This design comes from an exercise in tuning for small area and a short achievable clock period on the open sky130 flow, not from production work. Where RTL was checked, it was by simulation tests only, not by an equivalence proof against the original. The series may have gaps, and a smaller design here may also do less where the tests do not look. Only the layout flow was run in runs 4 to 6; the RTL was not checked for function there. Power figures rest on the tool's default switching activity, not on a simulated workload.

`flow/config.mk`:
```
export PLATFORM = sky130hd
export DESIGN_NAME = timer_top
export DESIGN_NICKNAME = timer_top
export VERILOG_FILES = /design/flow/design.v
export SDC_FILE = /design/flow/constraint.sdc
export NUM_CORES = 4
export LEC_CHECK = 0
export CAP_MARGIN = 20
export CORE_MARGIN = 2
export CORE_UTILIZATION = 40
export SLEW_MARGIN = 20
```
`flow/constraint.sdc`:
```
create_clock -name core_clock -period 4.0 [get_ports {sys_clk}]
set_input_delay 0.8000 -clock core_clock [delete_from_list [all_inputs] [get_ports {sys_clk}]]
set_output_delay 0.8000 -clock core_clock [all_outputs]
set_load 0.01 [all_outputs]
```
`flow/design.v`:
```
module apb_if (
    input clk,
    input rst_n,
    input psel,
    input pwrite,
    input penable,
    input [11:0] paddr,
    input [31:0] pwdata,
    input [3:0] pstrb,
    input error,
    input [31:0] rdata,
    output reg pready,
    output reg pslverr,
    output reg [31:0] prdata,
    output reg_ren,
    output reg_wen,
    output [11:0] addr,
    output [31:0] wdata,
    output [3:0] byte_en
);
    reg wait_cnt;
    reg [1:0] state;
    reg [1:0] next_state;
    parameter IDLE = 0;
    parameter SETUP = 1;
    parameter WAIT = 2;
    parameter ACCESS = 3;
    assign addr = paddr;
    assign wdata = pwdata;
    assign byte_en = pstrb;
    assign reg_wen = (state == ACCESS && pwrite);
    assign reg_ren = (state == ACCESS && !pwrite);
    always @(*) begin
        next_state = state;
        case (state)
            IDLE:
                begin
                    if (psel && !penable)
                        next_state = SETUP;
                    else
                        next_state = IDLE;
                end
            SETUP:
                if (psel && penable)
                    next_state = WAIT;
            WAIT:
                if (wait_cnt == 1)
                    next_state = ACCESS;
            ACCESS:
                begin
                    if (psel && !penable)
                        next_state = SETUP;
                    else
                        next_state = IDLE;
                end
        endcase
    end
    always @(posedge clk or negedge rst_n) begin
        if (!rst_n)
            state <= IDLE;
        else
            state <= next_state;
    end
    always @(posedge clk or negedge rst_n) begin
        if (!rst_n)
            begin
                wait_cnt <= 0;
                prdata <= 0;
                pready <= 0;
                pslverr <= 0;
            end
        else
            begin
                pslverr <= (state == ACCESS) && error;
                case (state)
                    IDLE:
                        begin
                            wait_cnt <= 0;
                            pready <= 0;
                        end
                    WAIT:
                        begin
                            wait_cnt <= 1;
                            pready <= 0;
                        end
                    ACCESS:
                        begin
                            prdata <= rdata;
                            pready <= 1;
                            wait_cnt <= 0;
                        end
                    default:
                        pready <= 0;
                endcase
            end
    end
endmodule
module register_file (
    input clk,
    input rst_n,
    input r_en,
    input w_en,
    input [11:0] addr,
    input [31:0] wdata,
    input [3:0] byte_en,
    input [63:0] counter,
    input int_st,
    input halt_ack,
    output error,
    output reg [31:0] rdata,
    output timer_en,
    output div_en,
    output [3:0] div_val,
    output halt_req,
    output int_en,
    output int_clr,
    output compare,
    output reg tdr0_wr_select,
    output reg tdr1_wr_select,
    output [31:0] tdr0_value,
    output [31:0] tdr1_value
);
    localparam A_TCR   = 12'h000;
    localparam A_TDR0  = 12'h004;
    localparam A_TDR1  = 12'h008;
    localparam A_TCMP0 = 12'h00C;
    localparam A_TCMP1 = 12'h010;
    localparam A_TIER  = 12'h014;
    localparam A_TISR  = 12'h018;
    localparam A_THCSR = 12'h01C;
    reg [31:0] TCR;
    reg [31:0] TCMP0;
    reg [31:0] TCMP1;
    reg [31:0] TIER;
    reg [31:0] TISR;
    reg [31:0] THCSR;
    reg [31:0] TDR0;
    reg [31:0] TDR1;
    wire [31:0] TCR_wm = 32'h00000F03;
    wire [31:0] TIER_wm = 32'h00000001;
    wire [31:0] THCSR_wm = 32'h00000001;
    wire div_val_er;
    wire timer_en_div_val_er;
    wire timer_en_div_en_er;
    function [31:0] apply_byte_en;
        input [31:0] old_data;
        input [31:0] new_data;
        input [3:0] byte_en;
        begin
            apply_byte_en = old_data;
            if (byte_en[0])
                apply_byte_en[7:0] = new_data[7:0];
            if (byte_en[1])
                apply_byte_en[15:8] = new_data[15:8];
            if (byte_en[2])
                apply_byte_en[23:16] = new_data[23:16];
            if (byte_en[3])
                apply_byte_en[31:24] = new_data[31:24];
        end
    endfunction
    assign timer_en = TCR[0];
    assign div_en = TCR[1];
    assign div_val = TCR[11:8];
    assign int_en = TIER[0];
    assign halt_req = THCSR[0];
    assign compare = (TCMP0 == counter[31:0]) && (TCMP1 == counter[63:32]);
    assign int_clr = (w_en && addr == A_TISR && byte_en[0] && wdata[0] == 1);
    assign div_val_er = w_en && addr == A_TCR && (wdata[11:8] > 4'd8);
    assign timer_en_div_val_er = w_en && addr == A_TCR && TCR[0] && byte_en[1] && (TCR[11:8] !== wdata[15:8]);
    assign timer_en_div_en_er = w_en && addr == A_TCR && TCR[0] && byte_en[0] && (TCR[1] !== wdata[1]);
    assign error = div_val_er || timer_en_div_val_er || timer_en_div_en_er;
    assign tdr0_value = TDR0;
    assign tdr1_value = TDR1;
    always @(posedge clk or negedge rst_n) begin
        if (!rst_n)
            begin
                TCR <= 32'h0000_0100; 
                TCMP0 <= 32'hFFFF_FFFF; 
                TCMP1 <= 32'hFFFF_FFFF;
                TIER <= 0;
                TISR <= 0;
                THCSR <= 0;
                TDR0 <= 0;
                TDR1 <= 0;
                tdr0_wr_select <= 0;
                tdr1_wr_select <= 0;
            end 
        else
            begin
                tdr0_wr_select <= w_en && addr == A_TDR0;
                tdr1_wr_select <= w_en && addr == A_TDR1;
                if (w_en && addr == A_TISR && byte_en[0] && wdata[0])
                    begin
                        TISR[0] <= 0;
                    end
                else if (int_st)
                    begin
                        TISR[0] <= 1;
                    end
                if (halt_ack)
                    THCSR[1] <= 1;
                else
                    THCSR[1] <= 0;
                if (w_en)
                    begin
                        case (addr)
                            A_TCR:
                                begin
                                    if (byte_en[0])
                                        TCR[0] <= wdata[0];
                                    if (!error)
                                        begin
                                            if (byte_en[0])
                                                TCR[1] <= wdata[1];
                                            if (byte_en[1])
                                                TCR[11:8] <= wdata[11:8];
                                        end
                                end
                            A_TDR0:
                                TDR0 <= apply_byte_en(TDR0, wdata, byte_en);
                            A_TDR1:
                                TDR1 <= apply_byte_en(TDR1, wdata, byte_en);
                            A_TCMP0:
                                TCMP0 <= apply_byte_en(TCMP0, wdata, byte_en);
                            A_TCMP1:
                                TCMP1 <= apply_byte_en(TCMP1, wdata, byte_en);
                            A_TIER:
                                TIER <= (apply_byte_en(TIER, wdata, byte_en) & TIER_wm) | (TIER & ~TIER_wm);
                            A_THCSR:
                                THCSR <= (apply_byte_en(THCSR, wdata, byte_en) & THCSR_wm) | (THCSR & ~THCSR_wm);
                            default: ;
                        endcase
                    end
            end
    end
    always @(*) begin
        if (r_en)
            begin
                case (addr)
                    A_TCR:
                        rdata = {20'h0, TCR[11:8], 6'h0, TCR[1:0]};
                    A_TDR0:
                        rdata = counter[31:0];   
                    A_TDR1:
                        rdata = counter[63:32];  
                    A_TCMP0:
                        rdata = TCMP0;
                    A_TCMP1:
                        rdata = TCMP1;
                    A_TIER:
                        rdata = {31'h0, TIER[0]};
                    A_TISR:
                        rdata = {31'h0, TISR[0]};
                    A_THCSR:
                        rdata = {30'h0, THCSR[1:0]};
                    default:
                        rdata = 32'h0;
                endcase
            end
        else
            rdata = 32'h0;
    end
endmodule
module counter (
    input clk,
    input rst_n,
    input timer_en,
    input div_en,
    input [3:0] div_val,
    input halt,
    input tdr0_wr_select,
    input tdr1_wr_select,
    input [31:0] tdr0_init,
    input [31:0] tdr1_init,
    output reg [63:0] counter
);
    reg [7:0] div_cnt;
    reg [31:0] tdr0_reg;
    reg [31:0] tdr1_reg;
    wire cnt_en;
    wire [8:0] div_sel;
    always @(posedge clk or negedge rst_n) begin
        if (!rst_n)
            begin
                tdr0_reg <= 32'h0;
                tdr1_reg <= 32'h0;
            end
        else
            begin
                if (tdr0_wr_select)
                    tdr0_reg <= tdr0_init;
                if (tdr1_wr_select)
                    tdr1_reg <= tdr1_init;
            end
    end
    assign div_sel = div_en ? 1 << div_val : 4'h0;
    always @(posedge clk or negedge rst_n) begin
        if (!rst_n)
            div_cnt <= 0;
        else
            begin
                if (timer_en && !halt)
                    begin
                        if (div_cnt == (div_en ? div_sel - 1 : 0))
                            div_cnt <= 0;
                        else
                            div_cnt <= div_cnt + 1;
                    end
                else
                    div_cnt <= 0;
            end
    end
    assign cnt_en = (timer_en && !halt && div_cnt == (div_en ? div_sel - 1 : 0));
    always @(posedge clk or negedge rst_n) begin
        if (!rst_n)
            begin
                counter <= 0;
            end
        else
            begin
                if (!timer_en)
                    begin
                        counter <= {tdr1_reg, tdr0_reg};
                    end
                else if (cnt_en && !halt)
                    begin
                        counter <= counter + 1;
                    end
            end
    end
endmodule
module interrupt_ctrl (
    input clk,
    input rst_n,
    input int_en,
    input compare,
    input int_clr,
    output tim_int,
    output reg int_st
);
    always @(posedge clk or negedge rst_n) begin
        if (!rst_n)
            begin
                int_st <= 0;
            end
        else
            begin
                if (int_clr)
                    begin
                        int_st <= 0;
                    end
                else if (compare)
                    begin
                        int_st <= 1;
                    end
            end
    end
    assign tim_int = int_en && int_st;
endmodule
module halt_ctrl (
    input clk,
    input rst_n,
    input halt_req,
    input dbg_mode,
    output reg halt_ack,
    output halt_en
);
    always @(posedge clk or negedge rst_n) begin
        if (!rst_n)
            halt_ack <= 1'b0;
        else
            halt_ack <= halt_req && dbg_mode;
    end
    assign halt_en = halt_req && dbg_mode;
endmodule
module timer_top (
    input sys_clk,
    input sys_rst_n,
    input tim_psel,
    input tim_pwrite,
    input tim_penable,
    input [11:0] tim_paddr,
    input [31:0] tim_pwdata,
    input [3:0] tim_pstrb,
    input dbg_mode,
    output tim_int,
    output tim_pready,
    output tim_pslverr,
    output [31:0] tim_prdata
);
    wire [11:0] addr;
    wire [31:0] wdata;
    wire [31:0] rdata;
    wire [3:0] byte_en;
    wire reg_ren;
    wire reg_wen;
    wire error_response;
    wire timer_en;
    wire div_en;
    wire halt_req;
    wire int_en;
    wire int_clr;
    wire compare;
    wire int_st;
    wire halt_ack;
    wire [3:0] div_val;
    wire halt_en;
    wire [63:0] counter_out;
    wire tdr0_wr_select;
    wire tdr1_wr_select;
    wire [31:0] tdr0_value;
    wire [31:0] tdr1_value;
    apb_if APB (
        .clk(sys_clk),
        .rst_n(sys_rst_n),
        .psel(tim_psel),
        .pwrite(tim_pwrite),
        .penable(tim_penable),
        .paddr(tim_paddr),
        .pwdata(tim_pwdata),
        .pstrb(tim_pstrb),
        .error(error_response),
        .rdata(rdata),
        .pready(tim_pready),
        .pslverr(tim_pslverr),
        .prdata(tim_prdata),
        .reg_ren(reg_ren),
        .reg_wen(reg_wen),
        .addr(addr),
        .wdata(wdata),
        .byte_en(byte_en)
    );
    register_file REG (
        .clk(sys_clk),
        .rst_n(sys_rst_n),
        .r_en(reg_ren),
        .w_en(reg_wen),
        .addr(addr),
        .wdata(wdata),
        .byte_en(byte_en),
        .counter(counter_out),
        .int_st(int_st),
        .halt_ack(halt_ack),
        .error(error_response),
        .rdata(rdata),
        .timer_en(timer_en),
        .div_en(div_en),
        .div_val(div_val),
        .halt_req(halt_req),
        .int_en(int_en),
        .int_clr(int_clr),
        .compare(compare),
        .tdr0_wr_select(tdr0_wr_select),
        .tdr1_wr_select(tdr1_wr_select),
        .tdr0_value(tdr0_value),
        .tdr1_value(tdr1_value)
    );
    counter CNT (
        .clk(sys_clk),
        .rst_n(sys_rst_n),
        .timer_en(timer_en),
        .div_en(div_en),
        .div_val(div_val),
        .halt(halt_en),
        .tdr0_wr_select(tdr0_wr_select),
        .tdr1_wr_select(tdr1_wr_select),
        .tdr0_init(tdr0_value),
        .tdr1_init(tdr1_value),
        .counter(counter_out)
    );
    interrupt_ctrl INTR (
        .clk(sys_clk),
        .rst_n(sys_rst_n),
        .int_en(int_en),
        .compare(compare),
        .int_clr(int_clr),
        .tim_int(tim_int),
        .int_st(int_st)
    );
    halt_ctrl HALT (
        .clk(sys_clk),
        .rst_n(sys_rst_n),
        .halt_req(halt_req),
        .dbg_mode(dbg_mode),
        .halt_ack(halt_ack),
        .halt_en(halt_en)
    );
endmodule
```
`flow/run.sh`:
```
#!/bin/bash
# synth_recipe.tcl (not shown) runs the flow's synth.tcl, then flattens the netlist and writes it again
# the make line also repeats each setting of config.mk as NAME=value (left out here)
make -C /OpenROAD-flow-scripts/flow DESIGN_CONFIG=/design/flow/config.mk WORK_HOME=/design/flow/orfs CLKGATE_MAP_FILE= SYNTH_SCRIPT=/design/flow/synth_recipe.tcl finish
```
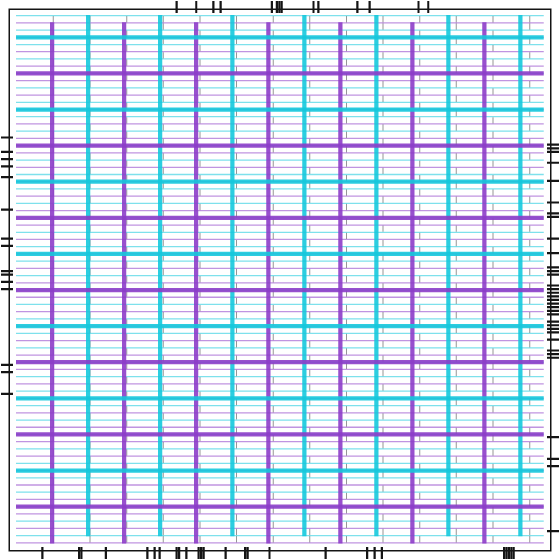
Run 1: supply network
Pins as bars on the die edge. Tap cells in grey.
net	colour
VDD	cyan
VSS	purple
met1 rails	74
tap cells	525
rows	73
overall die width: 203 um
die height: 203 um

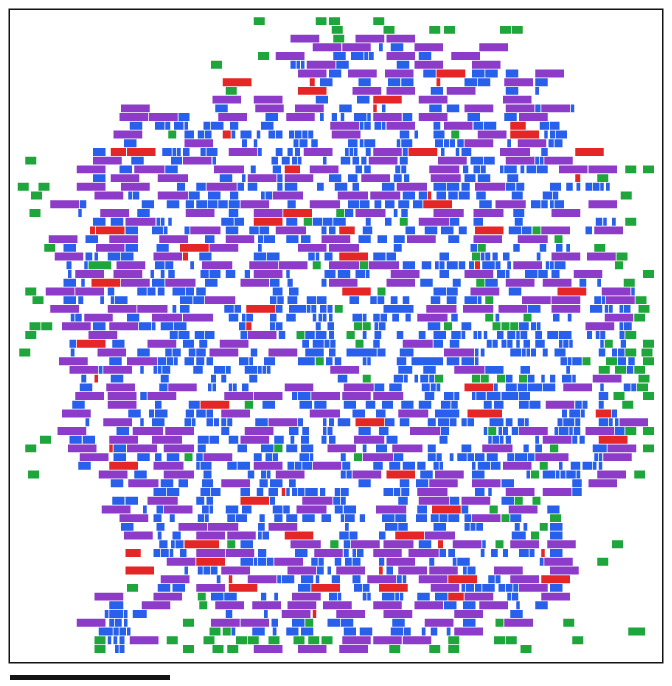
Run 1: cells coloured by class
Scale bar: 50 um.
class	colour	cells
sequential cells	purple	315
remaining logic cells	blue	1017
remaining buffers and delay cells	green	147
clock drivers and dummy loads	red	64
utilization after layout: 47.4%
flip-flop and latch share of the layout cell area: 42.6%
final non-filler cell area: 0.0187 mm^2
core region area: 0.0395 mm^2
number of placement rows: 73

==> run summary, run 1 <==
----------------------------------------------------
[Status]
  Outcome ... no timing/DRC/antenna violations

[CTS]
  Post-CTS clock slew at the launch and capture registers of the worst setup and hold paths ... 0.07 ns
  Resized cells post-CTS ... 0
  Buffer levels on the longest clock path ... 3
  Total clock buffers created by CTS ... 36
  Clock sink count ... 315
  Hold Buf Count CTS ... 0
  H-Tree Depth ... 2
  Post CTS Setup Buffer Count ... 0
  TritonCTS clock tree ... built
  Clock Root Buffer ... clkbuf_16

[Power and ir drop]
  Worst voltage drop across the vdd grid ... 201 uV
  Power Dens Cells ... between 300 and 400 mW/mm^2
  Static Leak ... 8.36 nW

[Timing]
  Number of hold violations in the final report ... 0
  Relative slew slack ... 36.5%
  Final period utilization ... 92.2%
  Actual slew at the worst max-slew pin ... about 0.95 ns
  Final setup vio count ... 0
  Worst hold slack ... around 0.39 ns
  Setup repair after global routing missed its margin ... no
  Maximum frequency from static timing analysis ... about 270 MHz
  Total count of max-transition violations in the final report ... 0
  Setup_tns ... 0 ns
  Min Tclk post-route ... about 3.7 ns

[Yosys]
  Per-instance average area after synthesis ... 11.2 um^2
  Distinct cell type count after synthesis ... 77
  Primary flip-flop cell chosen by synthesis mapping ... dfrtp_1
  Share of flip-flops with an asynchronous set or reset after synthesis ... 100%
  Post-Syn Area ... around 0.016 mm^2
  Proportion of synthesized chip area in sequential cells ... 50.1%
  Dominant cells by area after synthesis ... dfrtp_1 39%, mux2_2 14%, dfstp_2 11%
  Post-synth top area share ... 39.3%
  Cell taking the most area after synthesis ... dfrtp_1
  Synthesized netlist cell count ... 1423
  Flop and latch count out of synthesis ... around 320
  Number of nets produced by synthesis ... 1484
  Count of flip-flops with a built-in enable after synthesis ... 0
  Synth warn ... 5

[Die]
  Starting utilization of the core area ... 40.3%
  Area enclosed by the die boundary ... 0.0414 mm^2
  Number of top-level design ports ... 89

[Worst setup path]
  Worst reg2reg path startpoint ... REG.TCR[8]
  Capturing instance or port of the critical path ... CNT.counter[58]
  Cells along the critical path ... nand4_1 > ha_1 > and2_4 > o211ai_4 > o2111ai_1 > a211oi_2 > o311a_1 > nor2_1 > or3_1
  Kind of capture point of the worst setup path ... flop
  Critical path required time ... between 4 and 5 ns
  WP data arrival ... 4.08 ns
  CP max-delay cell ... dfstp_2
  Nature of the critical path startpoint ... flop
  CP startpoint ... REG.TCR[8]
  Max Fanout on Critical Path ... 12
  Number of cells traversed by the worst register-to-register path ... 9
  Setup slack on the worst flop-to-flop path ... 0.31 ns
  Reg-to-Reg End ... CNT.counter[58]
  CP peak stage delay ... 0.69 ns
  Category of the critical setup timing path ... reg2reg

[Detailed routing]
  Via count of the routed design ... 12200
  Count of unresolved DRC violations after routing ... 0
  Wirelength, routed ... 47300 um
  Average wire per cell in the routed design ... 22.9 um
  ANT nets after route ... 0
  DRC marker count from the first detailed-route iteration ... 1217
  Routed via count divided by cell count ... 5.88
  Detailed-routing iteration count for the pre-antenna-repair pass ... 6

[Global routing]
  Gr ovfl total ... 0
  Global-route wire length before repair ... 72700 um
  Met2 layer usage reported by global route ... 36.2%
  Number of global-route vias before repair ... 11800
  Antenna violations before repair ... 0
  Global router's overall resource usage ... 23.0%
  Maximum number of pins on one net before global-route repair ... ~120
  Met1 track utilization from global routing ... 33.3%
  Busiest layer in global routing ... met2
  Global-route track usage on met3 ... a little over 3%

[Layout]
  Final-layout fill cell count ... 3690
  Largest register FFs ... 64
  Number of nets in the layout ... 1578
  Reg with most FFs ... CNT.counter
  Combined flip-flop and latch cell area ... 0.00797 mm^2
  Combined area of the multi-input logic cells ... 0.00734 mm^2
  Antenna diode instance count ... 0
  Share of final-layout standard cells stronger than drive strength 1 ... 26.2%
  Area Growth Syn to Fin ... 17.5%

[Worst hold path]
  Kind of path behind the tightest hold check ... in2async

[Placed design]
  Final weighted congestion in routability-driven placement ... 0.878
  HPWL after detailed placement ... 33000 um
  Count of input and output buffers ... 88

[Flow run]
  Max-cap viol count ... 0

----------------------------------------------------
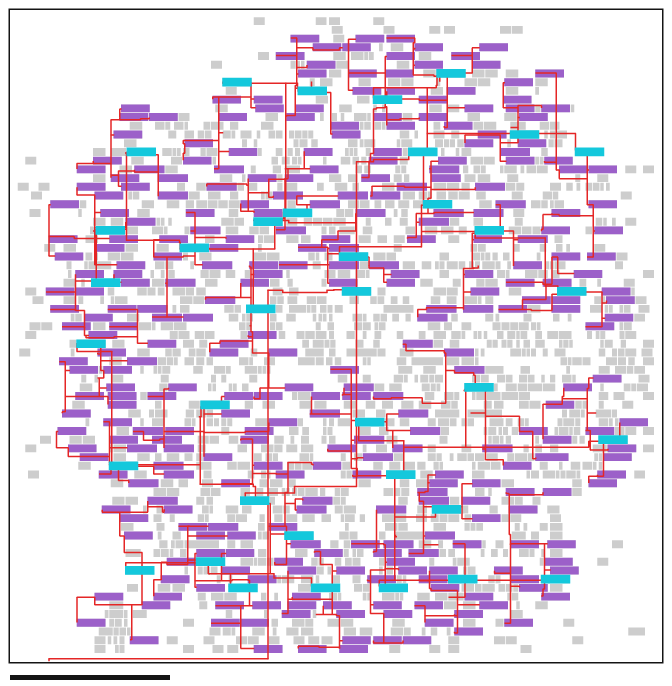
Run 1: clock network drawn from the DEF
Scale bar: 50 um.
[flip-flops] purple | count: 315
[clock wires] red | length: 4160 um
[clock-net drivers] cyan | count: 36
routed clock nets	37
flops lie	all over the die
clk pwr: 3.26 mW
clock network fraction of total power: 47.4%
worst clock skew: 0.0156 ns
clock latency at the later pin of the worst-skew pair: 0.53 ns

run 1: how the worst min path moves through the flow:
stage	depth (start not counted)	slack, ns	startpoint	to
2_1_floorplan	2	0.45	CNT.tdr1_reg[28]	CNT.counter[60]
3_3_place_gp	2	0.46	REG.TDR1[3]	CNT.tdr1_reg[3]
3_5_place_dp	1	0.46	HALT.halt_ack	REG.THCSR[1]
4_1_cts	1	0.42	sys_rst_n	REG.TDR0[2]
5_1_grt	1	0.45	sys_rst_n	CNT.tdr0_reg[5]
6_report	1	0.39	sys_rst_n	REG.TDR0[2]
run 1: cells in the mapped netlist, types with 9 or more instances:
cell / n
nand3_1: 55
xor2_1: 72
a31oi_1: 23
and3_1: 19
nand4b_1: 12
xnor2_1: 12
mux2_2: 200
nor2_1: 85
a222oi_1: 30
dfrtp_1: 250
nor4_1: 23
o22ai_1: 32
dfstp_2: 65
a21boi_0: 28
or3_1: 17
nand2_1: 74
inv_1: 57
nand4_1: 26
a211o_1: 12
or4_1: 17
o31ai_1: 12
nand3b_1: 9
a21oi_1: 25
mux2i_1: 18
clkbuf_1: 73
and2_1: 14
o21ai_0: 29
buf_2: 11
nor3_1: 17
run 1: final cells by class:
type                    instances  share of cell area [%]
flip-flops and latches        315                    42.6
multi-input cells             960                    39.3
repair buffers                147                    7.18
clock buffers                  53                    5.65
well taps                     525                    3.52
inverters                      57                    1.15
clock inverters                11                   0.569
run 1: metrics by stage:
stage / cells / power (mW) / utilization [%] / setup WS [ns] / instance area (um^2)
4_1_cts: 2068 / 6.94 / 47.4 / 0.353 / 18700
5_1_grt: 2068 / 7.11 / 47.4 / 0.0912 / 18700
2_1_floorplan: 1423 / 3.42 / - / 0.581 / 15900
3_3_place_gp: 2004 / 3.66 / 44.4 / 0.438 / 17500
6_report: 2068 / 6.87 / 47.4 / 0.313 / 18700
3_5_place_dp: 2004 / 3.67 / 44.4 / 0.378 / 17500
run 1: per-layer routing:
| metal | up-vias | part of all wire, % |
|---|---|---|
| li1 | 5449 | - |
| met1 | 6248 | 46 |
| met2 | 389 | 46 |
| met3 | 71 | 5.5 |
| met4 | 0 | 2.3 |
| met5 | - | 0 |
run 1: layout by cell type, fill, tap and decap left out, types with 25 or more instances in the layout:
master / synthesis / layout
dfstp_2: 65 / 65
inv_1: 57 / 56
nor2_1: 85 / 83
a222oi_1: 30 / 30
clkdlybuf4s50_1: 0 / 87
mux2_2: 200 / 200
nand2_1: 74 / 74
a21boi_0: 28 / 28
dfrtp_1: 250 / 248
clkbuf_16: 0 / 37
a21oi_1: 25 / 25
xor2_1: 72 / 72
nand3_1: 55 / 55
buf_4: 1 / 58
nand4_1: 26 / 26
o21ai_0: 29 / 29
o22ai_1: 32 / 32
run 1: cells by family (layout without fill, tap and decap cells):
group / Yosys count / count (layout) / share of synthesized area, %
multiplexers: 218 / 218 / 15.3
AND/OR/NAND/NOR: 401 / 401 / 13.5
flip-flops: 315 / 315 / 50.1
AO/OA/AOI/OAI: 250 / 250 / 12.1
adder cells (fa/ha/maj): 7 / 7 / 0.551
buffers and inverters: 148 / 268 / 3.79
XOR/XNOR: 84 / 84 / 4.63
run 1: where the power goes:
| group | internal (mW) | switching (mW) |
|---|---|---|
| combinational | 0.121 | 0.260 |
| clock | 1.96 | 1.30 |
| sequential | 3.21 | 0.0167 |
| total | 5.29 | 1.58 |
run 1: worst max-delay path: cells and delay by family (launching register included):
kind | cells | cell delay [ns]
AO/OA/AOI/OAI | 4 | 1.70
AND/OR/NAND/NOR | 4 | 0.82
flip-flops | 1 | 0.69
adder cells (fa/ha/maj) | 1 | 0.33
Run 1, finished layout with every layer on:
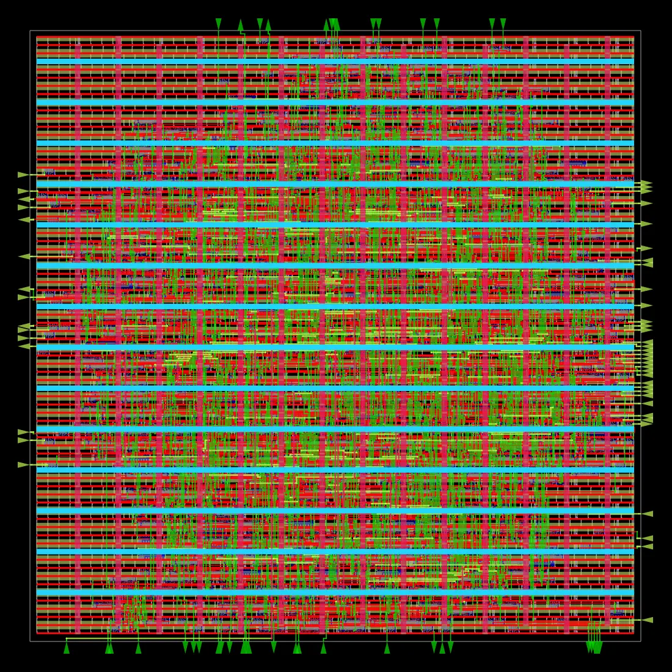

==> run 2: a larger rewrite; changed files in full <==
removed: flow/run.sh
==> flow/design.v <==
module timer_top (
    input sys_clk,
    input sys_rst_n,
    input tim_psel,
    input tim_pwrite,
    input tim_penable,
    input [11:0] tim_paddr,
    input [31:0] tim_pwdata,
    input [3:0] tim_pstrb,
    input dbg_mode,
    output tim_int,
    output tim_pready,
    output tim_pslverr,
    output [31:0] tim_prdata
);
    reg [1:0] ph;
    reg       acc;
    reg       pready_q;
    reg [7:0] sel;           
    wire ph3 = (ph == 2'd3);
    always @(posedge sys_clk or negedge sys_rst_n) begin
        if (!sys_rst_n) begin
            ph       <= 2'd0;
            acc      <= 1'b0;
            pready_q <= 1'b0;
            sel      <= 8'd0;
        end else begin
            if (ph == 2'd0)
                ph <= (tim_psel && !tim_penable) ? 2'd1 : 2'd0;
            else
                ph <= ph + 2'd1;
            acc      <= ph3;
            pready_q <= acc;
            sel      <= (ph3 && tim_paddr[11:5] == 7'd0 && tim_paddr[1:0] == 2'd0)
                        ? (8'd1 << tim_paddr[4:2]) : 8'd0;
        end
    end
    wire s_tcr   = sel[0];
    wire s_tdr0  = sel[1];
    wire s_tdr1  = sel[2];
    wire s_tcmp0 = sel[3];
    wire s_tcmp1 = sel[4];
    wire s_tier  = sel[5];
    wire s_tisr  = sel[6];
    wire s_thcsr = sel[7];
    wire wr = tim_pwrite;
    reg       timer_en;
    reg       div_en;
    reg [3:0] div_val;
    wire err_n = (tim_pwdata[11:8] > 4'd8)
               || (timer_en && tim_pstrb[1] && (tim_pwdata[15:8] != {4'd0, div_val}))
               || (timer_en && tim_pstrb[0] && (tim_pwdata[1] != div_en));
    wire tcr_we = s_tcr && wr;
    reg err, pslverr_q;
    always @(posedge sys_clk)
        err <= err_n;
    wire div_en_n = (tcr_we && !err && tim_pstrb[0]) ? tim_pwdata[1] : div_en;
    wire [3:0] div_val_n = (tcr_we && !err && tim_pstrb[1]) ? tim_pwdata[11:8] : div_val;
    always @(posedge sys_clk or negedge sys_rst_n) begin
        if (!sys_rst_n) begin
            timer_en  <= 1'b0;
            div_en    <= 1'b0;
            div_val   <= 4'd1;
            pslverr_q <= 1'b0;
        end else begin
            pslverr_q <= tcr_we && err;
            if (tcr_we && tim_pstrb[0])
                timer_en <= tim_pwdata[0];
            div_en   <= div_en_n;
            div_val  <= div_val_n;
        end
    end
    reg [31:0] tdr0, tdr1, tcmp0n, tcmp1n;    
    integer b;
    always @(posedge sys_clk or negedge sys_rst_n) begin
        if (!sys_rst_n) begin
            tdr0  <= 32'h0;
            tdr1  <= 32'h0;
            tcmp0n <= 32'h0;
            tcmp1n <= 32'h0;
        end else begin
            for (b = 0; b < 4; b = b + 1) begin
                if (s_tdr0 && wr && tim_pstrb[b])  tdr0[8*b +: 8]  <= tim_pwdata[8*b +: 8];
                if (s_tdr1 && wr && tim_pstrb[b])  tdr1[8*b +: 8]  <= tim_pwdata[8*b +: 8];
                if (s_tcmp0 && wr && tim_pstrb[b]) tcmp0n[8*b +: 8] <= ~tim_pwdata[8*b +: 8];
                if (s_tcmp1 && wr && tim_pstrb[b]) tcmp1n[8*b +: 8] <= ~tim_pwdata[8*b +: 8];
            end
        end
    end
    reg        ld_hold;
    reg [7:0]  div_cnt;      
    reg        div_hit;      
    reg [63:0] counter;
    wire halt = halt_req && dbg_mode;
    wire run  = timer_en && !halt;
    wire [7:0] div_mask  = (8'd1 << div_val) - 8'd1;
    wire [7:0] div_inc   = div_cnt + 8'd1;
    wire div_hit_n = run ? (!div_en || (&(div_inc | ~div_mask))) : (!div_en_n || (div_val_n == 4'd0));
    wire cnt_inc = !halt && div_hit;
    always @(posedge sys_clk or negedge sys_rst_n) begin
        if (!sys_rst_n) begin
            ld_hold <= 1'b0;
            div_hit <= 1'b1;
        end else begin
            ld_hold <= wr && (s_tdr0 || s_tdr1);
            div_hit <= div_hit_n;
        end
    end
    reg  [7:1] lo_ones;
    wire [7:0] byte_ones;        
    wire [7:0] tdr_byte_ones;
    wire [63:0] tdr = {tdr1, tdr0};
    wire [63:0] carry;           
    wire [7:1] lo_ones_inc;      
    wire [7:1] lo_ones_ld;       
    genvar gi;
    generate
        for (gi = 0; gi < 8; gi = gi + 1) begin : g_byte
            assign byte_ones[gi]     = &counter[8*gi +: 8];
            assign tdr_byte_ones[gi] = &tdr[8*gi +: 8];
        end
        for (gi = 0; gi < 64; gi = gi + 1) begin : g_carry
            if (gi % 8 == 0)
                assign carry[gi] = (gi == 0) ? 1'b1 : lo_ones[gi / 8];
            else if (gi < 8)
                assign carry[gi] = &counter[gi - 1:0];
            else
                assign carry[gi] = lo_ones[gi / 8] & (&counter[gi - 1:(gi / 8) * 8]);
        end
        for (gi = 1; gi < 8; gi = gi + 1) begin : g_lo
            if (gi == 1)
                assign lo_ones_inc[gi] = (counter[7:0] == 8'hFE);
            else
                assign lo_ones_inc[gi] = (counter[7:0] == 8'hFE) && (&byte_ones[gi - 1:1]);
            assign lo_ones_ld[gi]  = &tdr_byte_ones[gi - 1:0];
        end
    endgenerate
    always @(posedge sys_clk) begin
        div_cnt <= run ? div_inc : 8'd0;
        if (!timer_en) begin
            if (!ld_hold) begin
                counter <= tdr;
                lo_ones <= lo_ones_ld;
            end
        end else if (cnt_inc) begin
            counter <= counter ^ carry;
            lo_ones <= lo_ones_inc;
        end
    end
    reg int_en, pending, status, tim_int_q;
    wire compare = &(counter ^ {tcmp1n, tcmp0n});
    wire int_clr = s_tisr && wr && tim_pstrb[0] && tim_pwdata[0];
    wire int_en_n  = (s_tier && wr && tim_pstrb[0]) ? tim_pwdata[0] : int_en;
    wire pending_n = !int_clr && (pending || compare);
    always @(posedge sys_clk or negedge sys_rst_n) begin
        if (!sys_rst_n) begin
            int_en    <= 1'b0;
            pending   <= 1'b0;
            status    <= 1'b0;
            tim_int_q <= 1'b0;
        end else begin
            int_en    <= int_en_n;
            pending   <= pending_n;
            status    <= !int_clr && (status || pending);
            tim_int_q <= int_en_n && pending_n;
        end
    end
    reg halt_req;
    reg dbg_d1, dbg_d2;      
    always @(posedge sys_clk or negedge sys_rst_n) begin
        if (!sys_rst_n)
            halt_req <= 1'b0;
        else if (s_thcsr && wr && tim_pstrb[0])
            halt_req <= tim_pwdata[0];
    end
    always @(posedge sys_clk) begin
        dbg_d1 <= dbg_mode;
        dbg_d2 <= dbg_d1;
    end
    reg [31:0] prdata_q;
    wire [31:0] rdata =
          ({32{s_tcr}}   & {20'h0, div_val, 6'h0, div_en, timer_en})
        | ({32{s_tdr0}}  & counter[31:0])
        | ({32{s_tdr1}}  & counter[63:32])
        | ({32{s_tcmp0}} & ~tcmp0n)
        | ({32{s_tcmp1}} & ~tcmp1n)
        | ({32{s_tier}}  & {31'h0, int_en})
        | ({32{s_tisr}}  & {31'h0, status})
        | ({32{s_thcsr}} & {30'h0, halt_req && dbg_d2, halt_req});
    always @(posedge sys_clk or negedge sys_rst_n) begin
        if (!sys_rst_n)
            prdata_q <= 32'h0;
        else
            prdata_q <= rdata;
    end
    assign tim_int     = tim_int_q;
    assign tim_pready  = pready_q;
    assign tim_pslverr = pslverr_q;
    assign tim_prdata  = prdata_q;
endmodule
==> flow/flow/run.sh <==
#!/bin/bash
# Standard ORFS layout (standard.sh, standard synthesis unchanged) with:
#  - plain buf_2 port buffers instead of the delay-cell buffers buffer_ports picks by default,
#  - timing repair allowed to resize across cell footprints,
#  - larger clock-tree sink clusters without dummy loads.
# make's full output goes to flow_make.log; ORFS keeps each step's log under orfs/logs.
set -euo pipefail
bash standard.sh MATCH_CELL_FOOTPRINT=0 \
  "BUFFER_PORTS_ARGS=-buffer_cell sky130_fd_sc_hd__buf_2" \
  "CTS_ARGS=-sink_clustering_enable -repair_clock_nets -dont_use_dummy_load -sink_clustering_size 30 -sink_clustering_max_diameter 60" \
  finish > flow_make.log 2>&1
==> flow/standard.sh <==
#!/bin/bash
# synth_recipe.tcl (not shown) runs the flow's synth.tcl, then flattens the netlist and writes it again
# the make line also repeats each setting of config.mk as NAME=value (left out here)
make -C /OpenROAD-flow-scripts/flow DESIGN_CONFIG=/design/flow/config.mk WORK_HOME=/design/flow/orfs CLKGATE_MAP_FILE= SYNTH_SCRIPT=/design/flow/synth_recipe.tcl "${@:-finish}"
==> flow/config.mk <==
export PLATFORM = sky130hd
export DESIGN_NAME = timer_top
export DESIGN_NICKNAME = timer_top
export VERILOG_FILES = /design/flow/design.v
export SDC_FILE = /design/flow/constraint.sdc
export NUM_CORES = 4
export LEC_CHECK = 0
export CAP_MARGIN = 20
export CORE_MARGIN = 2
export CORE_UTILIZATION = 60
export SETUP_SLACK_MARGIN = 2.1
export SLEW_MARGIN = 20
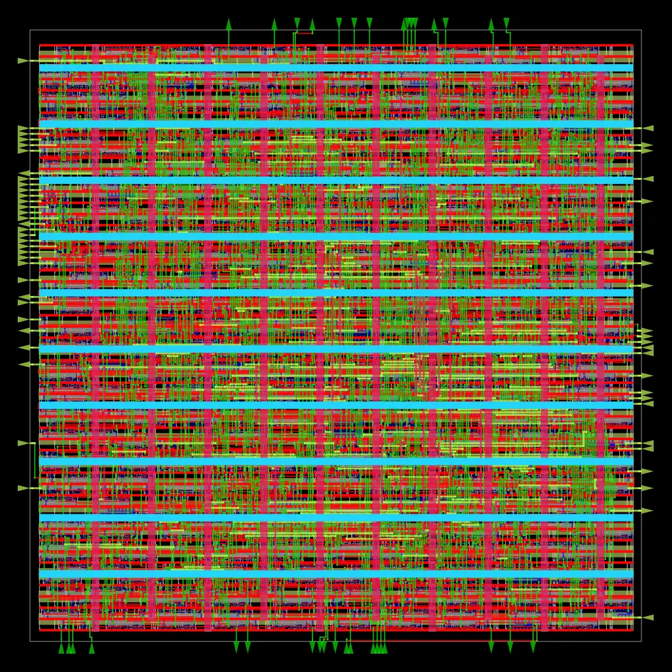
Run 2: finished layout with every layer on
area enclosed by the die boundary: 0.0219 mm^2
wirelength, routed: 33100 um
number of placement rows: 52

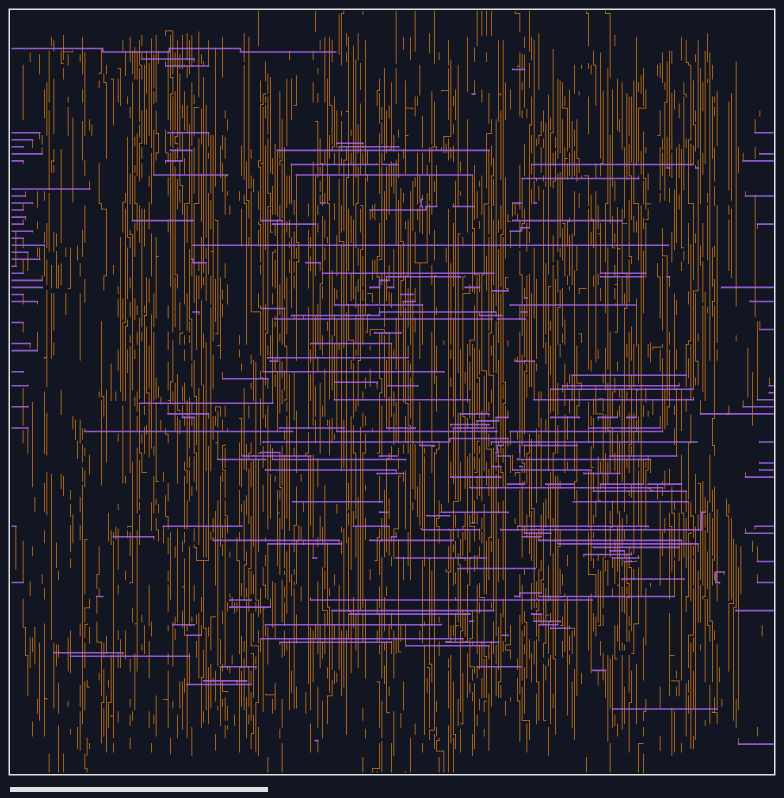
Run 2: wiring by layer
Scale bar: 50 um. Only two layers are drawn.
layer	colour	wire length
M2	orange	15500 um
M3	purple	2440 um
via count of the routed design: 9068
global router's overall resource usage: 30.8%
average wire per cell in the routed design: 22.5 um

==> run 2 against run 1 <==
  * Clock power is 46% lower
  * Synthesized cell count is 22% lower
  * Setup slack improved by 1.4 ns
  * Clock skew grew 0.015 ns
  * Power fell by 31%
  * Core utilization up 22 points
  * Critical path depth down 2
  * Register-to-register slack better by 1.4 ns
  * Largest cell class unchanged
  * Largest power group is now sequential cells
==> run summary, run 2 <==
----------------------------------------------------
[Timing]
  Final period utilization ... 57.2%
  Worst clock skew ... 0.0307 ns
  Setup slack after layout ... 1.71 ns
  Setup repair after global routing missed its margin ... yes
  Number of hold violations in the final report ... 0
  Relative slew slack ... 31.1%
  Actual slew at the worst max-slew pin ... 1.03 ns
  Final setup vio count ... 0
  Total count of max-transition violations in the final report ... 0
  Maximum frequency from static timing analysis ... around 440 MHz
  Min Tclk post-route ... 2.29 ns
  Setup_tns ... 0 ns

[Yosys]
  Count of flip-flops with a built-in enable after synthesis ... 71
  Primary flip-flop cell chosen by synthesis mapping ... dfrtp_1
  Top cells by instance count after synthesis ... 184 x dfrtp_1, 112 x nand2_1, 93 x xor2_1, 83 x mux2_2, 83 x nor2_1
  Per-instance average area after synthesis ... between 10 and 15 um^2
  Dominant cell by count in the synthesized netlist ... dfrtp_1
  Proportion of synthesized chip area in sequential cells ... 56.4%
  Dominant cells by area after synthesis ... dfrtp_1 37%, edfxtp_1 17%, mux2_2 7.5%
  Number of nets produced by synthesis ... roughly 1200
  Cell taking the most area after synthesis ... dfrtp_1
  Flop and latch count out of synthesis ... 268
  Synth warn ... 1
  Synthesized netlist cell count ... 1110
  Distinct cell type count after synthesis ... 50
  Post-Syn Area ... 0.0124 mm^2
  Share of flip-flops with an asynchronous set or reset after synthesis ... 69.4%
  Post-synth top area share ... between 30% and 40%

[Global routing]
  Maximum number of pins on one net before global-route repair ... 83
  Met1 track utilization from global routing ... about 46%
  Antenna violations before repair ... 0
  Global-route track usage on met3 ... 3.09%
  Gr ovfl total ... 0
  Met2 layer usage reported by global route ... between 40% and 50%
  Number of global-route vias before repair ... 8713
  Busiest layer in global routing ... met2
  Global-route wire length before repair ... just over 50000 um

[Placed design]
  Pre-CTS setup slack ... 1.53 ns
  DP Cell Count ... 1424
  Final weighted congestion in routability-driven placement ... 0.887
  HPWL after detailed placement ... around 23000 um
  Count of input and output buffers ... 88

[Die]
  Starting utilization of the core area ... approximately 60%
  Number of top-level design ports ... 89

[Worst setup path]
  CP max-delay cell ... or4_4
  Category of the critical setup timing path ... reg2reg
  CP peak stage delay ... 0.56 ns
  Cells along the critical path ... or4_4 > ha_4 > or3_1 > or3b_1 > a31o_2 > nand4_1 > a2bb2oi_1
  Kind of capture point of the worst setup path ... flop
  Buf+Inv Stages, Crit Path ... 0
  Nature of the critical path startpoint ... flop
  Critical path required time ... 4.42 ns
  Max Fanout on Critical Path ... 2
  Top cell family by delay on the critical path ... simple AND/OR/NAND/NOR gates
  WP data arrival ... 2.71 ns

[Power and ir drop]
  Power Dens Cells ... 338 mW/mm^2
  Static Leak ... between 6 and 7 nW

[CTS]
  TritonCTS clock tree ... built
  Post-CTS clock slew at the launch and capture registers of the worst setup and hold paths ... ~0.080 ns
  Clock latency at the later pin of the worst-skew pair ... ~0.51 ns
  Hold Buf Count CTS ... 0
  Clock Root Buffer ... clkbuf_16
  Total clock buffers created by CTS ... 20
  Buffer levels on the longest clock path ... 3
  H-Tree Depth ... 1
  Clock sink count ... 268

[Layout]
  Antenna diode instance count ... 0
  Commonest non-fill, non-tap cells in the layout ... 178 x dfrtp_1, 112 x nand2_1, 87 x buf_2, 84 x xor2_1
  Number of nets in the layout ... 1273
  Share of final-layout standard cells stronger than drive strength 1 ... 22.7%
  Area Growth Syn to Fin ... 13.2%
  Most common cell after layout, fill and taps aside ... dfrtp_1
  Reg with most FFs ... counter
  Largest register FFs ... 64
  Final-layout fill cell count ... approximately 1600
  Cell Count, Final, Fillers Out ... 1472

[Flow run]
  Max-cap viol count ... 0

[Detailed routing]
  Count of unresolved DRC violations after routing ... 0
  Detailed-routing iteration count for the pre-antenna-repair pass ... 5
  DRC marker count from the first detailed-route iteration ... 831
  Routed via count divided by cell count ... 6.16
  ANT nets after route ... 0

[Worst hold path]
  Kind of path behind the tightest hold check ... in2async

[Status]
  Outcome ... no timing/DRC/antenna violations

----------------------------------------------------
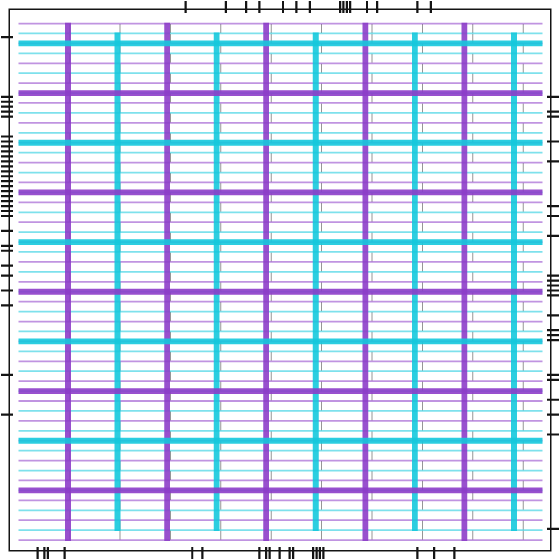
Run 2: supply network
Pins as bars on the die edge. Tap cells in grey.
net	colour
VDD	cyan
VSS	purple
tap cells	270
signal pins	89
met5 straps	10
rows	52
core region area: 0.0203 mm^2
worst voltage drop across the vdd grid: 370 uV
overall die width: 148 um
die height: 148 um

==> run 2: cell count changes after synthesis, moves of 45 or more <==
cell,previous run,this run
dfrtp_1,250,184
dfstp_2,65,2
edfxtp_1,0,71
inv_1,57,11
mux2_2,200,83
o21ai_0,29,74
==> run 2: cell families after synthesis <==
group	synth area share, %
AND/OR/NAND/NOR	12.6
flip-flops	56.4
AO/OA/AOI/OAI	10.8
XOR/XNOR	8.96
multiplexers	7.53
buffers and inverters	2.22
adder cells (fa/ha/maj)	1.51
==> run 2: final timing paths <==
| path | depth (start not counted) | slack, ns | endpoint | from |
|---|---|---|---|---|
| min | 1 | 0.31 | tdr0[17] | sys_rst_n |
| max | 7 | 1.71 | div_hit | div_val[1] |
| max in group asynchronous | 3 | 2.81 | tcmp1n[5] | sys_rst_n |
| min reg2reg | 0 | 0.34 | dbg_d2 | dbg_d1 |
| max reg2reg | 7 | 1.71 | div_hit | div_val[1] |
| min in group core_clock | 0 | 0.34 | dbg_d2 | dbg_d1 |
==> run 2: layout make-up <==
class	count	area [um^2]	share of cell area (%)
tap	270	338	2.40
sequential	268	7020	49.9
multi-input combinational	775	5330	37.9
timing repair buffer	128	823	5.85
clock buffer	20	500	3.56
inverter	11	48.8	0.347
==> run 2: timing repair <==
item,in CTS,in global routing
buffers inserted,14,12
setup endpoints to repair,173,6
pin swaps,3,3
resized for setup,24,14
cloned,2,0
==> run 2: stage by stage <==
| stage | total power, mW | instance area [um^2] | hold WS [ns] | utilization (%) |
|---|---|---|---|---|
| 6_report | 4.75 | 14100 | 0.314 | 69.3 |
| 5_1_grt | 4.91 | 14100 | 0.352 | 69.3 |
| 4_1_cts | 4.79 | 13900 | 0.338 | 68.4 |
| 3_5_place_dp | 3.04 | 13100 | 0.322 | 64.7 |
| 3_3_place_gp | 3.04 | 13100 | 0.318 | 64.7 |
| 2_1_floorplan | 2.93 | 12500 | 0.310 | - |
==> run 2: layer usage <==
metal / routed length (um) / share of wire, %
met5: 0 / 0
met4: 725 / 2.2
met3: 2440 / 7.4
met2: 15500 / 47
met1: 14500 / 44
==> run 2: power breakdown <==
group	total [mW]	switching [mW]	internal, mW
clock	1.77	0.884	0.886
sequential	2.84	0.0155	2.82
combinational	0.147	0.0972	0.0494
Run 2, clock network drawn from the DEF:
Scale bar: 50 um.
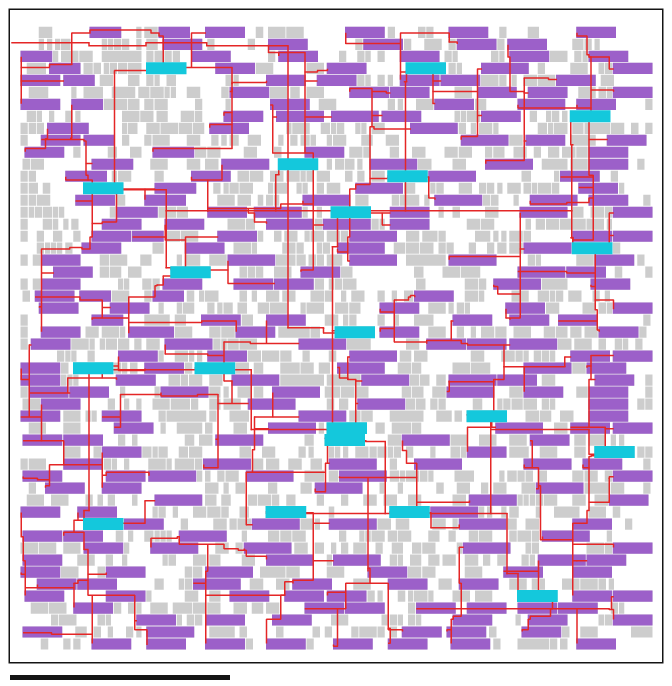

==> run 3: changes to the inputs <==
==> flow/run.sh (new file) <==
#!/bin/bash
# synth_recipe.tcl (not shown) runs the flow's synth.tcl, then flattens the netlist and writes it again
# the make line also repeats each setting of config.mk as NAME=value (left out here)
make -C /OpenROAD-flow-scripts/flow DESIGN_CONFIG=/design/flow/config.mk WORK_HOME=/design/flow/orfs CLKGATE_MAP_FILE= SYNTH_SCRIPT=/design/flow/synth_recipe.tcl finish
--- a/flow/config.mk
+++ b/flow/config.mk
@@ -10,2 +10,4 @@
 export CORE_UTILIZATION = 60
+export CTS_CLUSTER_DIAMETER = 60
+export CTS_CLUSTER_SIZE = 30
 export SETUP_SLACK_MARGIN = 2.1
removed: flow/flow/run.sh
removed: flow/standard.sh
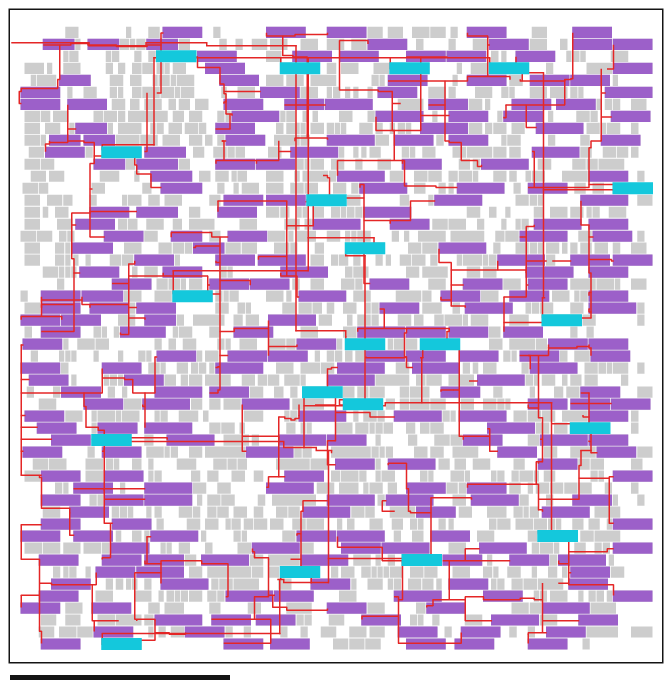
Run 3: clock network drawn from the DEF
Scale bar: 50 um.
[flip-flops] purple | count: 268
[clock-net drivers] cyan | count: 20
[clock wires] red | length: 3010 um
routed clock nets	21
flops lie	all over the die
worst clock skew: 0.0285 ns
clock network fraction of total power: 42.8%

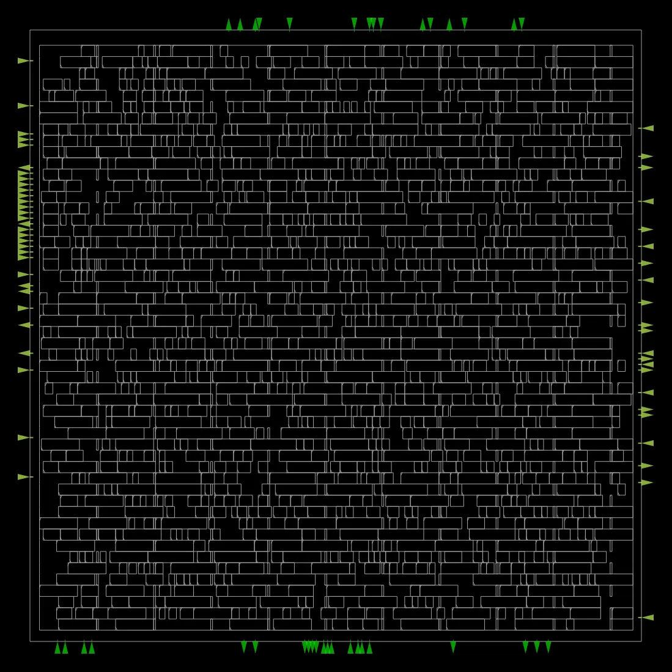
Run 3: placement view
tap cell count: 270
utilization after layout: 72.5%
final-layout fill cell count: 1489
flip-flop and latch share of the layout cell area: 47.7%
sequential cell count: 268

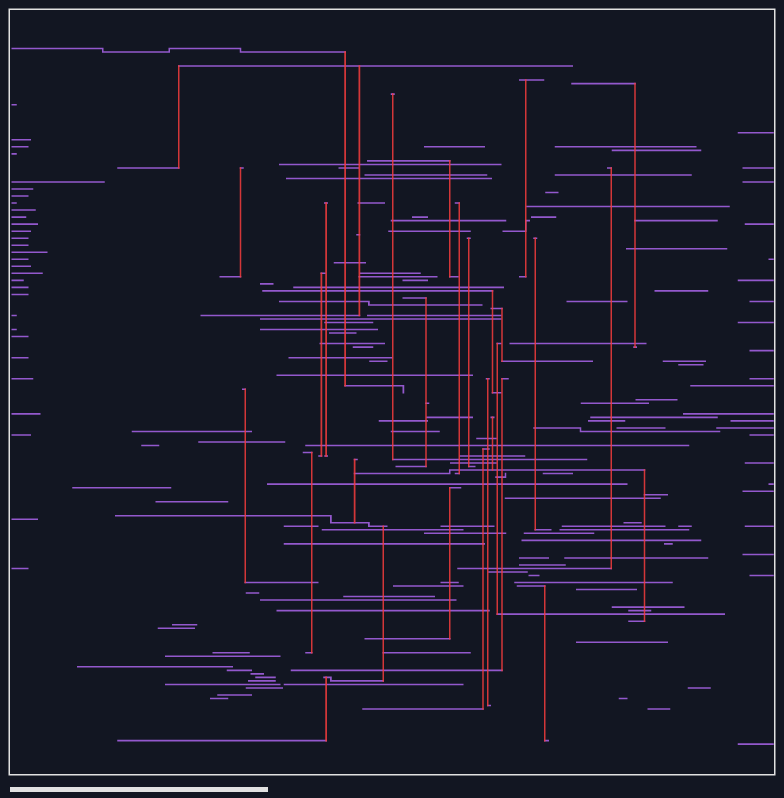
Run 3: wiring by layer
Scale bar: 50 um. Only two layers are drawn.
layer	colour	wire length
M3	purple	2690 um
M4	red	1160 um
average wire per cell in the routed design: 21.9 um
via count of the routed design: 9147
global router's overall resource usage: 30.4%
wirelength, routed: 32700 um

==> run 3 against run 2 <==
  * Still clean on timing, DRC and antenna
  * Register-to-register slack worse by 0.04 ns
  * Sequential share of layout area down 2.2 points
  * Worst hold slack got worse by 0.026 ns
  * Non-clock buffer count is 3 higher
  * Setup slack lost 0.038 ns
  * Critical endpoint unchanged
  * Highest routed layer is now met5
==> run summary, run 3 <==
----------------------------------------------------
[Status]
  Outcome ... no timing/DRC/antenna violations

[Power and ir drop]
  Combinational group share of total power ... roughly 3.4%
  Power Dens Cells ... 358 mW/mm^2
  Cell Int Power ... around 4 mW
  Switching share of power ... about a quarter
  Final total power ... 5.27 mW
  Fraction of power consumed by sequential logic ... 53.8%
  Net switching power of the design ... 1.30 mW
  Worst voltage drop across the vdd grid ... 297 uV
  Static Leak ... between 6 and 7 nW

[Die]
  Core region area ... 0.0203 mm^2
  Overall die width ... 148 um
  Number of placement rows ... 52
  Die height ... 148 um
  Number of top-level design ports ... 89
  Starting utilization of the core area ... 61.2%
  Area enclosed by the die boundary ... between 0.02 and 0.025 mm^2

[Yosys]
  Synth warn ... 1
  Flop and latch count out of synthesis ... about 270
  Distinct cell type count after synthesis ... 50
  Post-Syn Area ... 0.0124 mm^2
  Count of flip-flops with a built-in enable after synthesis ... 71
  Proportion of synthesized chip area in sequential cells ... 56.4%
  Synthesized netlist cell count ... between 1000 and 1500
  Per-instance average area after synthesis ... 11.2 um^2
  Dominant cells by area after synthesis ... dfrtp_1 37%, edfxtp_1 17%, mux2_2 7.5%
  Top cells by instance count after synthesis ... 184 x dfrtp_1, 112 x nand2_1, 93 x xor2_1, 83 x mux2_2, 83 x nor2_1
  Post-synth top area share ... 37.1%
  Number of nets produced by synthesis ... 1179
  Cell taking the most area after synthesis ... dfrtp_1
  Dominant cell by count in the synthesized netlist ... dfrtp_1
  Primary flip-flop cell chosen by synthesis mapping ... dfrtp_1
  Share of flip-flops with an asynchronous set or reset after synthesis ... 69.4%

[Detailed routing]
  Detailed-routing iteration count for the pre-antenna-repair pass ... 5
  Routed via count divided by cell count ... 6.13
  ANT nets after route ... 0
  Count of unresolved DRC violations after routing ... 0
  DRC marker count from the first detailed-route iteration ... ~780

[Global routing]
  Gr ovfl total ... 0
  Number of global-route vias before repair ... 8992
  Global-route wire length before repair ... 51100 um
  Maximum number of pins on one net before global-route repair ... a little over 90
  Antenna violations before repair ... 1

[Worst setup path]
  Kind of capture point of the worst setup path ... flop
  WP data arrival ... 2.77 ns
  Capturing instance or port of the critical path ... div_hit
  Critical path required time ... roughly 4.5 ns
  Worst reg2reg path startpoint ... div_val[2]
  Number of cells traversed by the worst register-to-register path ... 7
  CP max-delay cell ... or4_4
  Category of the critical setup timing path ... reg2reg
  Reg-to-Reg End ... div_hit
  Cells along the critical path ... or4_4 > ha_4 > or3_4 > or3b_1 > a31o_2 > nand4_1 > a2bb2oi_1
  Setup slack on the worst flop-to-flop path ... 1.67 ns
  Max Fanout on Critical Path ... 2
  Nature of the critical path startpoint ... flop
  CP startpoint ... div_val[2]
  CP peak stage delay ... 0.56 ns

[Timing]
  Maximum frequency from static timing analysis ... around 430 MHz
  Final setup vio count ... 0
  Final period utilization ... 58.1%
  Number of hold violations in the final report ... 0
  Total count of max-transition violations in the final report ... 0
  Setup slack after layout ... roughly 1.7 ns
  Actual slew at the worst max-slew pin ... roughly 0.75 ns
  Setup_tns ... 0 ns
  Setup repair after global routing missed its margin ... yes
  Relative slew slack ... approximately half
  Min Tclk post-route ... 2.33 ns

[Layout]
  Reg with most FFs ... counter
  Antenna diode instance count ... 0
  Final non-filler cell area ... around 0.015 mm^2
  Cell Count, Final, Fillers Out ... 1491
  Commonest non-fill, non-tap cells in the layout ... 178 x dfrtp_1, 111 x nand2_1, 83 x nor2_1, 83 x mux2_2, 78 x xor2_1
  Area Growth Syn to Fin ... 18.5%
  Largest register FFs ... 64
  Most common cell after layout, fill and taps aside ... dfrtp_1
  Share of final-layout standard cells stronger than drive strength 1 ... 21.4%
  Number of nets in the layout ... 1276

[Placed design]
  Final weighted congestion in routability-driven placement ... about 0.87
  Post-Place Cell Area ... 0.0135 mm^2
  HPWL after detailed placement ... 22000 um
  Pre-CTS setup slack ... around 0.97 ns
  Count of input and output buffers ... 88
  DP Cell Count ... 1419

[CTS]
  TritonCTS clock tree ... built
  Total clock buffers created by CTS ... 20
  Buffer levels on the longest clock path ... 3
  Clock latency at the later pin of the worst-skew pair ... 0.53 ns
  H-Tree Depth ... 1
  Clock Root Buffer ... clkbuf_16
  Hold Buf Count CTS ... 0
  Clock sink count ... ~270
  Post-CTS clock slew at the launch and capture registers of the worst setup and hold paths ... 0.10 ns

[Flow run]
  Max-cap viol count ... 0

[Worst hold path]
  Kind of path behind the tightest hold check ... in2async

----------------------------------------------------
[run 3: cell types whose count changed in the layout (fill, tap and decap cells not counted), moves of 4 or more]
cell             previous run  this run
clkinv_8                    0         4
buf_2                      87        36
xor2_2                      9        14
buf_4                      34        38
nand3_1                    36        28
xor2_1                     84        78
clkdlybuf4s50_1             0        51
inv_12                      0         5
nand3_2                     3        10
[run 3: logic make-up after synthesis]
logic type	share of synthesized area [%]
compound gates	10.8
xor+xnor	8.96
fa+ha+maj	1.51
buf+inv	2.22
flops	56.4
mux	7.53
simple gates	12.6
[run 3: repair_timing]
item                       in CTS  in global routing
resized for setup             166                 37
setup endpoints to repair     301                109
pin swaps                       6                 12
setup buffers                  15                 19
cloned                          2                  0
[run 3: per-layer routing]
layer  global-route usage [%]  vias up  wire length, um
met5                        0        -               13
met4                     10.7        2             1160
met3                     5.80       69             2690
met2                     48.1      346            15200
met1                     42.5     4531            13600
li1                         -     4199                -
[run 3: through the flow]
stage	hold WS (ns)	util [%]
after global placement	0.317	66.7
final	0.288	72.5
after global routing	0.363	72.5
after detailed placement	0.320	66.7
after floorplan	0.310	-
after CTS	0.336	70.8
[run 3: final cells by class]
| class | count | area [um^2] | area share (%) |
|---|---|---|---|
| clock buffer | 21 | 526 | 3.57 |
| clock inverter | 15 | 221 | 1.50 |
| inverter | 11 | 48.8 | 0.332 |
| multi-input combinational | 775 | 5480 | 37.3 |
| sequential | 268 | 7020 | 47.7 |
| tap | 270 | 338 | 2.30 |
| timing repair buffer | 131 | 1080 | 7.34 |
[run 3: how the worst min path moves through the flow]
stage | startpoint | endpoint | cells after the start
after global routing | dbg_d1 | dbg_d2 | 0
after detailed placement | dbg_d1 | dbg_d2 | 0
after CTS | sys_rst_n | tcmp0n[19] | 1
final | sys_rst_n | tcmp0n[19] | 1
after global placement | dbg_d1 | dbg_d2 | 0
after floorplan | dbg_d1 | dbg_d2 | 0
[run 3: critical path, delay by kind of cell (launching register included)]
kind	cells	cell delay (ns)
adder cells (fa/ha/maj)	1	0.18
flip-flops	1	0.42
AND/OR/NAND/NOR	4	1.34
AO/OA/AOI/OAI	2	0.32
[run 3: power groups by stage]
stage          registers, mW  logic [mW]  clock network, mW
2_1_floorplan           2.89      0.0402                  0
3_3_place_gp            2.89       0.179                  0
3_5_place_dp            2.89       0.182                  0
4_1_cts                 2.84       0.179               2.30
5_1_grt                 2.84       0.198               2.40
6_report                2.84       0.178               2.26
Run 3, supply network:
Pins as bars on the die edge. Tap cells in grey.
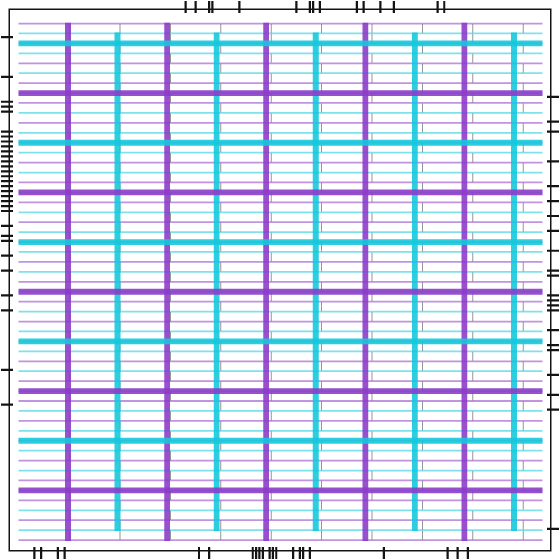

==> run 4: changes to the inputs <==
--- a/flow/design.v
+++ b/flow/design.v
@@ -108,31 +108,2 @@
     end
-    reg  [7:1] lo_ones;
-    wire [7:0] byte_ones;        
-    wire [7:0] tdr_byte_ones;
-    wire [63:0] tdr = {tdr1, tdr0};
-    wire [63:0] carry;           
-    wire [7:1] lo_ones_inc;      
-    wire [7:1] lo_ones_ld;       
-    genvar gi;
-    generate
-        for (gi = 0; gi < 8; gi = gi + 1) begin : g_byte
-            assign byte_ones[gi]     = &counter[8*gi +: 8];
-            assign tdr_byte_ones[gi] = &tdr[8*gi +: 8];
-        end
-        for (gi = 0; gi < 64; gi = gi + 1) begin : g_carry
-            if (gi % 8 == 0)
-                assign carry[gi] = (gi == 0) ? 1'b1 : lo_ones[gi / 8];
-            else if (gi < 8)
-                assign carry[gi] = &counter[gi - 1:0];
-            else
-                assign carry[gi] = lo_ones[gi / 8] & (&counter[gi - 1:(gi / 8) * 8]);
-        end
-        for (gi = 1; gi < 8; gi = gi + 1) begin : g_lo
-            if (gi == 1)
-                assign lo_ones_inc[gi] = (counter[7:0] == 8'hFE);
-            else
-                assign lo_ones_inc[gi] = (counter[7:0] == 8'hFE) && (&byte_ones[gi - 1:1]);
-            assign lo_ones_ld[gi]  = &tdr_byte_ones[gi - 1:0];
-        end
-    endgenerate
     always @(posedge sys_clk) begin
@@ -140,9 +111,6 @@
         if (!timer_en) begin
-            if (!ld_hold) begin
-                counter <= tdr;
-                lo_ones <= lo_ones_ld;
-            end
+            if (!ld_hold)
+                counter <= {tdr1, tdr0};
         end else if (cnt_inc) begin
-            counter <= counter ^ carry;
-            lo_ones <= lo_ones_inc;
+            counter <= counter + 64'd1;
         end
==> flow/flow/run.sh (new file) <==
#!/bin/bash
# Standard ORFS layout, with plain buffers on the ports (instead of the
# delay-cell buffers buffer_ports picks by default) and repair allowed to
# resize across cell footprints.
set -euo pipefail
bash standard.sh MATCH_CELL_FOOTPRINT=0 "BUFFER_PORTS_ARGS=-buffer_cell sky130_fd_sc_hd__buf_2" finish > flow_make.log 2>&1
==> flow/standard.sh (new file) <==
#!/bin/bash
# synth_recipe.tcl (not shown) runs the flow's synth.tcl, then flattens the netlist and writes it again
# the make line also repeats each setting of config.mk as NAME=value (left out here)
make -C /OpenROAD-flow-scripts/flow DESIGN_CONFIG=/design/flow/config.mk WORK_HOME=/design/flow/orfs CLKGATE_MAP_FILE= SYNTH_SCRIPT=/design/flow/synth_recipe.tcl "${@:-finish}"
--- a/flow/config.mk
+++ b/flow/config.mk
@@ -7,2 +7,3 @@
 export LEC_CHECK = 0
+export ABC_CLOCK_PERIOD_IN_PS = 1700
 export CAP_MARGIN = 20
@@ -10,5 +11,3 @@
 export CORE_UTILIZATION = 60
-export CTS_CLUSTER_DIAMETER = 60
-export CTS_CLUSTER_SIZE = 30
-export SETUP_SLACK_MARGIN = 2.1
+export SETUP_SLACK_MARGIN = 2.3
 export SLEW_MARGIN = 20
removed: flow/run.sh
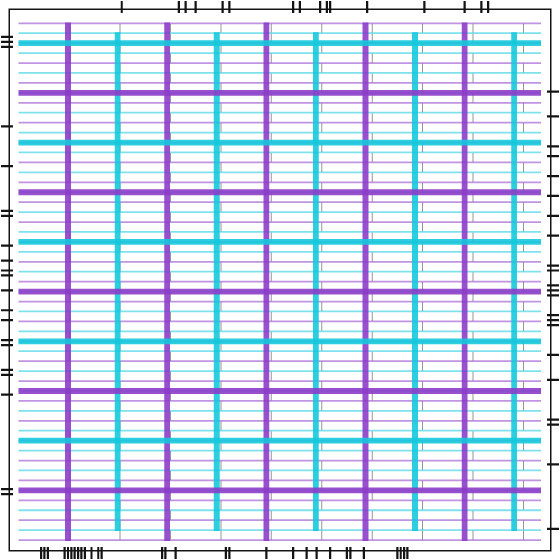
Run 4: supply network
Pins as bars on the die edge. Tap cells in grey.
net	colour
VSS	purple
VDD	cyan
tap cells	270
met4 straps	10
met1 rails	53
rows	52
die height: 148 um
overall die width: 148 um
core region area: 0.0202 mm^2
worst voltage drop across the vdd grid: 290 uV

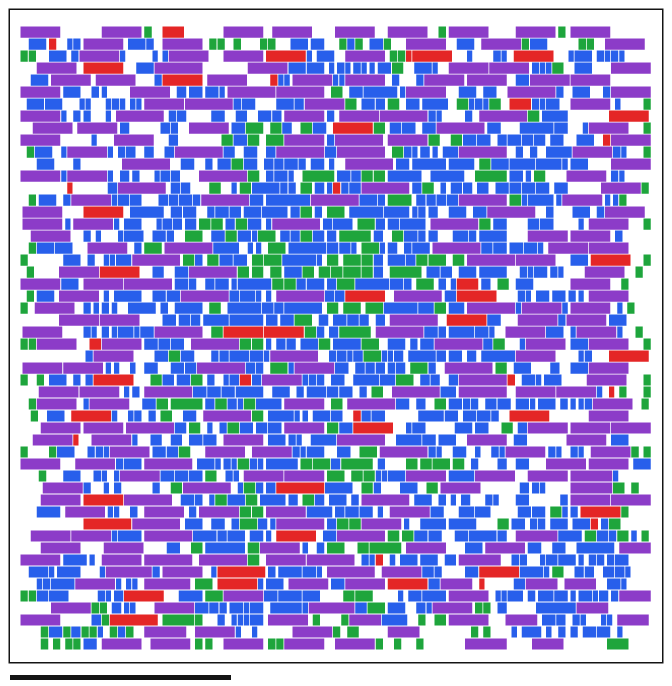
Run 4: cells coloured by class
Scale bar: 50 um.
class	colour	cells
clock drivers and dummy loads	red	49
remaining buffers and delay cells	green	243
remaining logic cells	blue	832
sequential cells	purple	261
final non-filler cell area: 0.0162 mm^2
flip-flop and latch share of the layout cell area: 42.0%
utilization after layout: 80.1%

==> run 4 against run 3 <==
  * Still clean on timing, DRC and antenna
  * Via count rose by 18%
  * Final cell count up 11%
  * Sequential share of layout area is 5.7 points lower
  * Count of clock-buffer cells in the layout increased by 12
  * Area after synthesis about the same
  * Power grew 4.8%
  * Largest cell class unchanged
==> run summary, run 4 <==
----------------------------------------------------
[Timing]
  Worst hold slack ... 0.333 ns
  Number of hold violations in the final report ... 0
  Relative slew slack ... 44.4%
  Final setup vio count ... 0
  Total count of max-transition violations in the final report ... 0
  Min Tclk post-route ... 2.37 ns
  Setup_tns ... 0 ns
  Actual slew at the worst max-slew pin ... about 0.83 ns
  Worst clock skew ... 0.0245 ns
  Maximum frequency from static timing analysis ... 422 MHz
  Setup repair after global routing missed its margin ... yes
  Final period utilization ... between 50% and 60%

[CTS]
  Total clock buffers created by CTS ... 27
  Clock latency at the later pin of the worst-skew pair ... approximately 0.54 ns
  H-Tree Depth ... 1
  Post-CTS clock slew at the launch and capture registers of the worst setup and hold paths ... 0.07 ns
  Clock sink count ... between 200 and 300
  Hold Buf Count CTS ... 0
  TritonCTS clock tree ... built
  Clock Root Buffer ... clkbuf_16
  Buffer levels on the longest clock path ... 3

[Worst setup path]
  Max Fanout on Critical Path ... 7
  Cells along the critical path ... buf_6 > nand4_1 > nor4_4 > buf_6 > nand3_4 > buf_6 > or3_1 > a31oi_1
  CP max-delay cell ... nor4_4
  Capturing instance or port of the critical path ... counter[50]
  Category of the critical setup timing path ... reg2reg
  CP peak stage delay ... 0.41 ns
  Most frequent cell on the critical path ... buf_6
  Critical path required time ... 4.36 ns
  Nature of the critical path startpoint ... flop
  CP startpoint ... counter[26]
  Setup slack on the worst flop-to-flop path ... 1.63 ns
  Kind of capture point of the worst setup path ... flop
  Number of cells traversed by the worst register-to-register path ... 8
  Reg-to-Reg End ... counter[50]
  WP data arrival ... 2.73 ns
  Worst reg2reg path startpoint ... counter[26]

[Layout]
  Reg with most FFs ... counter
  Most common cell after layout, fill and taps aside ... dfrtp_1
  Area Growth Syn to Fin ... 30.7%
  Cell Count, Final, Fillers Out ... 1655
  Antenna diode instance count ... 0
  Largest register FFs ... 64
  Final-layout fill cell count ... between 1000 and 1500
  Share of final-layout standard cells stronger than drive strength 1 ... 35.0%
  Combined flip-flop and latch cell area ... between 0.006 and 0.007 mm^2
  Combined area of the multi-input logic cells ... 0.00622 mm^2
  Commonest non-fill, non-tap cells in the layout ... 177 x dfrtp_1, 113 x buf_4, 100 x nand2_1, 86 x buf_2, 85 x nor2_1
  Number of nets in the layout ... 1424

[Global routing]
  Number of global-route vias before repair ... 10000
  Maximum number of pins on one net before global-route repair ... 101
  Gr ovfl total ... 0
  Global router's overall resource usage ... about a third
  Antenna violations before repair ... 0
  Global-route wire length before repair ... 58100 um

[Status]
  Outcome ... no timing/DRC/antenna violations

[Yosys]
  Proportion of synthesized chip area in sequential cells ... 54.8%
  Count of flip-flops with a built-in enable after synthesis ... 64
  Distinct cell type count after synthesis ... 49
  Dominant cell by count in the synthesized netlist ... dfrtp_1
  Post-synth top area share ... 37.1%
  Dominant cells by area after synthesis ... dfrtp_1 37%, edfxtp_1 15%, mux2_2 6.6%
  Post-Syn Area ... 0.0124 mm^2
  Synthesized netlist cell count ... 1164
  Top cells by instance count after synthesis ... 184 x dfrtp_1, 107 x nand2_1, 91 x nor2_1, 91 x o21ai_0, 85 x xor2_1
  Share of flip-flops with an asynchronous set or reset after synthesis ... 71.3%
  Per-instance average area after synthesis ... 10.7 um^2
  Cell taking the most area after synthesis ... dfrtp_1
  Synth warn ... 1
  Flop and latch count out of synthesis ... 261
  Number of nets produced by synthesis ... 1223
  Primary flip-flop cell chosen by synthesis mapping ... dfrtp_1

[Placed design]
  DP Cell Count ... 1461
  Count of input and output buffers ... approximately 90
  Final weighted congestion in routability-driven placement ... between 0.9 and 1
  HPWL after detailed placement ... 23600 um

[Detailed routing]
  Via count of the routed design ... 10800
  Count of unresolved DRC violations after routing ... 0
  ANT nets after route ... 0
  Detailed-routing iteration count for the pre-antenna-repair pass ... 6
  Average wire per cell in the routed design ... 23.5 um
  DRC marker count from the first detailed-route iteration ... roughly 1400
  Routed via count divided by cell count ... 6.53

[Flow run]
  Max-cap viol count ... 0

[Power and ir drop]
  Static Leak ... 7.66 nW
  Power Dens Cells ... 341 mW/mm^2

[Die]
  Starting utilization of the core area ... roughly three fifths
  Number of placement rows ... 52
  Number of top-level design ports ... 89

[Worst hold path]
  Kind of path behind the tightest hold check ... in2async

----------------------------------------------------
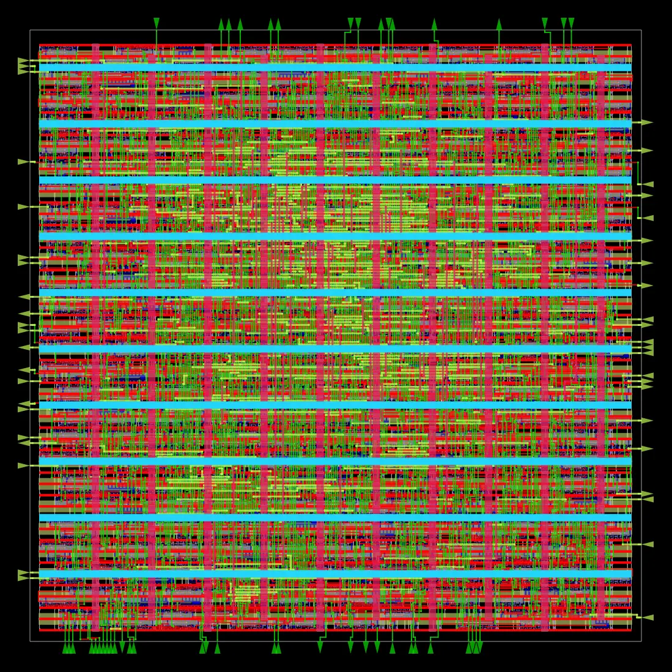
Run 4: finished layout with every layer on
area enclosed by the die boundary: 0.0218 mm^2
wirelength, routed: 38800 um

[run 4: cell count changes after synthesis, moves of 8 or more]
cell,delta
xor2_1,-8
nor2_1,+8
or3_1,+15
o21ai_0,+17
ha_1,-10
nand4_1,-10
mux2_2,-10
nor4_1,+12
clkbuf_1,+18
a21oi_1,-15
a31oi_1,+23
[run 4: logic make-up after synthesis]
kind of cell	after synthesis	share of synthesized area (%)
simple gates	375	14.9
flops	261	54.8
compound gates	245	12.2
xor+xnor	115	8.12
buf+inv	90	2.88
mux	73	6.63
fa+ha+maj	5	0.504
[run 4: worst min path at each step]
stage / slack [ns] / to / depth (start not counted)
floorplan: 0.31 / dbg_d2 / 0
global placement: 0.33 / dbg_d2 / 0
detailed placement: 0.32 / dbg_d2 / 0
CTS: 0.35 / dbg_d2 / 0
global route: 0.35 / pready_q / 0
finish: 0.33 / prdata_q[8] / 1
[run 4: cell type report]
class	count	area share [%]
Clock inverter	16	1.13
Timing Repair Buffer	243	11.5
Inverter	16	0.432
Clock buffer	33	4.49
Sequential cell	261	42.0
Multi-Input combinational cell	816	38.4
Tap cell	270	2.08
[run 4: power by group]
part / total [mW] / switching [mW] / internal, mW
clock: 2.61 / 1.06 / 1.55
sequential: 2.76 / 0.0142 / 2.74
combinational: 0.155 / 0.105 / 0.0497
[run 4: metrics by stage]
step | area [um^2] | power [mW] | setup WS [ns]
floorplan | 12900 | 2.86 | 1.58
global placement | 13300 | 2.96 | 1.41
detailed placement | 13300 | 2.96 | 1.33
CTS | 15500 | 5.54 | 1.67
global route | 16200 | 5.67 | 1.56
finish | 16200 | 5.52 | 1.63
[run 4: worst max-delay path, delay by kind of cell, from the launching register on]
family | cells | cell delay (ns)
flops | 1 | 0.39
simple gates | 4 | 1.11
compound gates | 1 | 0.23
buf+inv | 3 | 0.45
[run 4: repair_timing]
action                     4_1_cts  5_1_grt
setup endpoints to repair      275      190
buffers inserted                93       49
cloned                           2        1
gates resized for setup        103       65
pin swaps                       74       58
[run 4: routing by layer]
| metal | part of all wire [%] | up-vias | track usage, % |
|---|---|---|---|
| met5 | 0 | - | 0 |
| met4 | 3.6 | 0 | 8.94 |
| met2 | 45 | 709 | 52.2 |
| li1 | - | 4652 | - |
| met1 | 40 | 5308 | 51.5 |
| met3 | 11 | 132 | 5.86 |
Run 4, placement view:
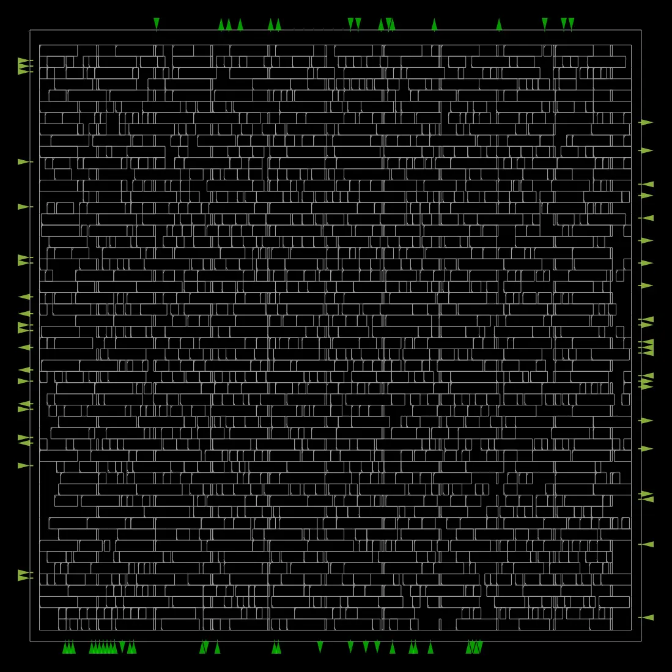

==> run 5: changes to the inputs <==
--- a/flow/design.v
+++ b/flow/design.v
@@ -49,11 +49,7 @@
     reg [3:0] div_val;
-    wire err_n = (tim_pwdata[11:8] > 4'd8)
-               || (timer_en && tim_pstrb[1] && (tim_pwdata[15:8] != {4'd0, div_val}))
-               || (timer_en && tim_pstrb[0] && (tim_pwdata[1] != div_en));
+    wire err = (tim_pwdata[11:8] > 4'd8)
+             || (timer_en && tim_pstrb[1] && (tim_pwdata[15:8] != {4'd0, div_val}))
+             || (timer_en && tim_pstrb[0] && (tim_pwdata[1] != div_en));
     wire tcr_we = s_tcr && wr;
-    reg err, pslverr_q;
-    always @(posedge sys_clk)
-        err <= err_n;
-    wire div_en_n = (tcr_we && !err && tim_pstrb[0]) ? tim_pwdata[1] : div_en;
-    wire [3:0] div_val_n = (tcr_we && !err && tim_pstrb[1]) ? tim_pwdata[11:8] : div_val;
+    reg pslverr_q;
     always @(posedge sys_clk or negedge sys_rst_n) begin
@@ -68,7 +64,9 @@
                 timer_en <= tim_pwdata[0];
-            div_en   <= div_en_n;
-            div_val  <= div_val_n;
+            if (tcr_we && !err && tim_pstrb[0])
+                div_en <= tim_pwdata[1];
+            if (tcr_we && !err && tim_pstrb[1])
+                div_val <= tim_pwdata[11:8];
         end
     end
-    reg [31:0] tdr0, tdr1, tcmp0n, tcmp1n;    
+    reg [31:0] tdr0, tdr1, tcmp0, tcmp1;
     integer b;
@@ -78,4 +76,4 @@
             tdr1  <= 32'h0;
-            tcmp0n <= 32'h0;
-            tcmp1n <= 32'h0;
+            tcmp0 <= 32'hFFFF_FFFF;
+            tcmp1 <= 32'hFFFF_FFFF;
         end else begin
@@ -84,4 +82,4 @@
                 if (s_tdr1 && wr && tim_pstrb[b])  tdr1[8*b +: 8]  <= tim_pwdata[8*b +: 8];
-                if (s_tcmp0 && wr && tim_pstrb[b]) tcmp0n[8*b +: 8] <= ~tim_pwdata[8*b +: 8];
-                if (s_tcmp1 && wr && tim_pstrb[b]) tcmp1n[8*b +: 8] <= ~tim_pwdata[8*b +: 8];
+                if (s_tcmp0 && wr && tim_pstrb[b]) tcmp0[8*b +: 8] <= tim_pwdata[8*b +: 8];
+                if (s_tcmp1 && wr && tim_pstrb[b]) tcmp1[8*b +: 8] <= tim_pwdata[8*b +: 8];
             end
@@ -90,10 +88,7 @@
     reg        ld_hold;
-    reg [7:0]  div_cnt;      
-    reg        div_hit;      
+    reg [7:0]  div_cnt;
     reg [63:0] counter;
     wire halt = halt_req && dbg_mode;
-    wire run  = timer_en && !halt;
-    wire [7:0] div_mask  = (8'd1 << div_val) - 8'd1;
-    wire [7:0] div_inc   = div_cnt + 8'd1;
-    wire div_hit_n = run ? (!div_en || (&(div_inc | ~div_mask))) : (!div_en_n || (div_val_n == 4'd0));
+    wire [7:0] div_mask = (8'd1 << div_val) - 8'd1;
+    wire div_hit = !div_en || (&(div_cnt | ~div_mask));
     wire cnt_inc = !halt && div_hit;
@@ -102,15 +97,16 @@
             ld_hold <= 1'b0;
-            div_hit <= 1'b1;
+            div_cnt <= 8'd0;
+            counter <= 64'd0;
         end else begin
             ld_hold <= wr && (s_tdr0 || s_tdr1);
-            div_hit <= div_hit_n;
-        end
-    end
-    always @(posedge sys_clk) begin
-        div_cnt <= run ? div_inc : 8'd0;
-        if (!timer_en) begin
-            if (!ld_hold)
-                counter <= {tdr1, tdr0};
-        end else if (cnt_inc) begin
-            counter <= counter + 64'd1;
+            if (!timer_en || halt || div_hit)
+                div_cnt <= 8'd0;
+            else
+                div_cnt <= div_cnt + 8'd1;
+            if (!timer_en) begin
+                if (!ld_hold)
+                    counter <= {tdr1, tdr0};
+            end else if (cnt_inc) begin
+                counter <= counter + 64'd1;
+            end
         end
@@ -118,3 +114,3 @@
     reg int_en, pending, status, tim_int_q;
-    wire compare = &(counter ^ {tcmp1n, tcmp0n});
+    wire compare = (counter == {tcmp1, tcmp0});
     wire int_clr = s_tisr && wr && tim_pstrb[0] && tim_pwdata[0];
@@ -152,4 +148,4 @@
         | ({32{s_tdr1}}  & counter[63:32])
-        | ({32{s_tcmp0}} & ~tcmp0n)
-        | ({32{s_tcmp1}} & ~tcmp1n)
+        | ({32{s_tcmp0}} & tcmp0)
+        | ({32{s_tcmp1}} & tcmp1)
         | ({32{s_tier}}  & {31'h0, int_en})
==> flow/run.sh (new file) <==
#!/bin/bash
# synth_recipe.tcl (not shown) runs the flow's synth.tcl, then flattens the netlist and writes it again
# the make line also repeats each setting of config.mk as NAME=value (left out here)
make -C /OpenROAD-flow-scripts/flow DESIGN_CONFIG=/design/flow/config.mk WORK_HOME=/design/flow/orfs CLKGATE_MAP_FILE= SYNTH_SCRIPT=/design/flow/synth_recipe.tcl finish
removed: flow/flow/run.sh
removed: flow/standard.sh
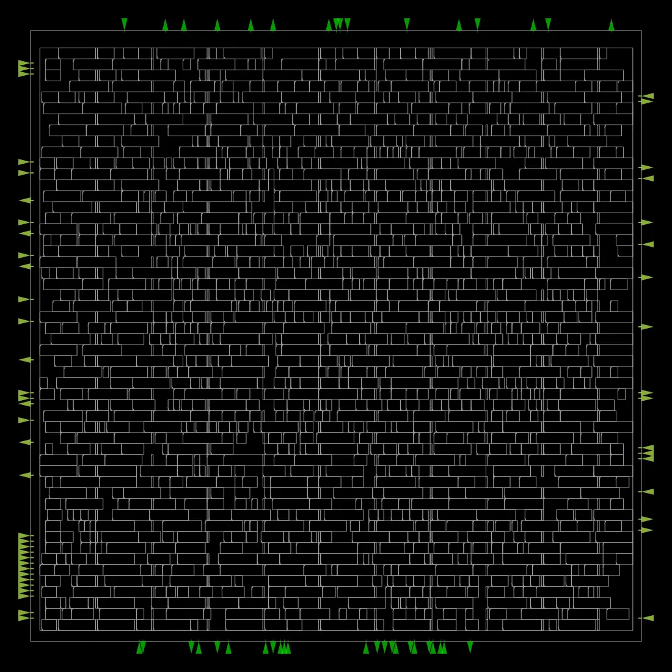
Run 5: placement view
number of placement rows: 53
flip-flop and latch share of the layout cell area: 38.9%
final-layout fill cell count: 1289

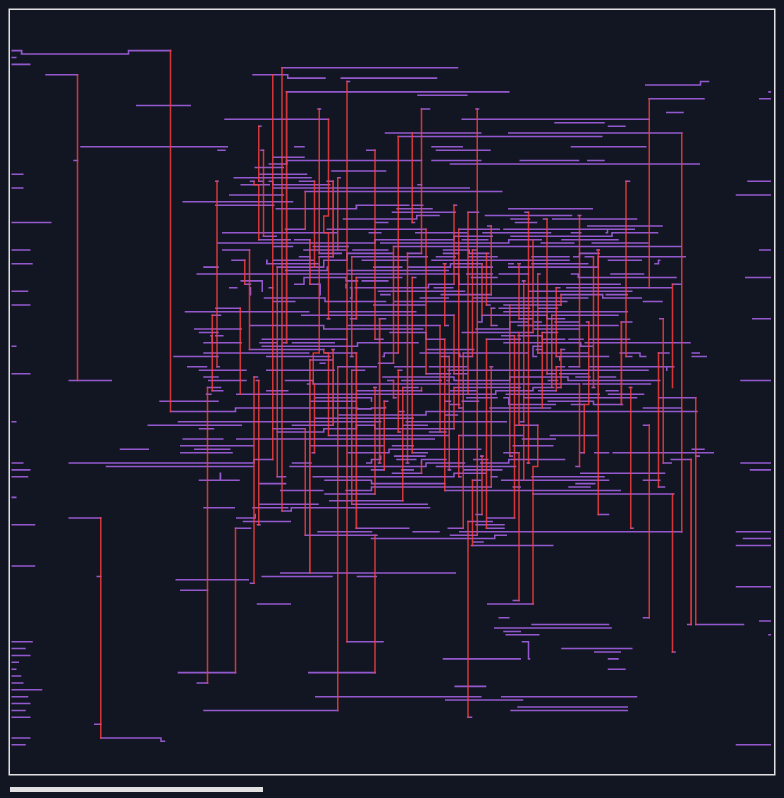
Run 5: wiring by layer
Scale bar: 50 um. Only two layers are drawn.
layer	colour	wire length
M3	purple	4830 um
M4	red	3090 um
global router's overall resource usage: 37.3%
wirelength, routed: 44000 um

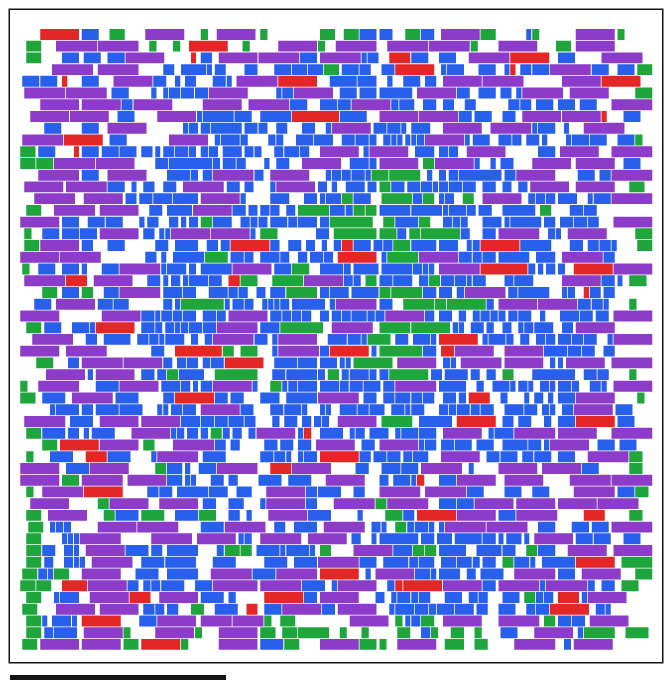
Run 5: cells coloured by class
Scale bar: 50 um.
class	colour	cells
remaining logic cells	blue	857
remaining buffers and delay cells	green	162
clock drivers and dummy loads	red	54
sequential cells	purple	259
final non-filler cell area: 0.0170 mm^2
utilization after layout: 80.1%
core region area: 0.0212 mm^2

==> run 5 against run 4 <==
  * Die area increased by 4.6%
  * Final cell count decreased by 2.8%
  * Via count grew 6.1%
  * Count of clock-buffer cells in the layout up 10
  * Still clean on timing, DRC and antenna
  * Critical path depth is 4 higher
  * Global-route usage grew 3.1 points
==> run summary, run 5 <==
----------------------------------------------------
[Worst setup path]
  Kind of capture point of the worst setup path ... flop
  Category of the critical setup timing path ... reg2reg
  Max Fanout on Critical Path ... 8
  Critical path required time ... between 4 and 5 ns
  Nature of the critical path startpoint ... flop
  Worst reg2reg path startpoint ... div_val[2]

[Yosys]
  Fraction of the mapped netlist area in compound gates ... 16.4%
  Count of flip-flops with a built-in enable after synthesis ... 0
  Post-synth top area share ... 37.0%
  Cell taking the most area after synthesis ... dfrtp_1
  Arithmetic-cell share of the synthesized area counting full adders, half adders and majority gates ... 0.481%
  Number of nets produced by synthesis ... 1254
  Proportion of synthesized chip area in sequential cells ... 50.4%
  Per-instance average area after synthesis ... 10.9 um^2
  Flop and latch count out of synthesis ... 259
  Distinct cell type count after synthesis ... 67
  Top cells by instance count after synthesis ... 192 x dfrtp_1, 138 x mux2_2, 98 x nand2_1, 96 x a22oi_1, 71 x xor2_1
  Post-synthesis xor/xnor area fraction ... 5.05%
  Share of flip-flops with an asynchronous set or reset after synthesis ... about 99%
  Combinational family with the most area after synthesis ... compound AO/OA/AOI/OAI gates

[Placed design]
  Count of input and output buffers ... 88
  DP Cell Count ... 1501
  Final weighted congestion in routability-driven placement ... 0.973
  HPWL after detailed placement ... 27000 um
  Post-Place Cell Area ... approximately 0.014 mm^2
  Pre-CTS setup slack ... 1.07 ns

[Die]
  Overall die width ... 151 um
  Die height ... 151 um
  Starting utilization of the core area ... 61.4%
  Number of top-level design ports ... 89
  Area enclosed by the die boundary ... around 0.023 mm^2

[Detailed routing]
  Via count of the routed design ... between 10000 and 15000
  DRC marker count from the first detailed-route iteration ... 1780
  Detailed-routing iteration count for the pre-antenna-repair pass ... 7
  Count of unresolved DRC violations after routing ... 0
  Routed via count divided by cell count ... 7.13

[Layout]
  Combined area of the multi-input logic cells ... 0.00717 mm^2
  Most common cell after layout, fill and taps aside ... dfrtp_1
  Commonest non-fill, non-tap cells in the layout ... 164 x dfrtp_1, 101 x mux2_2, 87 x nand2_1, 70 x a22oi_1, 68 x xor2_1
  Cell Count, Final, Fillers Out ... 1608
  Largest register FFs ... 64
  Number of nets in the layout ... 1368

[CTS]
  TritonCTS clock tree ... built
  Hold Buf Count CTS ... 0
  Buffer levels on the longest clock path ... 3
  H-Tree Depth ... 1
  Total clock buffers created by CTS ... 29
  Clock latency at the later pin of the worst-skew pair ... around 0.56 ns

[Global routing]
  Number of global-route vias before repair ... 10900
  Gr ovfl total ... 0
  Global-route wire length before repair ... 64800 um
  Maximum number of pins on one net before global-route repair ... 94

[Timing]
  Worst hold slack ... between 0.2 and 0.25 ns
  Number of hold violations in the final report ... 0
  Relative slew slack ... 47.5%
  Setup slack after layout ... approximately 1.5 ns
  Maximum frequency from static timing analysis ... 408 MHz
  Actual slew at the worst max-slew pin ... 0.787 ns
  Setup repair after global routing missed its margin ... yes
  Worst clock skew ... approximately 0.014 ns
  Final period utilization ... around three fifths
  Min Tclk post-route ... 2.45 ns
  Total count of max-transition violations in the final report ... 0
  Setup_tns ... 0 ns

[Power and ir drop]
  Final total power ... 5.68 mW
  Static Leak ... 7.82 nW
  Worst voltage drop across the vdd grid ... ~360 uV
  Power Dens Cells ... 335 mW/mm^2

[Status]
  Outcome ... no timing/DRC/antenna violations

[Worst hold path]
  Kind of path behind the tightest hold check ... in2async

[Flow run]
  Max-cap viol count ... 0

----------------------------------------------------
-- run 5: cell type report --
type | instances | share of cell area [%]
Timing Repair Buffer | 162 | 10.2
Antenna cell | 1 | 0.0148
Clock inverter | 11 | 0.900
Tap cell | 275 | 2.03
Multi-Input combinational cell | 829 | 42.3
Sequential cell | 259 | 38.9
Inverter | 28 | 0.620
Clock buffer | 43 | 5.06
-- run 5: routing by layer --
layer  track usage (%)  up-vias  wire, um
met1              52.5     5672     17100
li1                  -     4722         -
met3              8.80      246      4830
met4              18.4        2      3090
met5                 0        -        49
met2              54.5      820     19000
-- run 5: timing repair --
item,4_1_cts,5_1_grt
setup buffers,29,10
endpoints found under the setup margin,239,160
pin swaps,37,54
gates cloned,7,6
resized for setup,270,102
-- run 5: path summary, 6_finish.rpt --
path	end	slack [ns]	cells after the start
hold / removal	prdata_q[10]	0.24	1
min in group core_clock	dbg_d2	0.34	0
max in group asynchronous	tcmp1[27]	2.75	2
setup reg to reg	counter[44]	1.55	12
setup / recovery	counter[44]	1.55	12
hold reg to reg	dbg_d2	0.34	0
-- run 5: power by group --
group | total, mW | leakage [nW] | internal [mW] | switching [mW]
Combinational | 0.218 | 4.03 | 0.0877 | 0.131
Clock | 2.80 | 0.488 | 1.68 | 1.12
Sequential | 2.66 | 3.31 | 2.65 | 0.0155
Total | 5.68 | 7.82 | 4.42 | 1.26
-- run 5: logic make-up (layout without fill, tap and decap cells) --
| group | after synthesis | in the layout |
|---|---|---|
| buffers and inverters | 108 | 244 |
| AOI/OAI and AO/OA | 295 | 295 |
| and+or+nand+nor | 313 | 314 |
| DFF | 259 | 259 |
| xor gates and xnor gates | 75 | 75 |
| muxes | 140 | 140 |
| other | 0 | 1 |
| adders and majority gates | 5 | 5 |
-- run 5: worst max-delay path: stages (launching register included) --
cell and delay [ns]:
dfrtp_2 0.44, nor2_4 0.16, nand3_2 0.11, ha_4 0.18
nor2b_4 0.12, o31ai_1 0.18, nand3_1 0.16, buf_4 0.17
and4_4 0.25, nor2_4 0.20, buf_12 0.15, buf_12 0.12
a2bb2oi_2 0.14
Run 5, supply network:
Pins as bars on the die edge. Tap cells in grey.
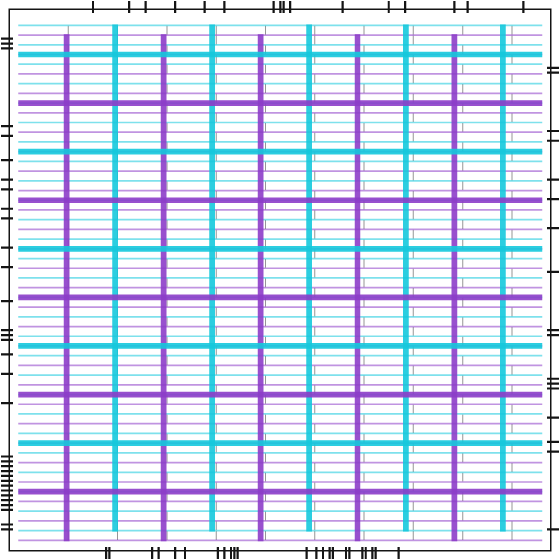

==> run 6: changes to the inputs <==
--- a/flow/config.mk
+++ b/flow/config.mk
@@ -7,7 +7,5 @@
 export LEC_CHECK = 0
-export ABC_CLOCK_PERIOD_IN_PS = 1700
 export CAP_MARGIN = 20
 export CORE_MARGIN = 2
-export CORE_UTILIZATION = 60
-export SETUP_SLACK_MARGIN = 2.3
+export CORE_UTILIZATION = 40
 export SLEW_MARGIN = 20
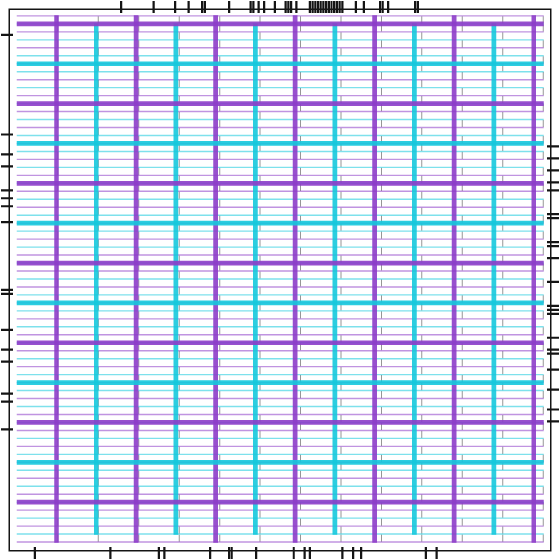
Run 6: supply network
Pins as bars on the die edge. Tap cells in grey.
net	colour
VSS	purple
VDD	cyan
met1 rails	67
met5 straps	13
signal pins	89
overall die width: 184 um
worst voltage drop across the vdd grid: 345 uV
die height: 184 um

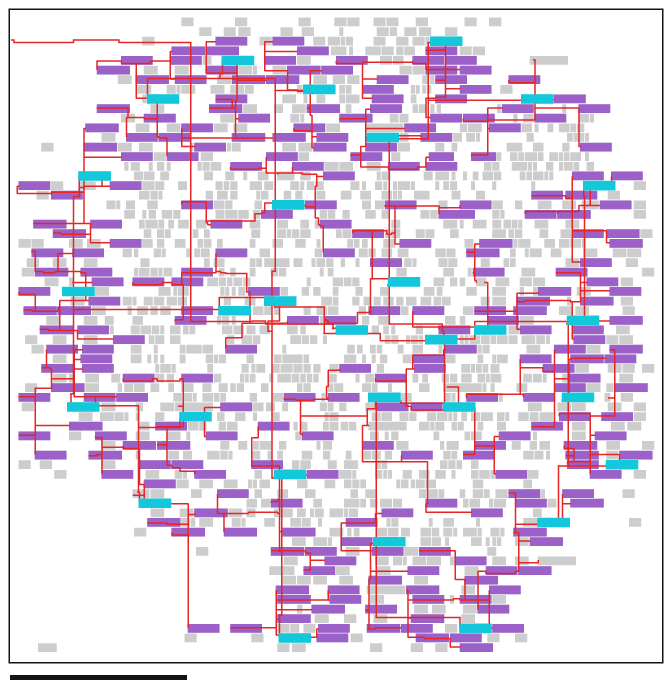
Run 6: clock network drawn from the DEF
Scale bar: 50 um.
[flip-flops] purple | count: 259
[clock-net drivers] cyan | count: 29
[clock wires] red | length: 3560 um
flops lie	all over the die
clock latency at the later pin of the worst-skew pair: 0.56 ns
clk pwr: 2.97 mW
worst clock skew: 0.0147 ns

==> run 6 against run 5 <==
  * Clock power increased by 6%
  * First-iteration DRC count decreased by 36%
  * Global-route usage decreased by 13 points
  * Flip-flop and latch count unchanged
  * Still clean
  * Sequential share of layout area increased by 3.6 points
  * Count of clock-buffer cells in the layout decreased by 4
  * Design area decreased by 9.0%
==> run summary, run 6 <==
----------------------------------------------------
[Yosys]
  Dominant cell by count in the synthesized netlist ... dfrtp_1
  Post-synth top area share ... between 30 and 40%
  Synthesized netlist cell count ... approximately 1200
  Top cells by instance count after synthesis ... 192 x dfrtp_1, 138 x mux2_2, 98 x nand2_1, 96 x a22oi_1, 71 x xor2_1
  Primary flip-flop cell chosen by synthesis mapping ... dfrtp_1
  Cell taking the most area after synthesis ... dfrtp_1
  Share of flip-flops with an asynchronous set or reset after synthesis ... 99.2%
  Distinct cell type count after synthesis ... 67
  Post-Syn Area ... 0.0130 mm^2
  Synth warn ... 1
  Count of flip-flops with a built-in enable after synthesis ... 0
  Proportion of synthesized chip area in sequential cells ... around half
  Dominant cells by area after synthesis ... dfrtp_1 37%, dfstp_2 13%, mux2_2 12%
  Number of nets produced by synthesis ... 1254
  Per-instance average area after synthesis ... 10.9 um^2
  Flop and latch count out of synthesis ... approximately 260

[Timing]
  Relative slew slack ... between 20% and 30%
  Setup_tns ... 0 ns
  Total count of max-transition violations in the final report ... 0
  Number of hold violations in the final report ... 0
  Actual slew at the worst max-slew pin ... 1.08 ns
  Final setup vio count ... 0
  Maximum frequency from static timing analysis ... approximately 340 MHz
  Final period utilization ... 74.0%
  Setup repair after global routing missed its margin ... no
  Min Tclk post-route ... 2.96 ns

[CTS]
  Post-CTS clock slew at the launch and capture registers of the worst setup and hold paths ... 0.06 ns
  TritonCTS clock tree ... built
  Total clock buffers created by CTS ... 29
  Clock sink count ... 259
  Post CTS Setup Buffer Count ... 0
  H-Tree Depth ... 1
  Resized cells post-CTS ... 0
  Buffer levels on the longest clock path ... 3
  Hold Buf Count CTS ... 0
  Clock Root Buffer ... clkbuf_16

[Power and ir drop]
  Static Leak ... between 7 and 8 nW
  Power Dens Cells ... ~380 mW/mm^2

[Layout]
  Number of nets in the layout ... approximately 1300
  Commonest non-fill, non-tap cells in the layout ... 191 x dfrtp_1, 138 x mux2_2, 98 x nand2_1, 96 x a22oi_1, 87 x clkdlybuf4s50_1
  Share of final-layout standard cells stronger than drive strength 1 ... 22.9%
  Reg with most FFs ... counter
  Most common cell after layout, fill and taps aside ... dfrtp_1
  Largest register FFs ... 64
  Area Growth Syn to Fin ... 18.7%

[Worst setup path]
  Most frequent cell on the critical path ... nand3_1
  CP max-delay cell ... buf_4
  WP data arrival ... 3.40 ns
  Max Fanout on Critical Path ... 40
  Nature of the critical path startpoint ... flop
  Cells along the critical path ... nor2_1 > nand3_1 > ha_1 > nor2b_1 > o31ai_1 > nand3_1 > nand4_1 > buf_4 > a2111oi_0 > or3_1
  CP peak stage delay ... 0.49 ns
  Kind of capture point of the worst setup path ... flop
  Critical path required time ... around 4.4 ns
  Category of the critical setup timing path ... reg2reg

[Detailed routing]
  Uppermost layer routed ... met5
  Detailed-routing iteration count for the pre-antenna-repair pass ... 8
  Detailed-route wire length on metal 1 ... 17700 um
  Wirelength, routed ... 40900 um
  Average wire per cell in the routed design ... 23.6 um
  Via count of the routed design ... between 10000 and 15000
  ANT nets after route ... 0
  DRC marker count from the first detailed-route iteration ... 1131
  Routed via count divided by cell count ... 6.02
  Sum of met3 wire segment lengths after detailed routing ... 3180 um
  Met2 layer wire length in the routed design ... between 15000 and 20000 um
  Count of unresolved DRC violations after routing ... 0

[Die]
  Starting utilization of the core area ... between 40% and 50%
  Number of top-level design ports ... 89
  Area enclosed by the die boundary ... 0.0340 mm^2

[Flow run]
  Max-cap viol count ... 0

[Placed design]
  Count of input and output buffers ... 88
  Final weighted congestion in routability-driven placement ... roughly 0.9
  HPWL after detailed placement ... 28200 um

[Global routing]
  Number of global-route vias before repair ... 10100
  Maximum number of pins on one net before global-route repair ... 105
  Global-route wire length before repair ... 62400 um
  Antenna violations before repair ... 2
  Gr ovfl total ... 0
  Global router's overall resource usage ... 24.1%

[Worst hold path]
  Kind of path behind the tightest hold check ... in2async

[Status]
  Outcome ... no timing/DRC/antenna violations

----------------------------------------------------
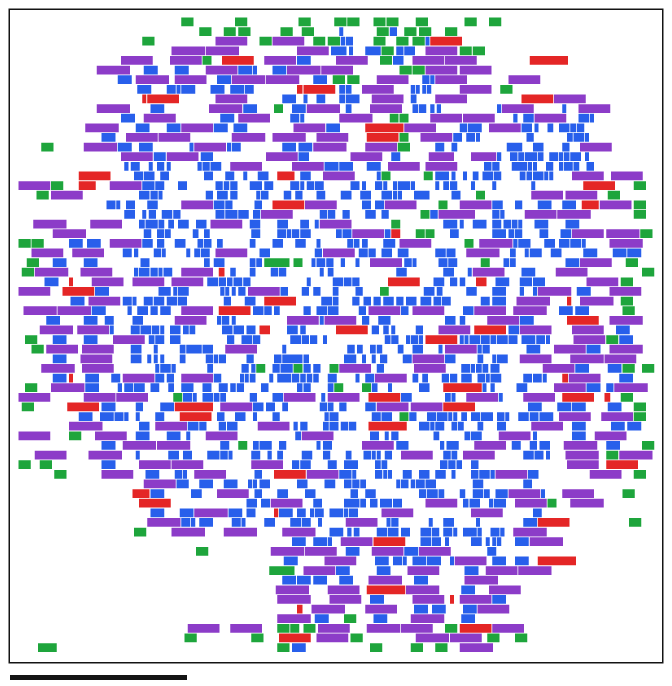
Run 6: cells coloured by class
Scale bar: 50 um.
class	colour	cells
remaining buffers and delay cells	green	117
remaining logic cells	blue	856
clock drivers and dummy loads	red	54
sequential cells	purple	259
utilization after layout: 47.8%
number of placement rows: 66
final non-filler cell area: 0.0154 mm^2
flip-flop and latch share of the layout cell area: 42.5%
core region area: 0.0323 mm^2

run 6: cell types whose count changed in the layout (fill, tap and decap cells not counted), sizes merged, moves of 2 or more:
cell / change
clkinvlp: -2
bufinv: +4
dlygate4sd2: -9
clkdlybuf4s50: +46
buf: -75
clkbuf: -9
run 6: report_power, final:
group,internal [mW],total [mW],switching (mW)
registers,2.65,2.66,0.0153
logic,0.0845,0.202,0.118
clock network,1.86,2.97,1.12
total,4.59,5.84,1.25
run 6: area by class of cell:
class	instances	area, um^2
multi-input combinational	828	6020
fill	2967	16900
clock buffer	39	803
clock inverter	15	260
tap	442	553
inverter	28	105
sequential	259	6560
antenna	1	2.50
timing repair buffer	117	1130
run 6: metrics by stage:
stage | total power [mW] | hold WS [ns] | setup slack, ns | instances | instance area [um^2]
floorplan | 2.75 | 0.310 | 1.53 | 1195 | 13000
global placement | 2.91 | 0.336 | 0.824 | 1674 | 14400
detailed placement | 2.92 | 0.319 | 0.707 | 1674 | 14400
CTS | 5.90 | 0.330 | 1.07 | 1728 | 15400
global route | 6.02 | 0.358 | 0.850 | 1728 | 15400
finish | 5.84 | 0.295 | 1.04 | 1729 | 15400
run 6: cells by family (layout without fill, tap and decap cells):
kind of cell	Yosys count	count (layout)	share of synthesized area (%)
AOI/OAI and AO/OA	295	295	16.4
and+or+nand+nor	313	313	12.2
other	0	1	0
DFF	259	259	50.4
muxes	140	140	12.1
xor gates and xnor gates	75	75	5.05
adders and majority gates	5	5	0.481
buffers and inverters	108	199	3.35
run 6: worst paths after layout:
path,from,endpoint,slack [ns],cells past startpoint
max reg2reg,div_val[1],counter[63],1.04,10
max,div_val[1],counter[63],1.04,10
min reg2reg,dbg_d1,dbg_d2,0.35,0
min,sys_rst_n,prdata_q[16],0.30,1
max in group asynchronous,sys_rst_n,tcmp0[16],2.67,2
min in group core_clock,dbg_d1,dbg_d2,0.35,0
run 6: worst max-delay path: cells and delay by family, from the launching register on:
family	cells	cell delay, ns
buffers and inverters	1	0.49
DFF	1	0.47
adders and majority gates	1	0.23
AOI/OAI and AO/OA	2	0.42
and+or+nand+nor	6	1.22
run 6: metal layers:
metal | up-vias | global-route usage (%)
li1 | 4614 | -
met1 | 5226 | 34.3
met2 | 473 | 36.2
met3 | 101 | 4.11
met4 | 2 | 10.3
met5 | - | 0
Run 6, wiring by layer:
Scale bar: 50 um. Only two layers are drawn.
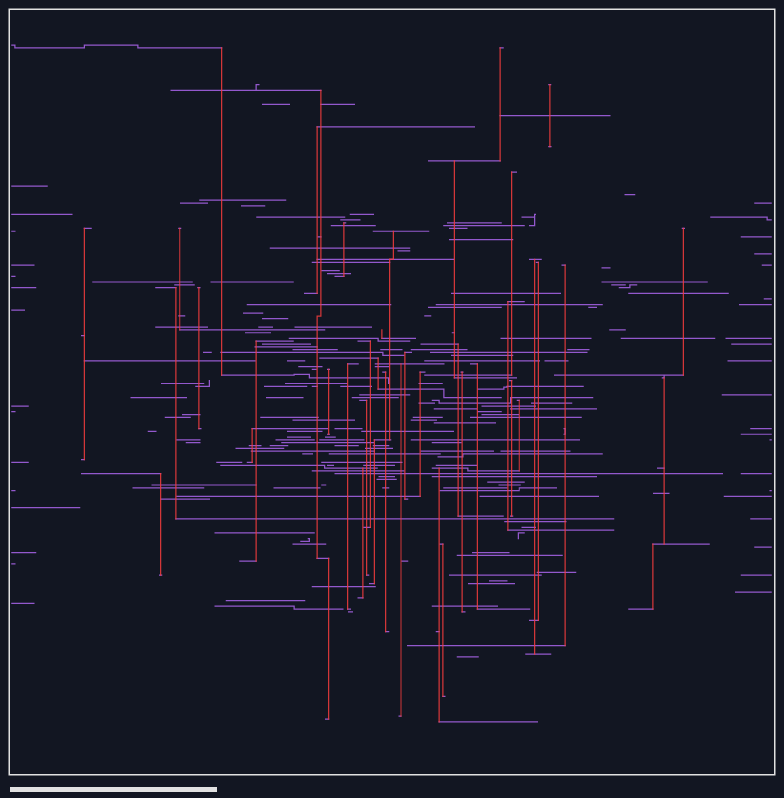

--- run 7 (changed files replaced; the others as in run 6) ---
removed: flow/run.sh
==> flow/design.v <==
module timer_top (
    input sys_clk,
    input sys_rst_n,
    input tim_psel,
    input tim_pwrite,
    input tim_penable,
    input [11:0] tim_paddr,
    input [31:0] tim_pwdata,
    input [3:0] tim_pstrb,
    input dbg_mode,
    output tim_int,
    output tim_pready,
    output tim_pslverr,
    output [31:0] tim_prdata
);
    reg [1:0] ph;
    reg       acc;
    reg       pready_q;
    reg [7:0] sel;           
    wire ph3 = (ph == 2'd3);
    always @(posedge sys_clk or negedge sys_rst_n) begin
        if (!sys_rst_n) begin
            ph       <= 2'd0;
            acc      <= 1'b0;
            pready_q <= 1'b0;
            sel      <= 8'd0;
        end else begin
            if (ph == 2'd0)
                ph <= (tim_psel && !tim_penable) ? 2'd1 : 2'd0;
            else
                ph <= ph + 2'd1;
            acc      <= ph3;
            pready_q <= acc;
            sel      <= (ph3 && tim_paddr[11:5] == 7'd0 && tim_paddr[1:0] == 2'd0)
                        ? (8'd1 << tim_paddr[4:2]) : 8'd0;
        end
    end
    wire s_tcr   = sel[0];
    wire s_tdr0  = sel[1];
    wire s_tdr1  = sel[2];
    wire s_tcmp0 = sel[3];
    wire s_tcmp1 = sel[4];
    wire s_tier  = sel[5];
    wire s_tisr  = sel[6];
    wire s_thcsr = sel[7];
    wire wr = tim_pwrite;
    reg       timer_en;
    reg       div_en;
    reg [3:0] div_val;
    wire err_n = (tim_pwdata[11:8] > 4'd8)
               || (timer_en && tim_pstrb[1] && (tim_pwdata[15:8] != {4'd0, div_val}))
               || (timer_en && tim_pstrb[0] && (tim_pwdata[1] != div_en));
    wire tcr_we = s_tcr && wr;
    reg err, pslverr_q;
    always @(posedge sys_clk)
        err <= err_n;
    wire div_en_n = (tcr_we && !err && tim_pstrb[0]) ? tim_pwdata[1] : div_en;
    wire [3:0] div_val_n = (tcr_we && !err && tim_pstrb[1]) ? tim_pwdata[11:8] : div_val;
    always @(posedge sys_clk or negedge sys_rst_n) begin
        if (!sys_rst_n) begin
            timer_en  <= 1'b0;
            div_en    <= 1'b0;
            div_val   <= 4'd1;
            pslverr_q <= 1'b0;
        end else begin
            pslverr_q <= tcr_we && err;
            if (tcr_we && tim_pstrb[0])
                timer_en <= tim_pwdata[0];
            div_en   <= div_en_n;
            div_val  <= div_val_n;
        end
    end
    reg [31:0] tdr0, tdr1, tcmp0n, tcmp1n;    
    integer b;
    always @(posedge sys_clk or negedge sys_rst_n) begin
        if (!sys_rst_n) begin
            tdr0  <= 32'h0;
            tdr1  <= 32'h0;
            tcmp0n <= 32'h0;
            tcmp1n <= 32'h0;
        end else begin
            for (b = 0; b < 4; b = b + 1) begin
                if (s_tdr0 && wr && tim_pstrb[b])  tdr0[8*b +: 8]  <= tim_pwdata[8*b +: 8];
                if (s_tdr1 && wr && tim_pstrb[b])  tdr1[8*b +: 8]  <= tim_pwdata[8*b +: 8];
                if (s_tcmp0 && wr && tim_pstrb[b]) tcmp0n[8*b +: 8] <= ~tim_pwdata[8*b +: 8];
                if (s_tcmp1 && wr && tim_pstrb[b]) tcmp1n[8*b +: 8] <= ~tim_pwdata[8*b +: 8];
            end
        end
    end
    reg        ld_hold;
    reg [7:0]  div_cnt;      
    reg        div_hit;      
    reg [63:0] counter;
    wire halt = halt_req && dbg_mode;
    wire run  = timer_en && !halt;
    wire [7:0] div_mask  = (8'd1 << div_val) - 8'd1;
    wire [7:0] div_inc   = div_cnt + 8'd1;
    wire div_hit_n = run ? (!div_en || (&(div_inc | ~div_mask))) : (!div_en_n || (div_val_n == 4'd0));
    wire cnt_inc = !halt && div_hit;
    always @(posedge sys_clk or negedge sys_rst_n) begin
        if (!sys_rst_n) begin
            ld_hold <= 1'b0;
            div_hit <= 1'b1;
        end else begin
            ld_hold <= wr && (s_tdr0 || s_tdr1);
            div_hit <= div_hit_n;
        end
    end
    reg  [7:1] lo_ones;
    reg  [6:0] tdr_ones_q;
    wire [7:0] byte_ones;        
    wire [7:0] tdr_byte_ones;
    wire [63:0] tdr = {tdr1, tdr0};
    wire [63:0] carry;           
    wire [7:1] lo_ones_inc;      
    wire [7:1] lo_ones_ld;       
    genvar gi;
    generate
        for (gi = 0; gi < 8; gi = gi + 1) begin : g_byte
            assign byte_ones[gi]     = &counter[8*gi +: 8];
            assign tdr_byte_ones[gi] = &tdr[8*gi +: 8];
        end
        for (gi = 0; gi < 64; gi = gi + 1) begin : g_carry
            if (gi % 8 == 0)
                assign carry[gi] = (gi == 0) ? 1'b1 : lo_ones[gi / 8];
            else if (gi < 8)
                assign carry[gi] = &counter[gi - 1:0];
            else
                assign carry[gi] = lo_ones[gi / 8] & (&counter[gi - 1:(gi / 8) * 8]);
        end
        for (gi = 1; gi < 8; gi = gi + 1) begin : g_lo
            if (gi == 1)
                assign lo_ones_inc[gi] = (counter[7:0] == 8'hFE);
            else
                assign lo_ones_inc[gi] = (counter[7:0] == 8'hFE) && (&byte_ones[gi - 1:1]);
            assign lo_ones_ld[gi]  = &tdr_ones_q[gi - 1:0];
        end
    endgenerate
    wire cnt_load = !timer_en && !ld_hold;
    wire cnt_step = timer_en && cnt_inc;
    wire [7:0] byte_step;        
    generate
        for (gi = 0; gi < 8; gi = gi + 1) begin : g_step
            if (gi == 0)
                assign byte_step[gi] = cnt_step;
            else
                assign byte_step[gi] = cnt_step && lo_ones[gi];
        end
    endgenerate
    wire [63:0] toggle;
    generate
        for (gi = 0; gi < 64; gi = gi + 1) begin : g_tog
            if (gi % 8 == 0)
                assign toggle[gi] = byte_step[gi / 8];
            else
                assign toggle[gi] = byte_step[gi / 8] && (&counter[gi - 1:(gi / 8) * 8]);
        end
    endgenerate
    always @(posedge sys_clk) begin
        tdr_ones_q <= tdr_byte_ones[6:0];
        div_cnt <= run ? div_inc : 8'd0;
        counter <= cnt_load ? tdr : (counter ^ toggle);
        if (cnt_load)
            lo_ones <= lo_ones_ld;
        else if (cnt_step)
            lo_ones <= lo_ones_inc;
    end
    reg int_en, pending, status, tim_int_q;
    wire compare = &(counter ^ {tcmp1n, tcmp0n});
    wire int_clr = s_tisr && wr && tim_pstrb[0] && tim_pwdata[0];
    wire int_en_n  = (s_tier && wr && tim_pstrb[0]) ? tim_pwdata[0] : int_en;
    wire pending_n = !int_clr && (pending || compare);
    always @(posedge sys_clk or negedge sys_rst_n) begin
        if (!sys_rst_n) begin
            int_en    <= 1'b0;
            pending   <= 1'b0;
            status    <= 1'b0;
            tim_int_q <= 1'b0;
        end else begin
            int_en    <= int_en_n;
            pending   <= pending_n;
            status    <= !int_clr && (status || pending);
            tim_int_q <= int_en_n && pending_n;
        end
    end
    reg halt_req;
    reg dbg_d1, dbg_d2;      
    always @(posedge sys_clk or negedge sys_rst_n) begin
        if (!sys_rst_n)
            halt_req <= 1'b0;
        else if (s_thcsr && wr && tim_pstrb[0])
            halt_req <= tim_pwdata[0];
    end
    always @(posedge sys_clk) begin
        dbg_d1 <= dbg_mode;
        dbg_d2 <= dbg_d1;
    end
    reg [31:0] prdata_q;
    wire [31:0] rdata =
          ({32{s_tcr}}   & {20'h0, div_val, 6'h0, div_en, timer_en})
        | ({32{s_tdr0}}  & counter[31:0])
        | ({32{s_tdr1}}  & counter[63:32])
        | ({32{s_tcmp0}} & ~tcmp0n)
        | ({32{s_tcmp1}} & ~tcmp1n)
        | ({32{s_tier}}  & {31'h0, int_en})
        | ({32{s_tisr}}  & {31'h0, status})
        | ({32{s_thcsr}} & {30'h0, halt_req && dbg_d2, halt_req});
    always @(posedge sys_clk or negedge sys_rst_n) begin
        if (!sys_rst_n)
            prdata_q <= 32'h0;
        else
            prdata_q <= rdata;
    end
    assign tim_int     = tim_int_q;
    assign tim_pready  = pready_q;
    assign tim_pslverr = pslverr_q;
    assign tim_prdata  = prdata_q;
endmodule
==> flow/flow/run.sh <==
#!/bin/bash
# Standard ORFS layout (standard.sh, standard synthesis unchanged) with:
#  - plain buf_2 port buffers instead of the delay-cell buffers buffer_ports picks by default,
#  - timing repair allowed to resize across cell footprints,
#  - larger clock-tree sink clusters without dummy loads.
# make's full output goes to flow_make.log; ORFS keeps each step's log under orfs/logs.
set -euo pipefail
bash standard.sh MATCH_CELL_FOOTPRINT=0 \
  "BUFFER_PORTS_ARGS=-buffer_cell sky130_fd_sc_hd__buf_2" \
  "CTS_ARGS=-sink_clustering_enable -repair_clock_nets -dont_use_dummy_load -sink_clustering_size 30 -sink_clustering_max_diameter 60" \
  finish > flow_make.log 2>&1
==> flow/standard.sh <==
#!/bin/bash
# synth_recipe.tcl (not shown) runs the flow's synth.tcl, then flattens the netlist and writes it again
# the make line also repeats each setting of config.mk as NAME=value (left out here)
make -C /OpenROAD-flow-scripts/flow DESIGN_CONFIG=/design/flow/config.mk WORK_HOME=/design/flow/orfs CLKGATE_MAP_FILE= SYNTH_SCRIPT=/design/flow/synth_recipe.tcl "${@:-finish}"
==> flow/config.mk <==
export PLATFORM = sky130hd
export DESIGN_NAME = timer_top
export DESIGN_NICKNAME = timer_top
export VERILOG_FILES = /design/flow/design.v
export SDC_FILE = /design/flow/constraint.sdc
export NUM_CORES = 4
export LEC_CHECK = 0
export CAP_MARGIN = 20
export CORE_MARGIN = 2
export CORE_UTILIZATION = 60
export SETUP_SLACK_MARGIN = 2.1
export SLEW_MARGIN = 20
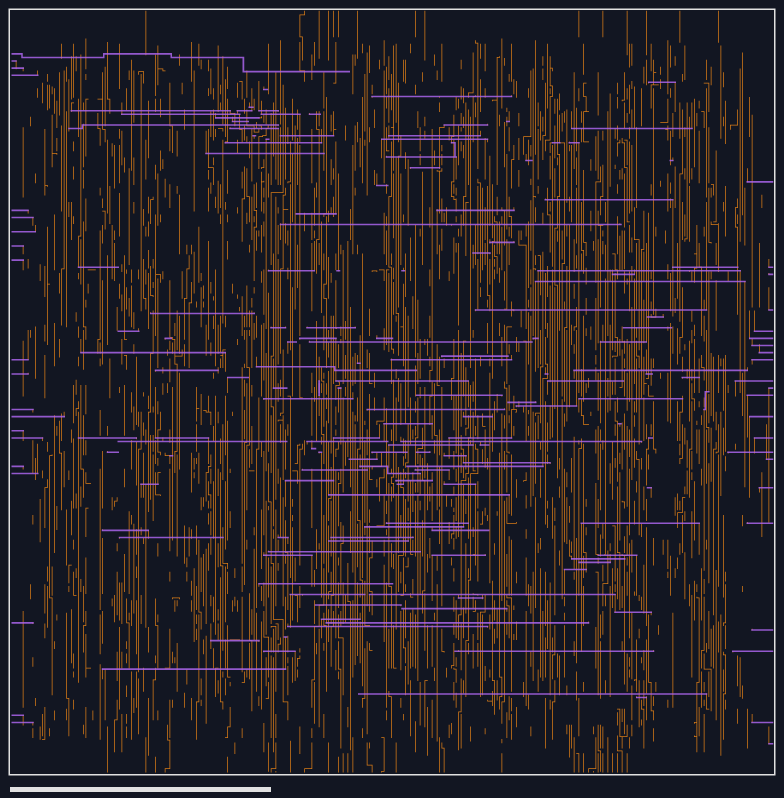
Run 7: wiring by layer
Scale bar: 50 um. Only two layers are drawn.
layer	colour	wire length
M2	orange	15000 um
M3	purple	2130 um
wirelength, routed: 32400 um
average wire per cell in the routed design: 21.4 um
global router's overall resource usage: 30.3%
via count of the routed design: 9117

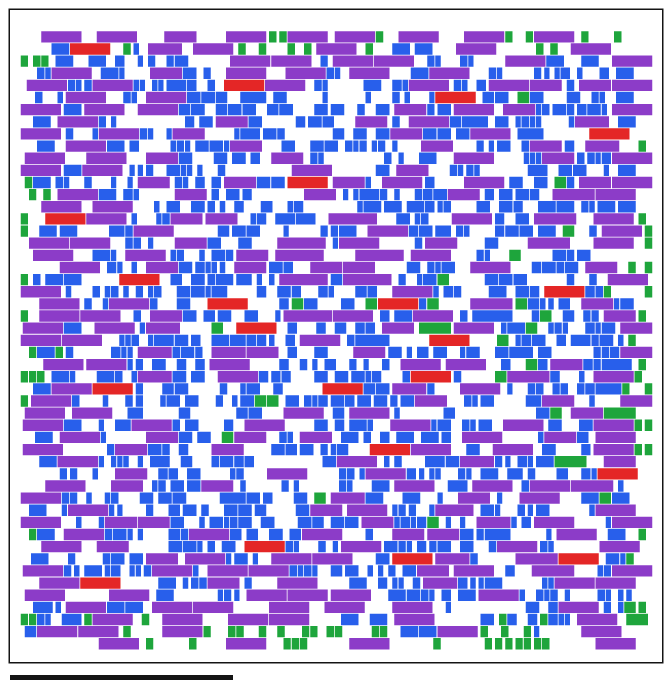
Run 7: cells coloured by class
Scale bar: 50 um.
class	colour	cells
clock-net drivers	red	21
sequential cells	purple	275
remaining logic cells	blue	836
remaining buffers and delay cells	green	114
utilization after layout: 69.2%
number of placement rows: 51

==> run 7 against run 6 <==
  * Still clean
  * Sequential power rose by 6%
  * Final cell count down 13%
  * First-iteration DRC count is 37% lower
  * Core utilization up 21 points
  * Count of clock-buffer cells in the layout is 18 lower
  * Sequential share of layout area increased by 5.6 points
  * Critical path depth fell by 3
  * Synthesized cell count down 2.6%
  * Via count decreased by 12%
  * Setup slack better by 0.63 ns
  * Flip-flop and latch count is 16 higher
  * Die area is 37% lower
  * Largest power group is now sequential cells
==> run summary, run 7 <==
----------------------------------------------------
[Placed design]
  HPWL after detailed placement ... about 22000 um
  Final weighted congestion in routability-driven placement ... 0.889
  Count of input and output buffers ... 88

[Die]
  Core region area ... 0.0197 mm^2
  Area enclosed by the die boundary ... 0.0213 mm^2
  Number of top-level design ports ... 89
  Starting utilization of the core area ... 61.6%

[CTS]
  Clock sink count ... 275
  Post-CTS clock slew at the launch and capture registers of the worst setup and hold paths ... about 0.080 ns
  Total clock buffers created by CTS ... 21
  Buffer levels on the longest clock path ... 3
  Clock latency at the later pin of the worst-skew pair ... roughly 0.52 ns
  TritonCTS clock tree ... built
  Clock Root Buffer ... clkbuf_16
  H-Tree Depth ... 1
  Hold Buf Count CTS ... 0

[Detailed routing]
  Detailed-routing iteration count for the pre-antenna-repair pass ... 5
  Count of unresolved DRC violations after routing ... 0
  ANT nets after route ... 0
  Routed via count divided by cell count ... 6.03
  DRC marker count from the first detailed-route iteration ... 712

[Worst setup path]
  Cells along the critical path ... or4_4 > ha_4 > or3_1 > or3b_1 > a31o_1 > a31oi_1 > nor3_1
  Worst reg2reg path startpoint ... div_val[2]
  Buf+Inv Stages, Crit Path ... 0
  CP peak stage delay ... about 0.56 ns
  Number of cells traversed by the worst register-to-register path ... 7
  Nature of the critical path startpoint ... flop
  Reg-to-Reg End ... div_hit
  Number of cells on the critical path ... 7
  Setup slack on the worst flop-to-flop path ... 1.67 ns
  Top cell family by delay on the critical path ... simple AND/OR/NAND/NOR gates
  CP max-delay cell ... or4_4
  Category of the critical setup timing path ... reg2reg
  Critical path required time ... between 4 and 5 ns
  Kind of capture point of the worst setup path ... flop
  Capturing instance or port of the critical path ... div_hit
  Max Fanout on Critical Path ... 3
  CP startpoint ... div_val[2]
  WP data arrival ... 2.78 ns

[Global routing]
  Antenna violations before repair ... 0
  Global-route wire length before repair ... 50100 um
  Gr ovfl total ... 0
  Maximum number of pins on one net before global-route repair ... 90
  Number of global-route vias before repair ... 8779

[Timing]
  Number of hold violations in the final report ... 0
  Relative slew slack ... 50.1%
  Worst hold slack ... 0.291 ns
  Maximum frequency from static timing analysis ... 429 MHz
  Worst clock skew ... 0.0331 ns
  Final period utilization ... 58.2%
  Setup repair after global routing missed its margin ... yes
  Setup_tns ... 0 ns
  Total count of max-transition violations in the final report ... 0
  Min Tclk post-route ... 2.33 ns
  Actual slew at the worst max-slew pin ... 0.748 ns
  Final setup vio count ... 0

[Yosys]
  Distinct cell type count after synthesis ... 61
  Synthesized netlist cell count ... around 1200
  Post-Syn Area ... 0.0121 mm^2
  Dominant cells by area after synthesis ... dfrtp_1 38%, dfxtp_1 14%, xor2_1 6.7%
  Number of nets produced by synthesis ... 1230
  Dominant cell by count in the synthesized netlist ... dfrtp_1
  Top cells by instance count after synthesis ... 184 x dfrtp_1, 178 x nand2_1, 123 x o21ai_0, 93 x xor2_1, 82 x dfxtp_1
  Post-synth top area share ... between 30% and 40%
  Per-instance average area after synthesis ... 10.4 um^2
  Proportion of synthesized chip area in sequential cells ... 53.7%
  Count of flip-flops with a built-in enable after synthesis ... 7
  Cell taking the most area after synthesis ... dfrtp_1
  Synth warn ... 1
  Primary flip-flop cell chosen by synthesis mapping ... dfrtp_1
  Share of flip-flops with an asynchronous set or reset after synthesis ... 67.6%
  Flop and latch count out of synthesis ... 275

[Layout]
  Most common cell after layout, fill and taps aside ... dfrtp_1
  Area Growth Syn to Fin ... 12.3%
  Share of final-layout standard cells stronger than drive strength 1 ... a little over a fifth
  Largest register FFs ... 64
  Antenna diode instance count ... 0
  Number of nets in the layout ... 1314
  Commonest non-fill, non-tap cells in the layout ... 178 x dfrtp_1, 176 x nand2_1, 122 x o21ai_0, 90 x xor2_1, 87 x buf_2
  Reg with most FFs ... counter

[Power and ir drop]
  Static Leak ... 6.37 nW
  Worst voltage drop across the vdd grid ... 341 uV
  Final total power ... 4.80 mW
  Power Dens Cells ... 353 mW/mm^2

[Worst hold path]
  Kind of path behind the tightest hold check ... in2async

[Status]
  Outcome ... no timing/DRC/antenna violations

[Flow run]
  Max-cap viol count ... 0

----------------------------------------------------
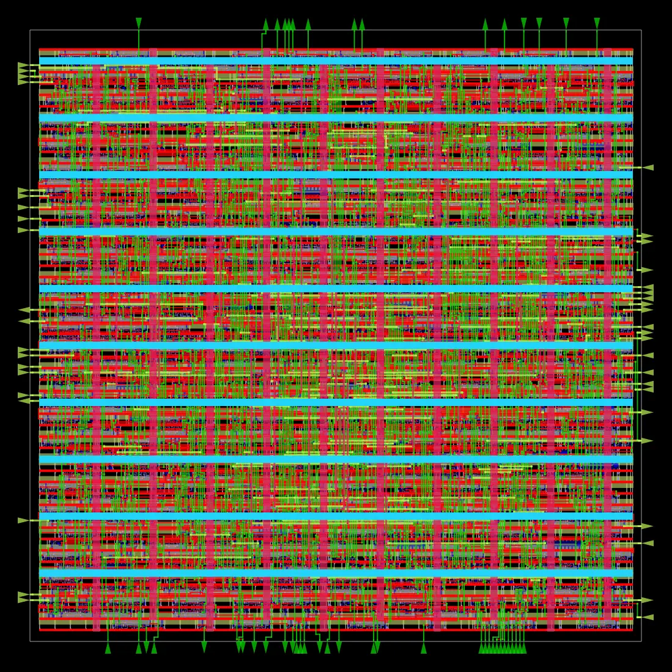
Run 7: finished layout with every layer on
final non-filler cell area: 0.0136 mm^2
overall die width: 146 um

[run 7: logic make-up after synthesis]
| logic type | Yosys count | share of synthesized area (%) |
|---|---|---|
| AND/OR/NAND/NOR | 375 | 14.9 |
| XOR/XNOR | 129 | 9.33 |
| AO/OA/AOI/OAI | 222 | 11.5 |
| multiplexers | 72 | 6.69 |
| flip-flops | 275 | 53.7 |
| buffers and inverters | 79 | 2.65 |
| adder cells (fa/ha/maj) | 12 | 1.24 |
[run 7: cell type report]
class,instances,area [um^2]
clock buffer,21,526
fill,1575,6050
inverter,23,93.8
multi-input combinational,811,5420
sequential,275,6540
tap,265,332
timing repair buffer,114,682
timing repair inverter,2,15.0
[run 7: worst min-delay path by stage]
stage,startpoint,to
after CTS,sys_rst_n,sel[5]
after detailed placement,dbg_d1,dbg_d2
after global routing,sys_rst_n,sel[5]
after global placement,acc,pready_q
final,sys_rst_n,sel[1]
after floorplan,dbg_d1,dbg_d2
[run 7: worst register-to-register path, stage by stage (launching register included)]
cell and delay (ns):
dfrtp_2 0.42, or4_4 0.56, ha_4 0.18, or3_1 0.33
or3b_1 0.36, a31o_1 0.22, a31oi_1 0.14, nor3_1 0.07
[run 7: repair_timing]
item                       CTS  global route
setup endpoints to repair   71            58
buffers inserted            12             6
resized for setup           21            20
pin swaps                    5             6
cloned                       2             1
[run 7: metrics by stage]
stage	cells	cell area (um^2)	util, %	setup WS (ns)
finish	1511	13600	69.2	1.67
detailed placement	1469	12800	65.0	1.48
floorplan	1164	12100	-	1.64
CTS	1504	13500	68.6	1.70
global placement	1469	12800	65.0	1.49
global route	1511	13600	69.2	1.61
[run 7: layer usage]
layer  track usage (%)  vias up  wire length, um
li1                  -     4253                -
met1              43.4     4500            14300
met2              47.6      302            15000
met3              4.59       62             2130
met4              10.2        0              973
met5                 0        -                0
[run 7: power by group]
group / total (mW) / internal (mW) / leakage (nW) / switching, mW
registers: 2.81 / 2.80 / 3.32 / 0.0118
clock network: 1.84 / 0.928 / 0.259 / 0.917
logic: 0.147 / 0.0456 / 2.79 / 0.102
total: 4.80 / 3.77 / 6.37 / 1.03

[port drivers added, routing unchanged]
The results above use ideal ports. As a check the final layouts listed here were re-extracted and re-timed, cells and wires unchanged. Step 1: set_driving_cell puts a clkbuf_16 on sys_clk and a buf_2 on each other input, an assumption about the parent block. Step 2 also shifts input and output timing later by t, the mid clock arrival at the registers, as if the neighbouring blocks saw the same clock. a / b / c = no drivers / after step 1 / after step 2; a / b = the first two.
run	t (ns)	setup WS [ns]	latest minus earliest clock arrival (ns)	pins driven straight from the clock port
run 1	0.572	0.313 / 0.313 / 0.272	0.017 / 0.016	1
run 2	0.540	1.712 / 1.712 / 1.620	0.036 / 0.035	1
run 3	0.567	1.674 / 1.674 / 1.295	0.029 / 0.029	1
run 4	0.582	1.629 / 1.629 / 1.629	0.025 / 0.024	1
run 5	0.603	1.549 / 1.549 / 1.004	0.017 / 0.018	1
run 6	0.609	1.041 / 1.041 / 0.747	0.015 / 0.015	1
run 7	0.555	1.670 / 1.670 / 1.636	0.033 / 0.033	1
After both steps every run listed still meets setup and hold. For run 5, which loses most, drivers alone change the setup slack by 0.000 ns; drivers and shift together by -0.545 ns.
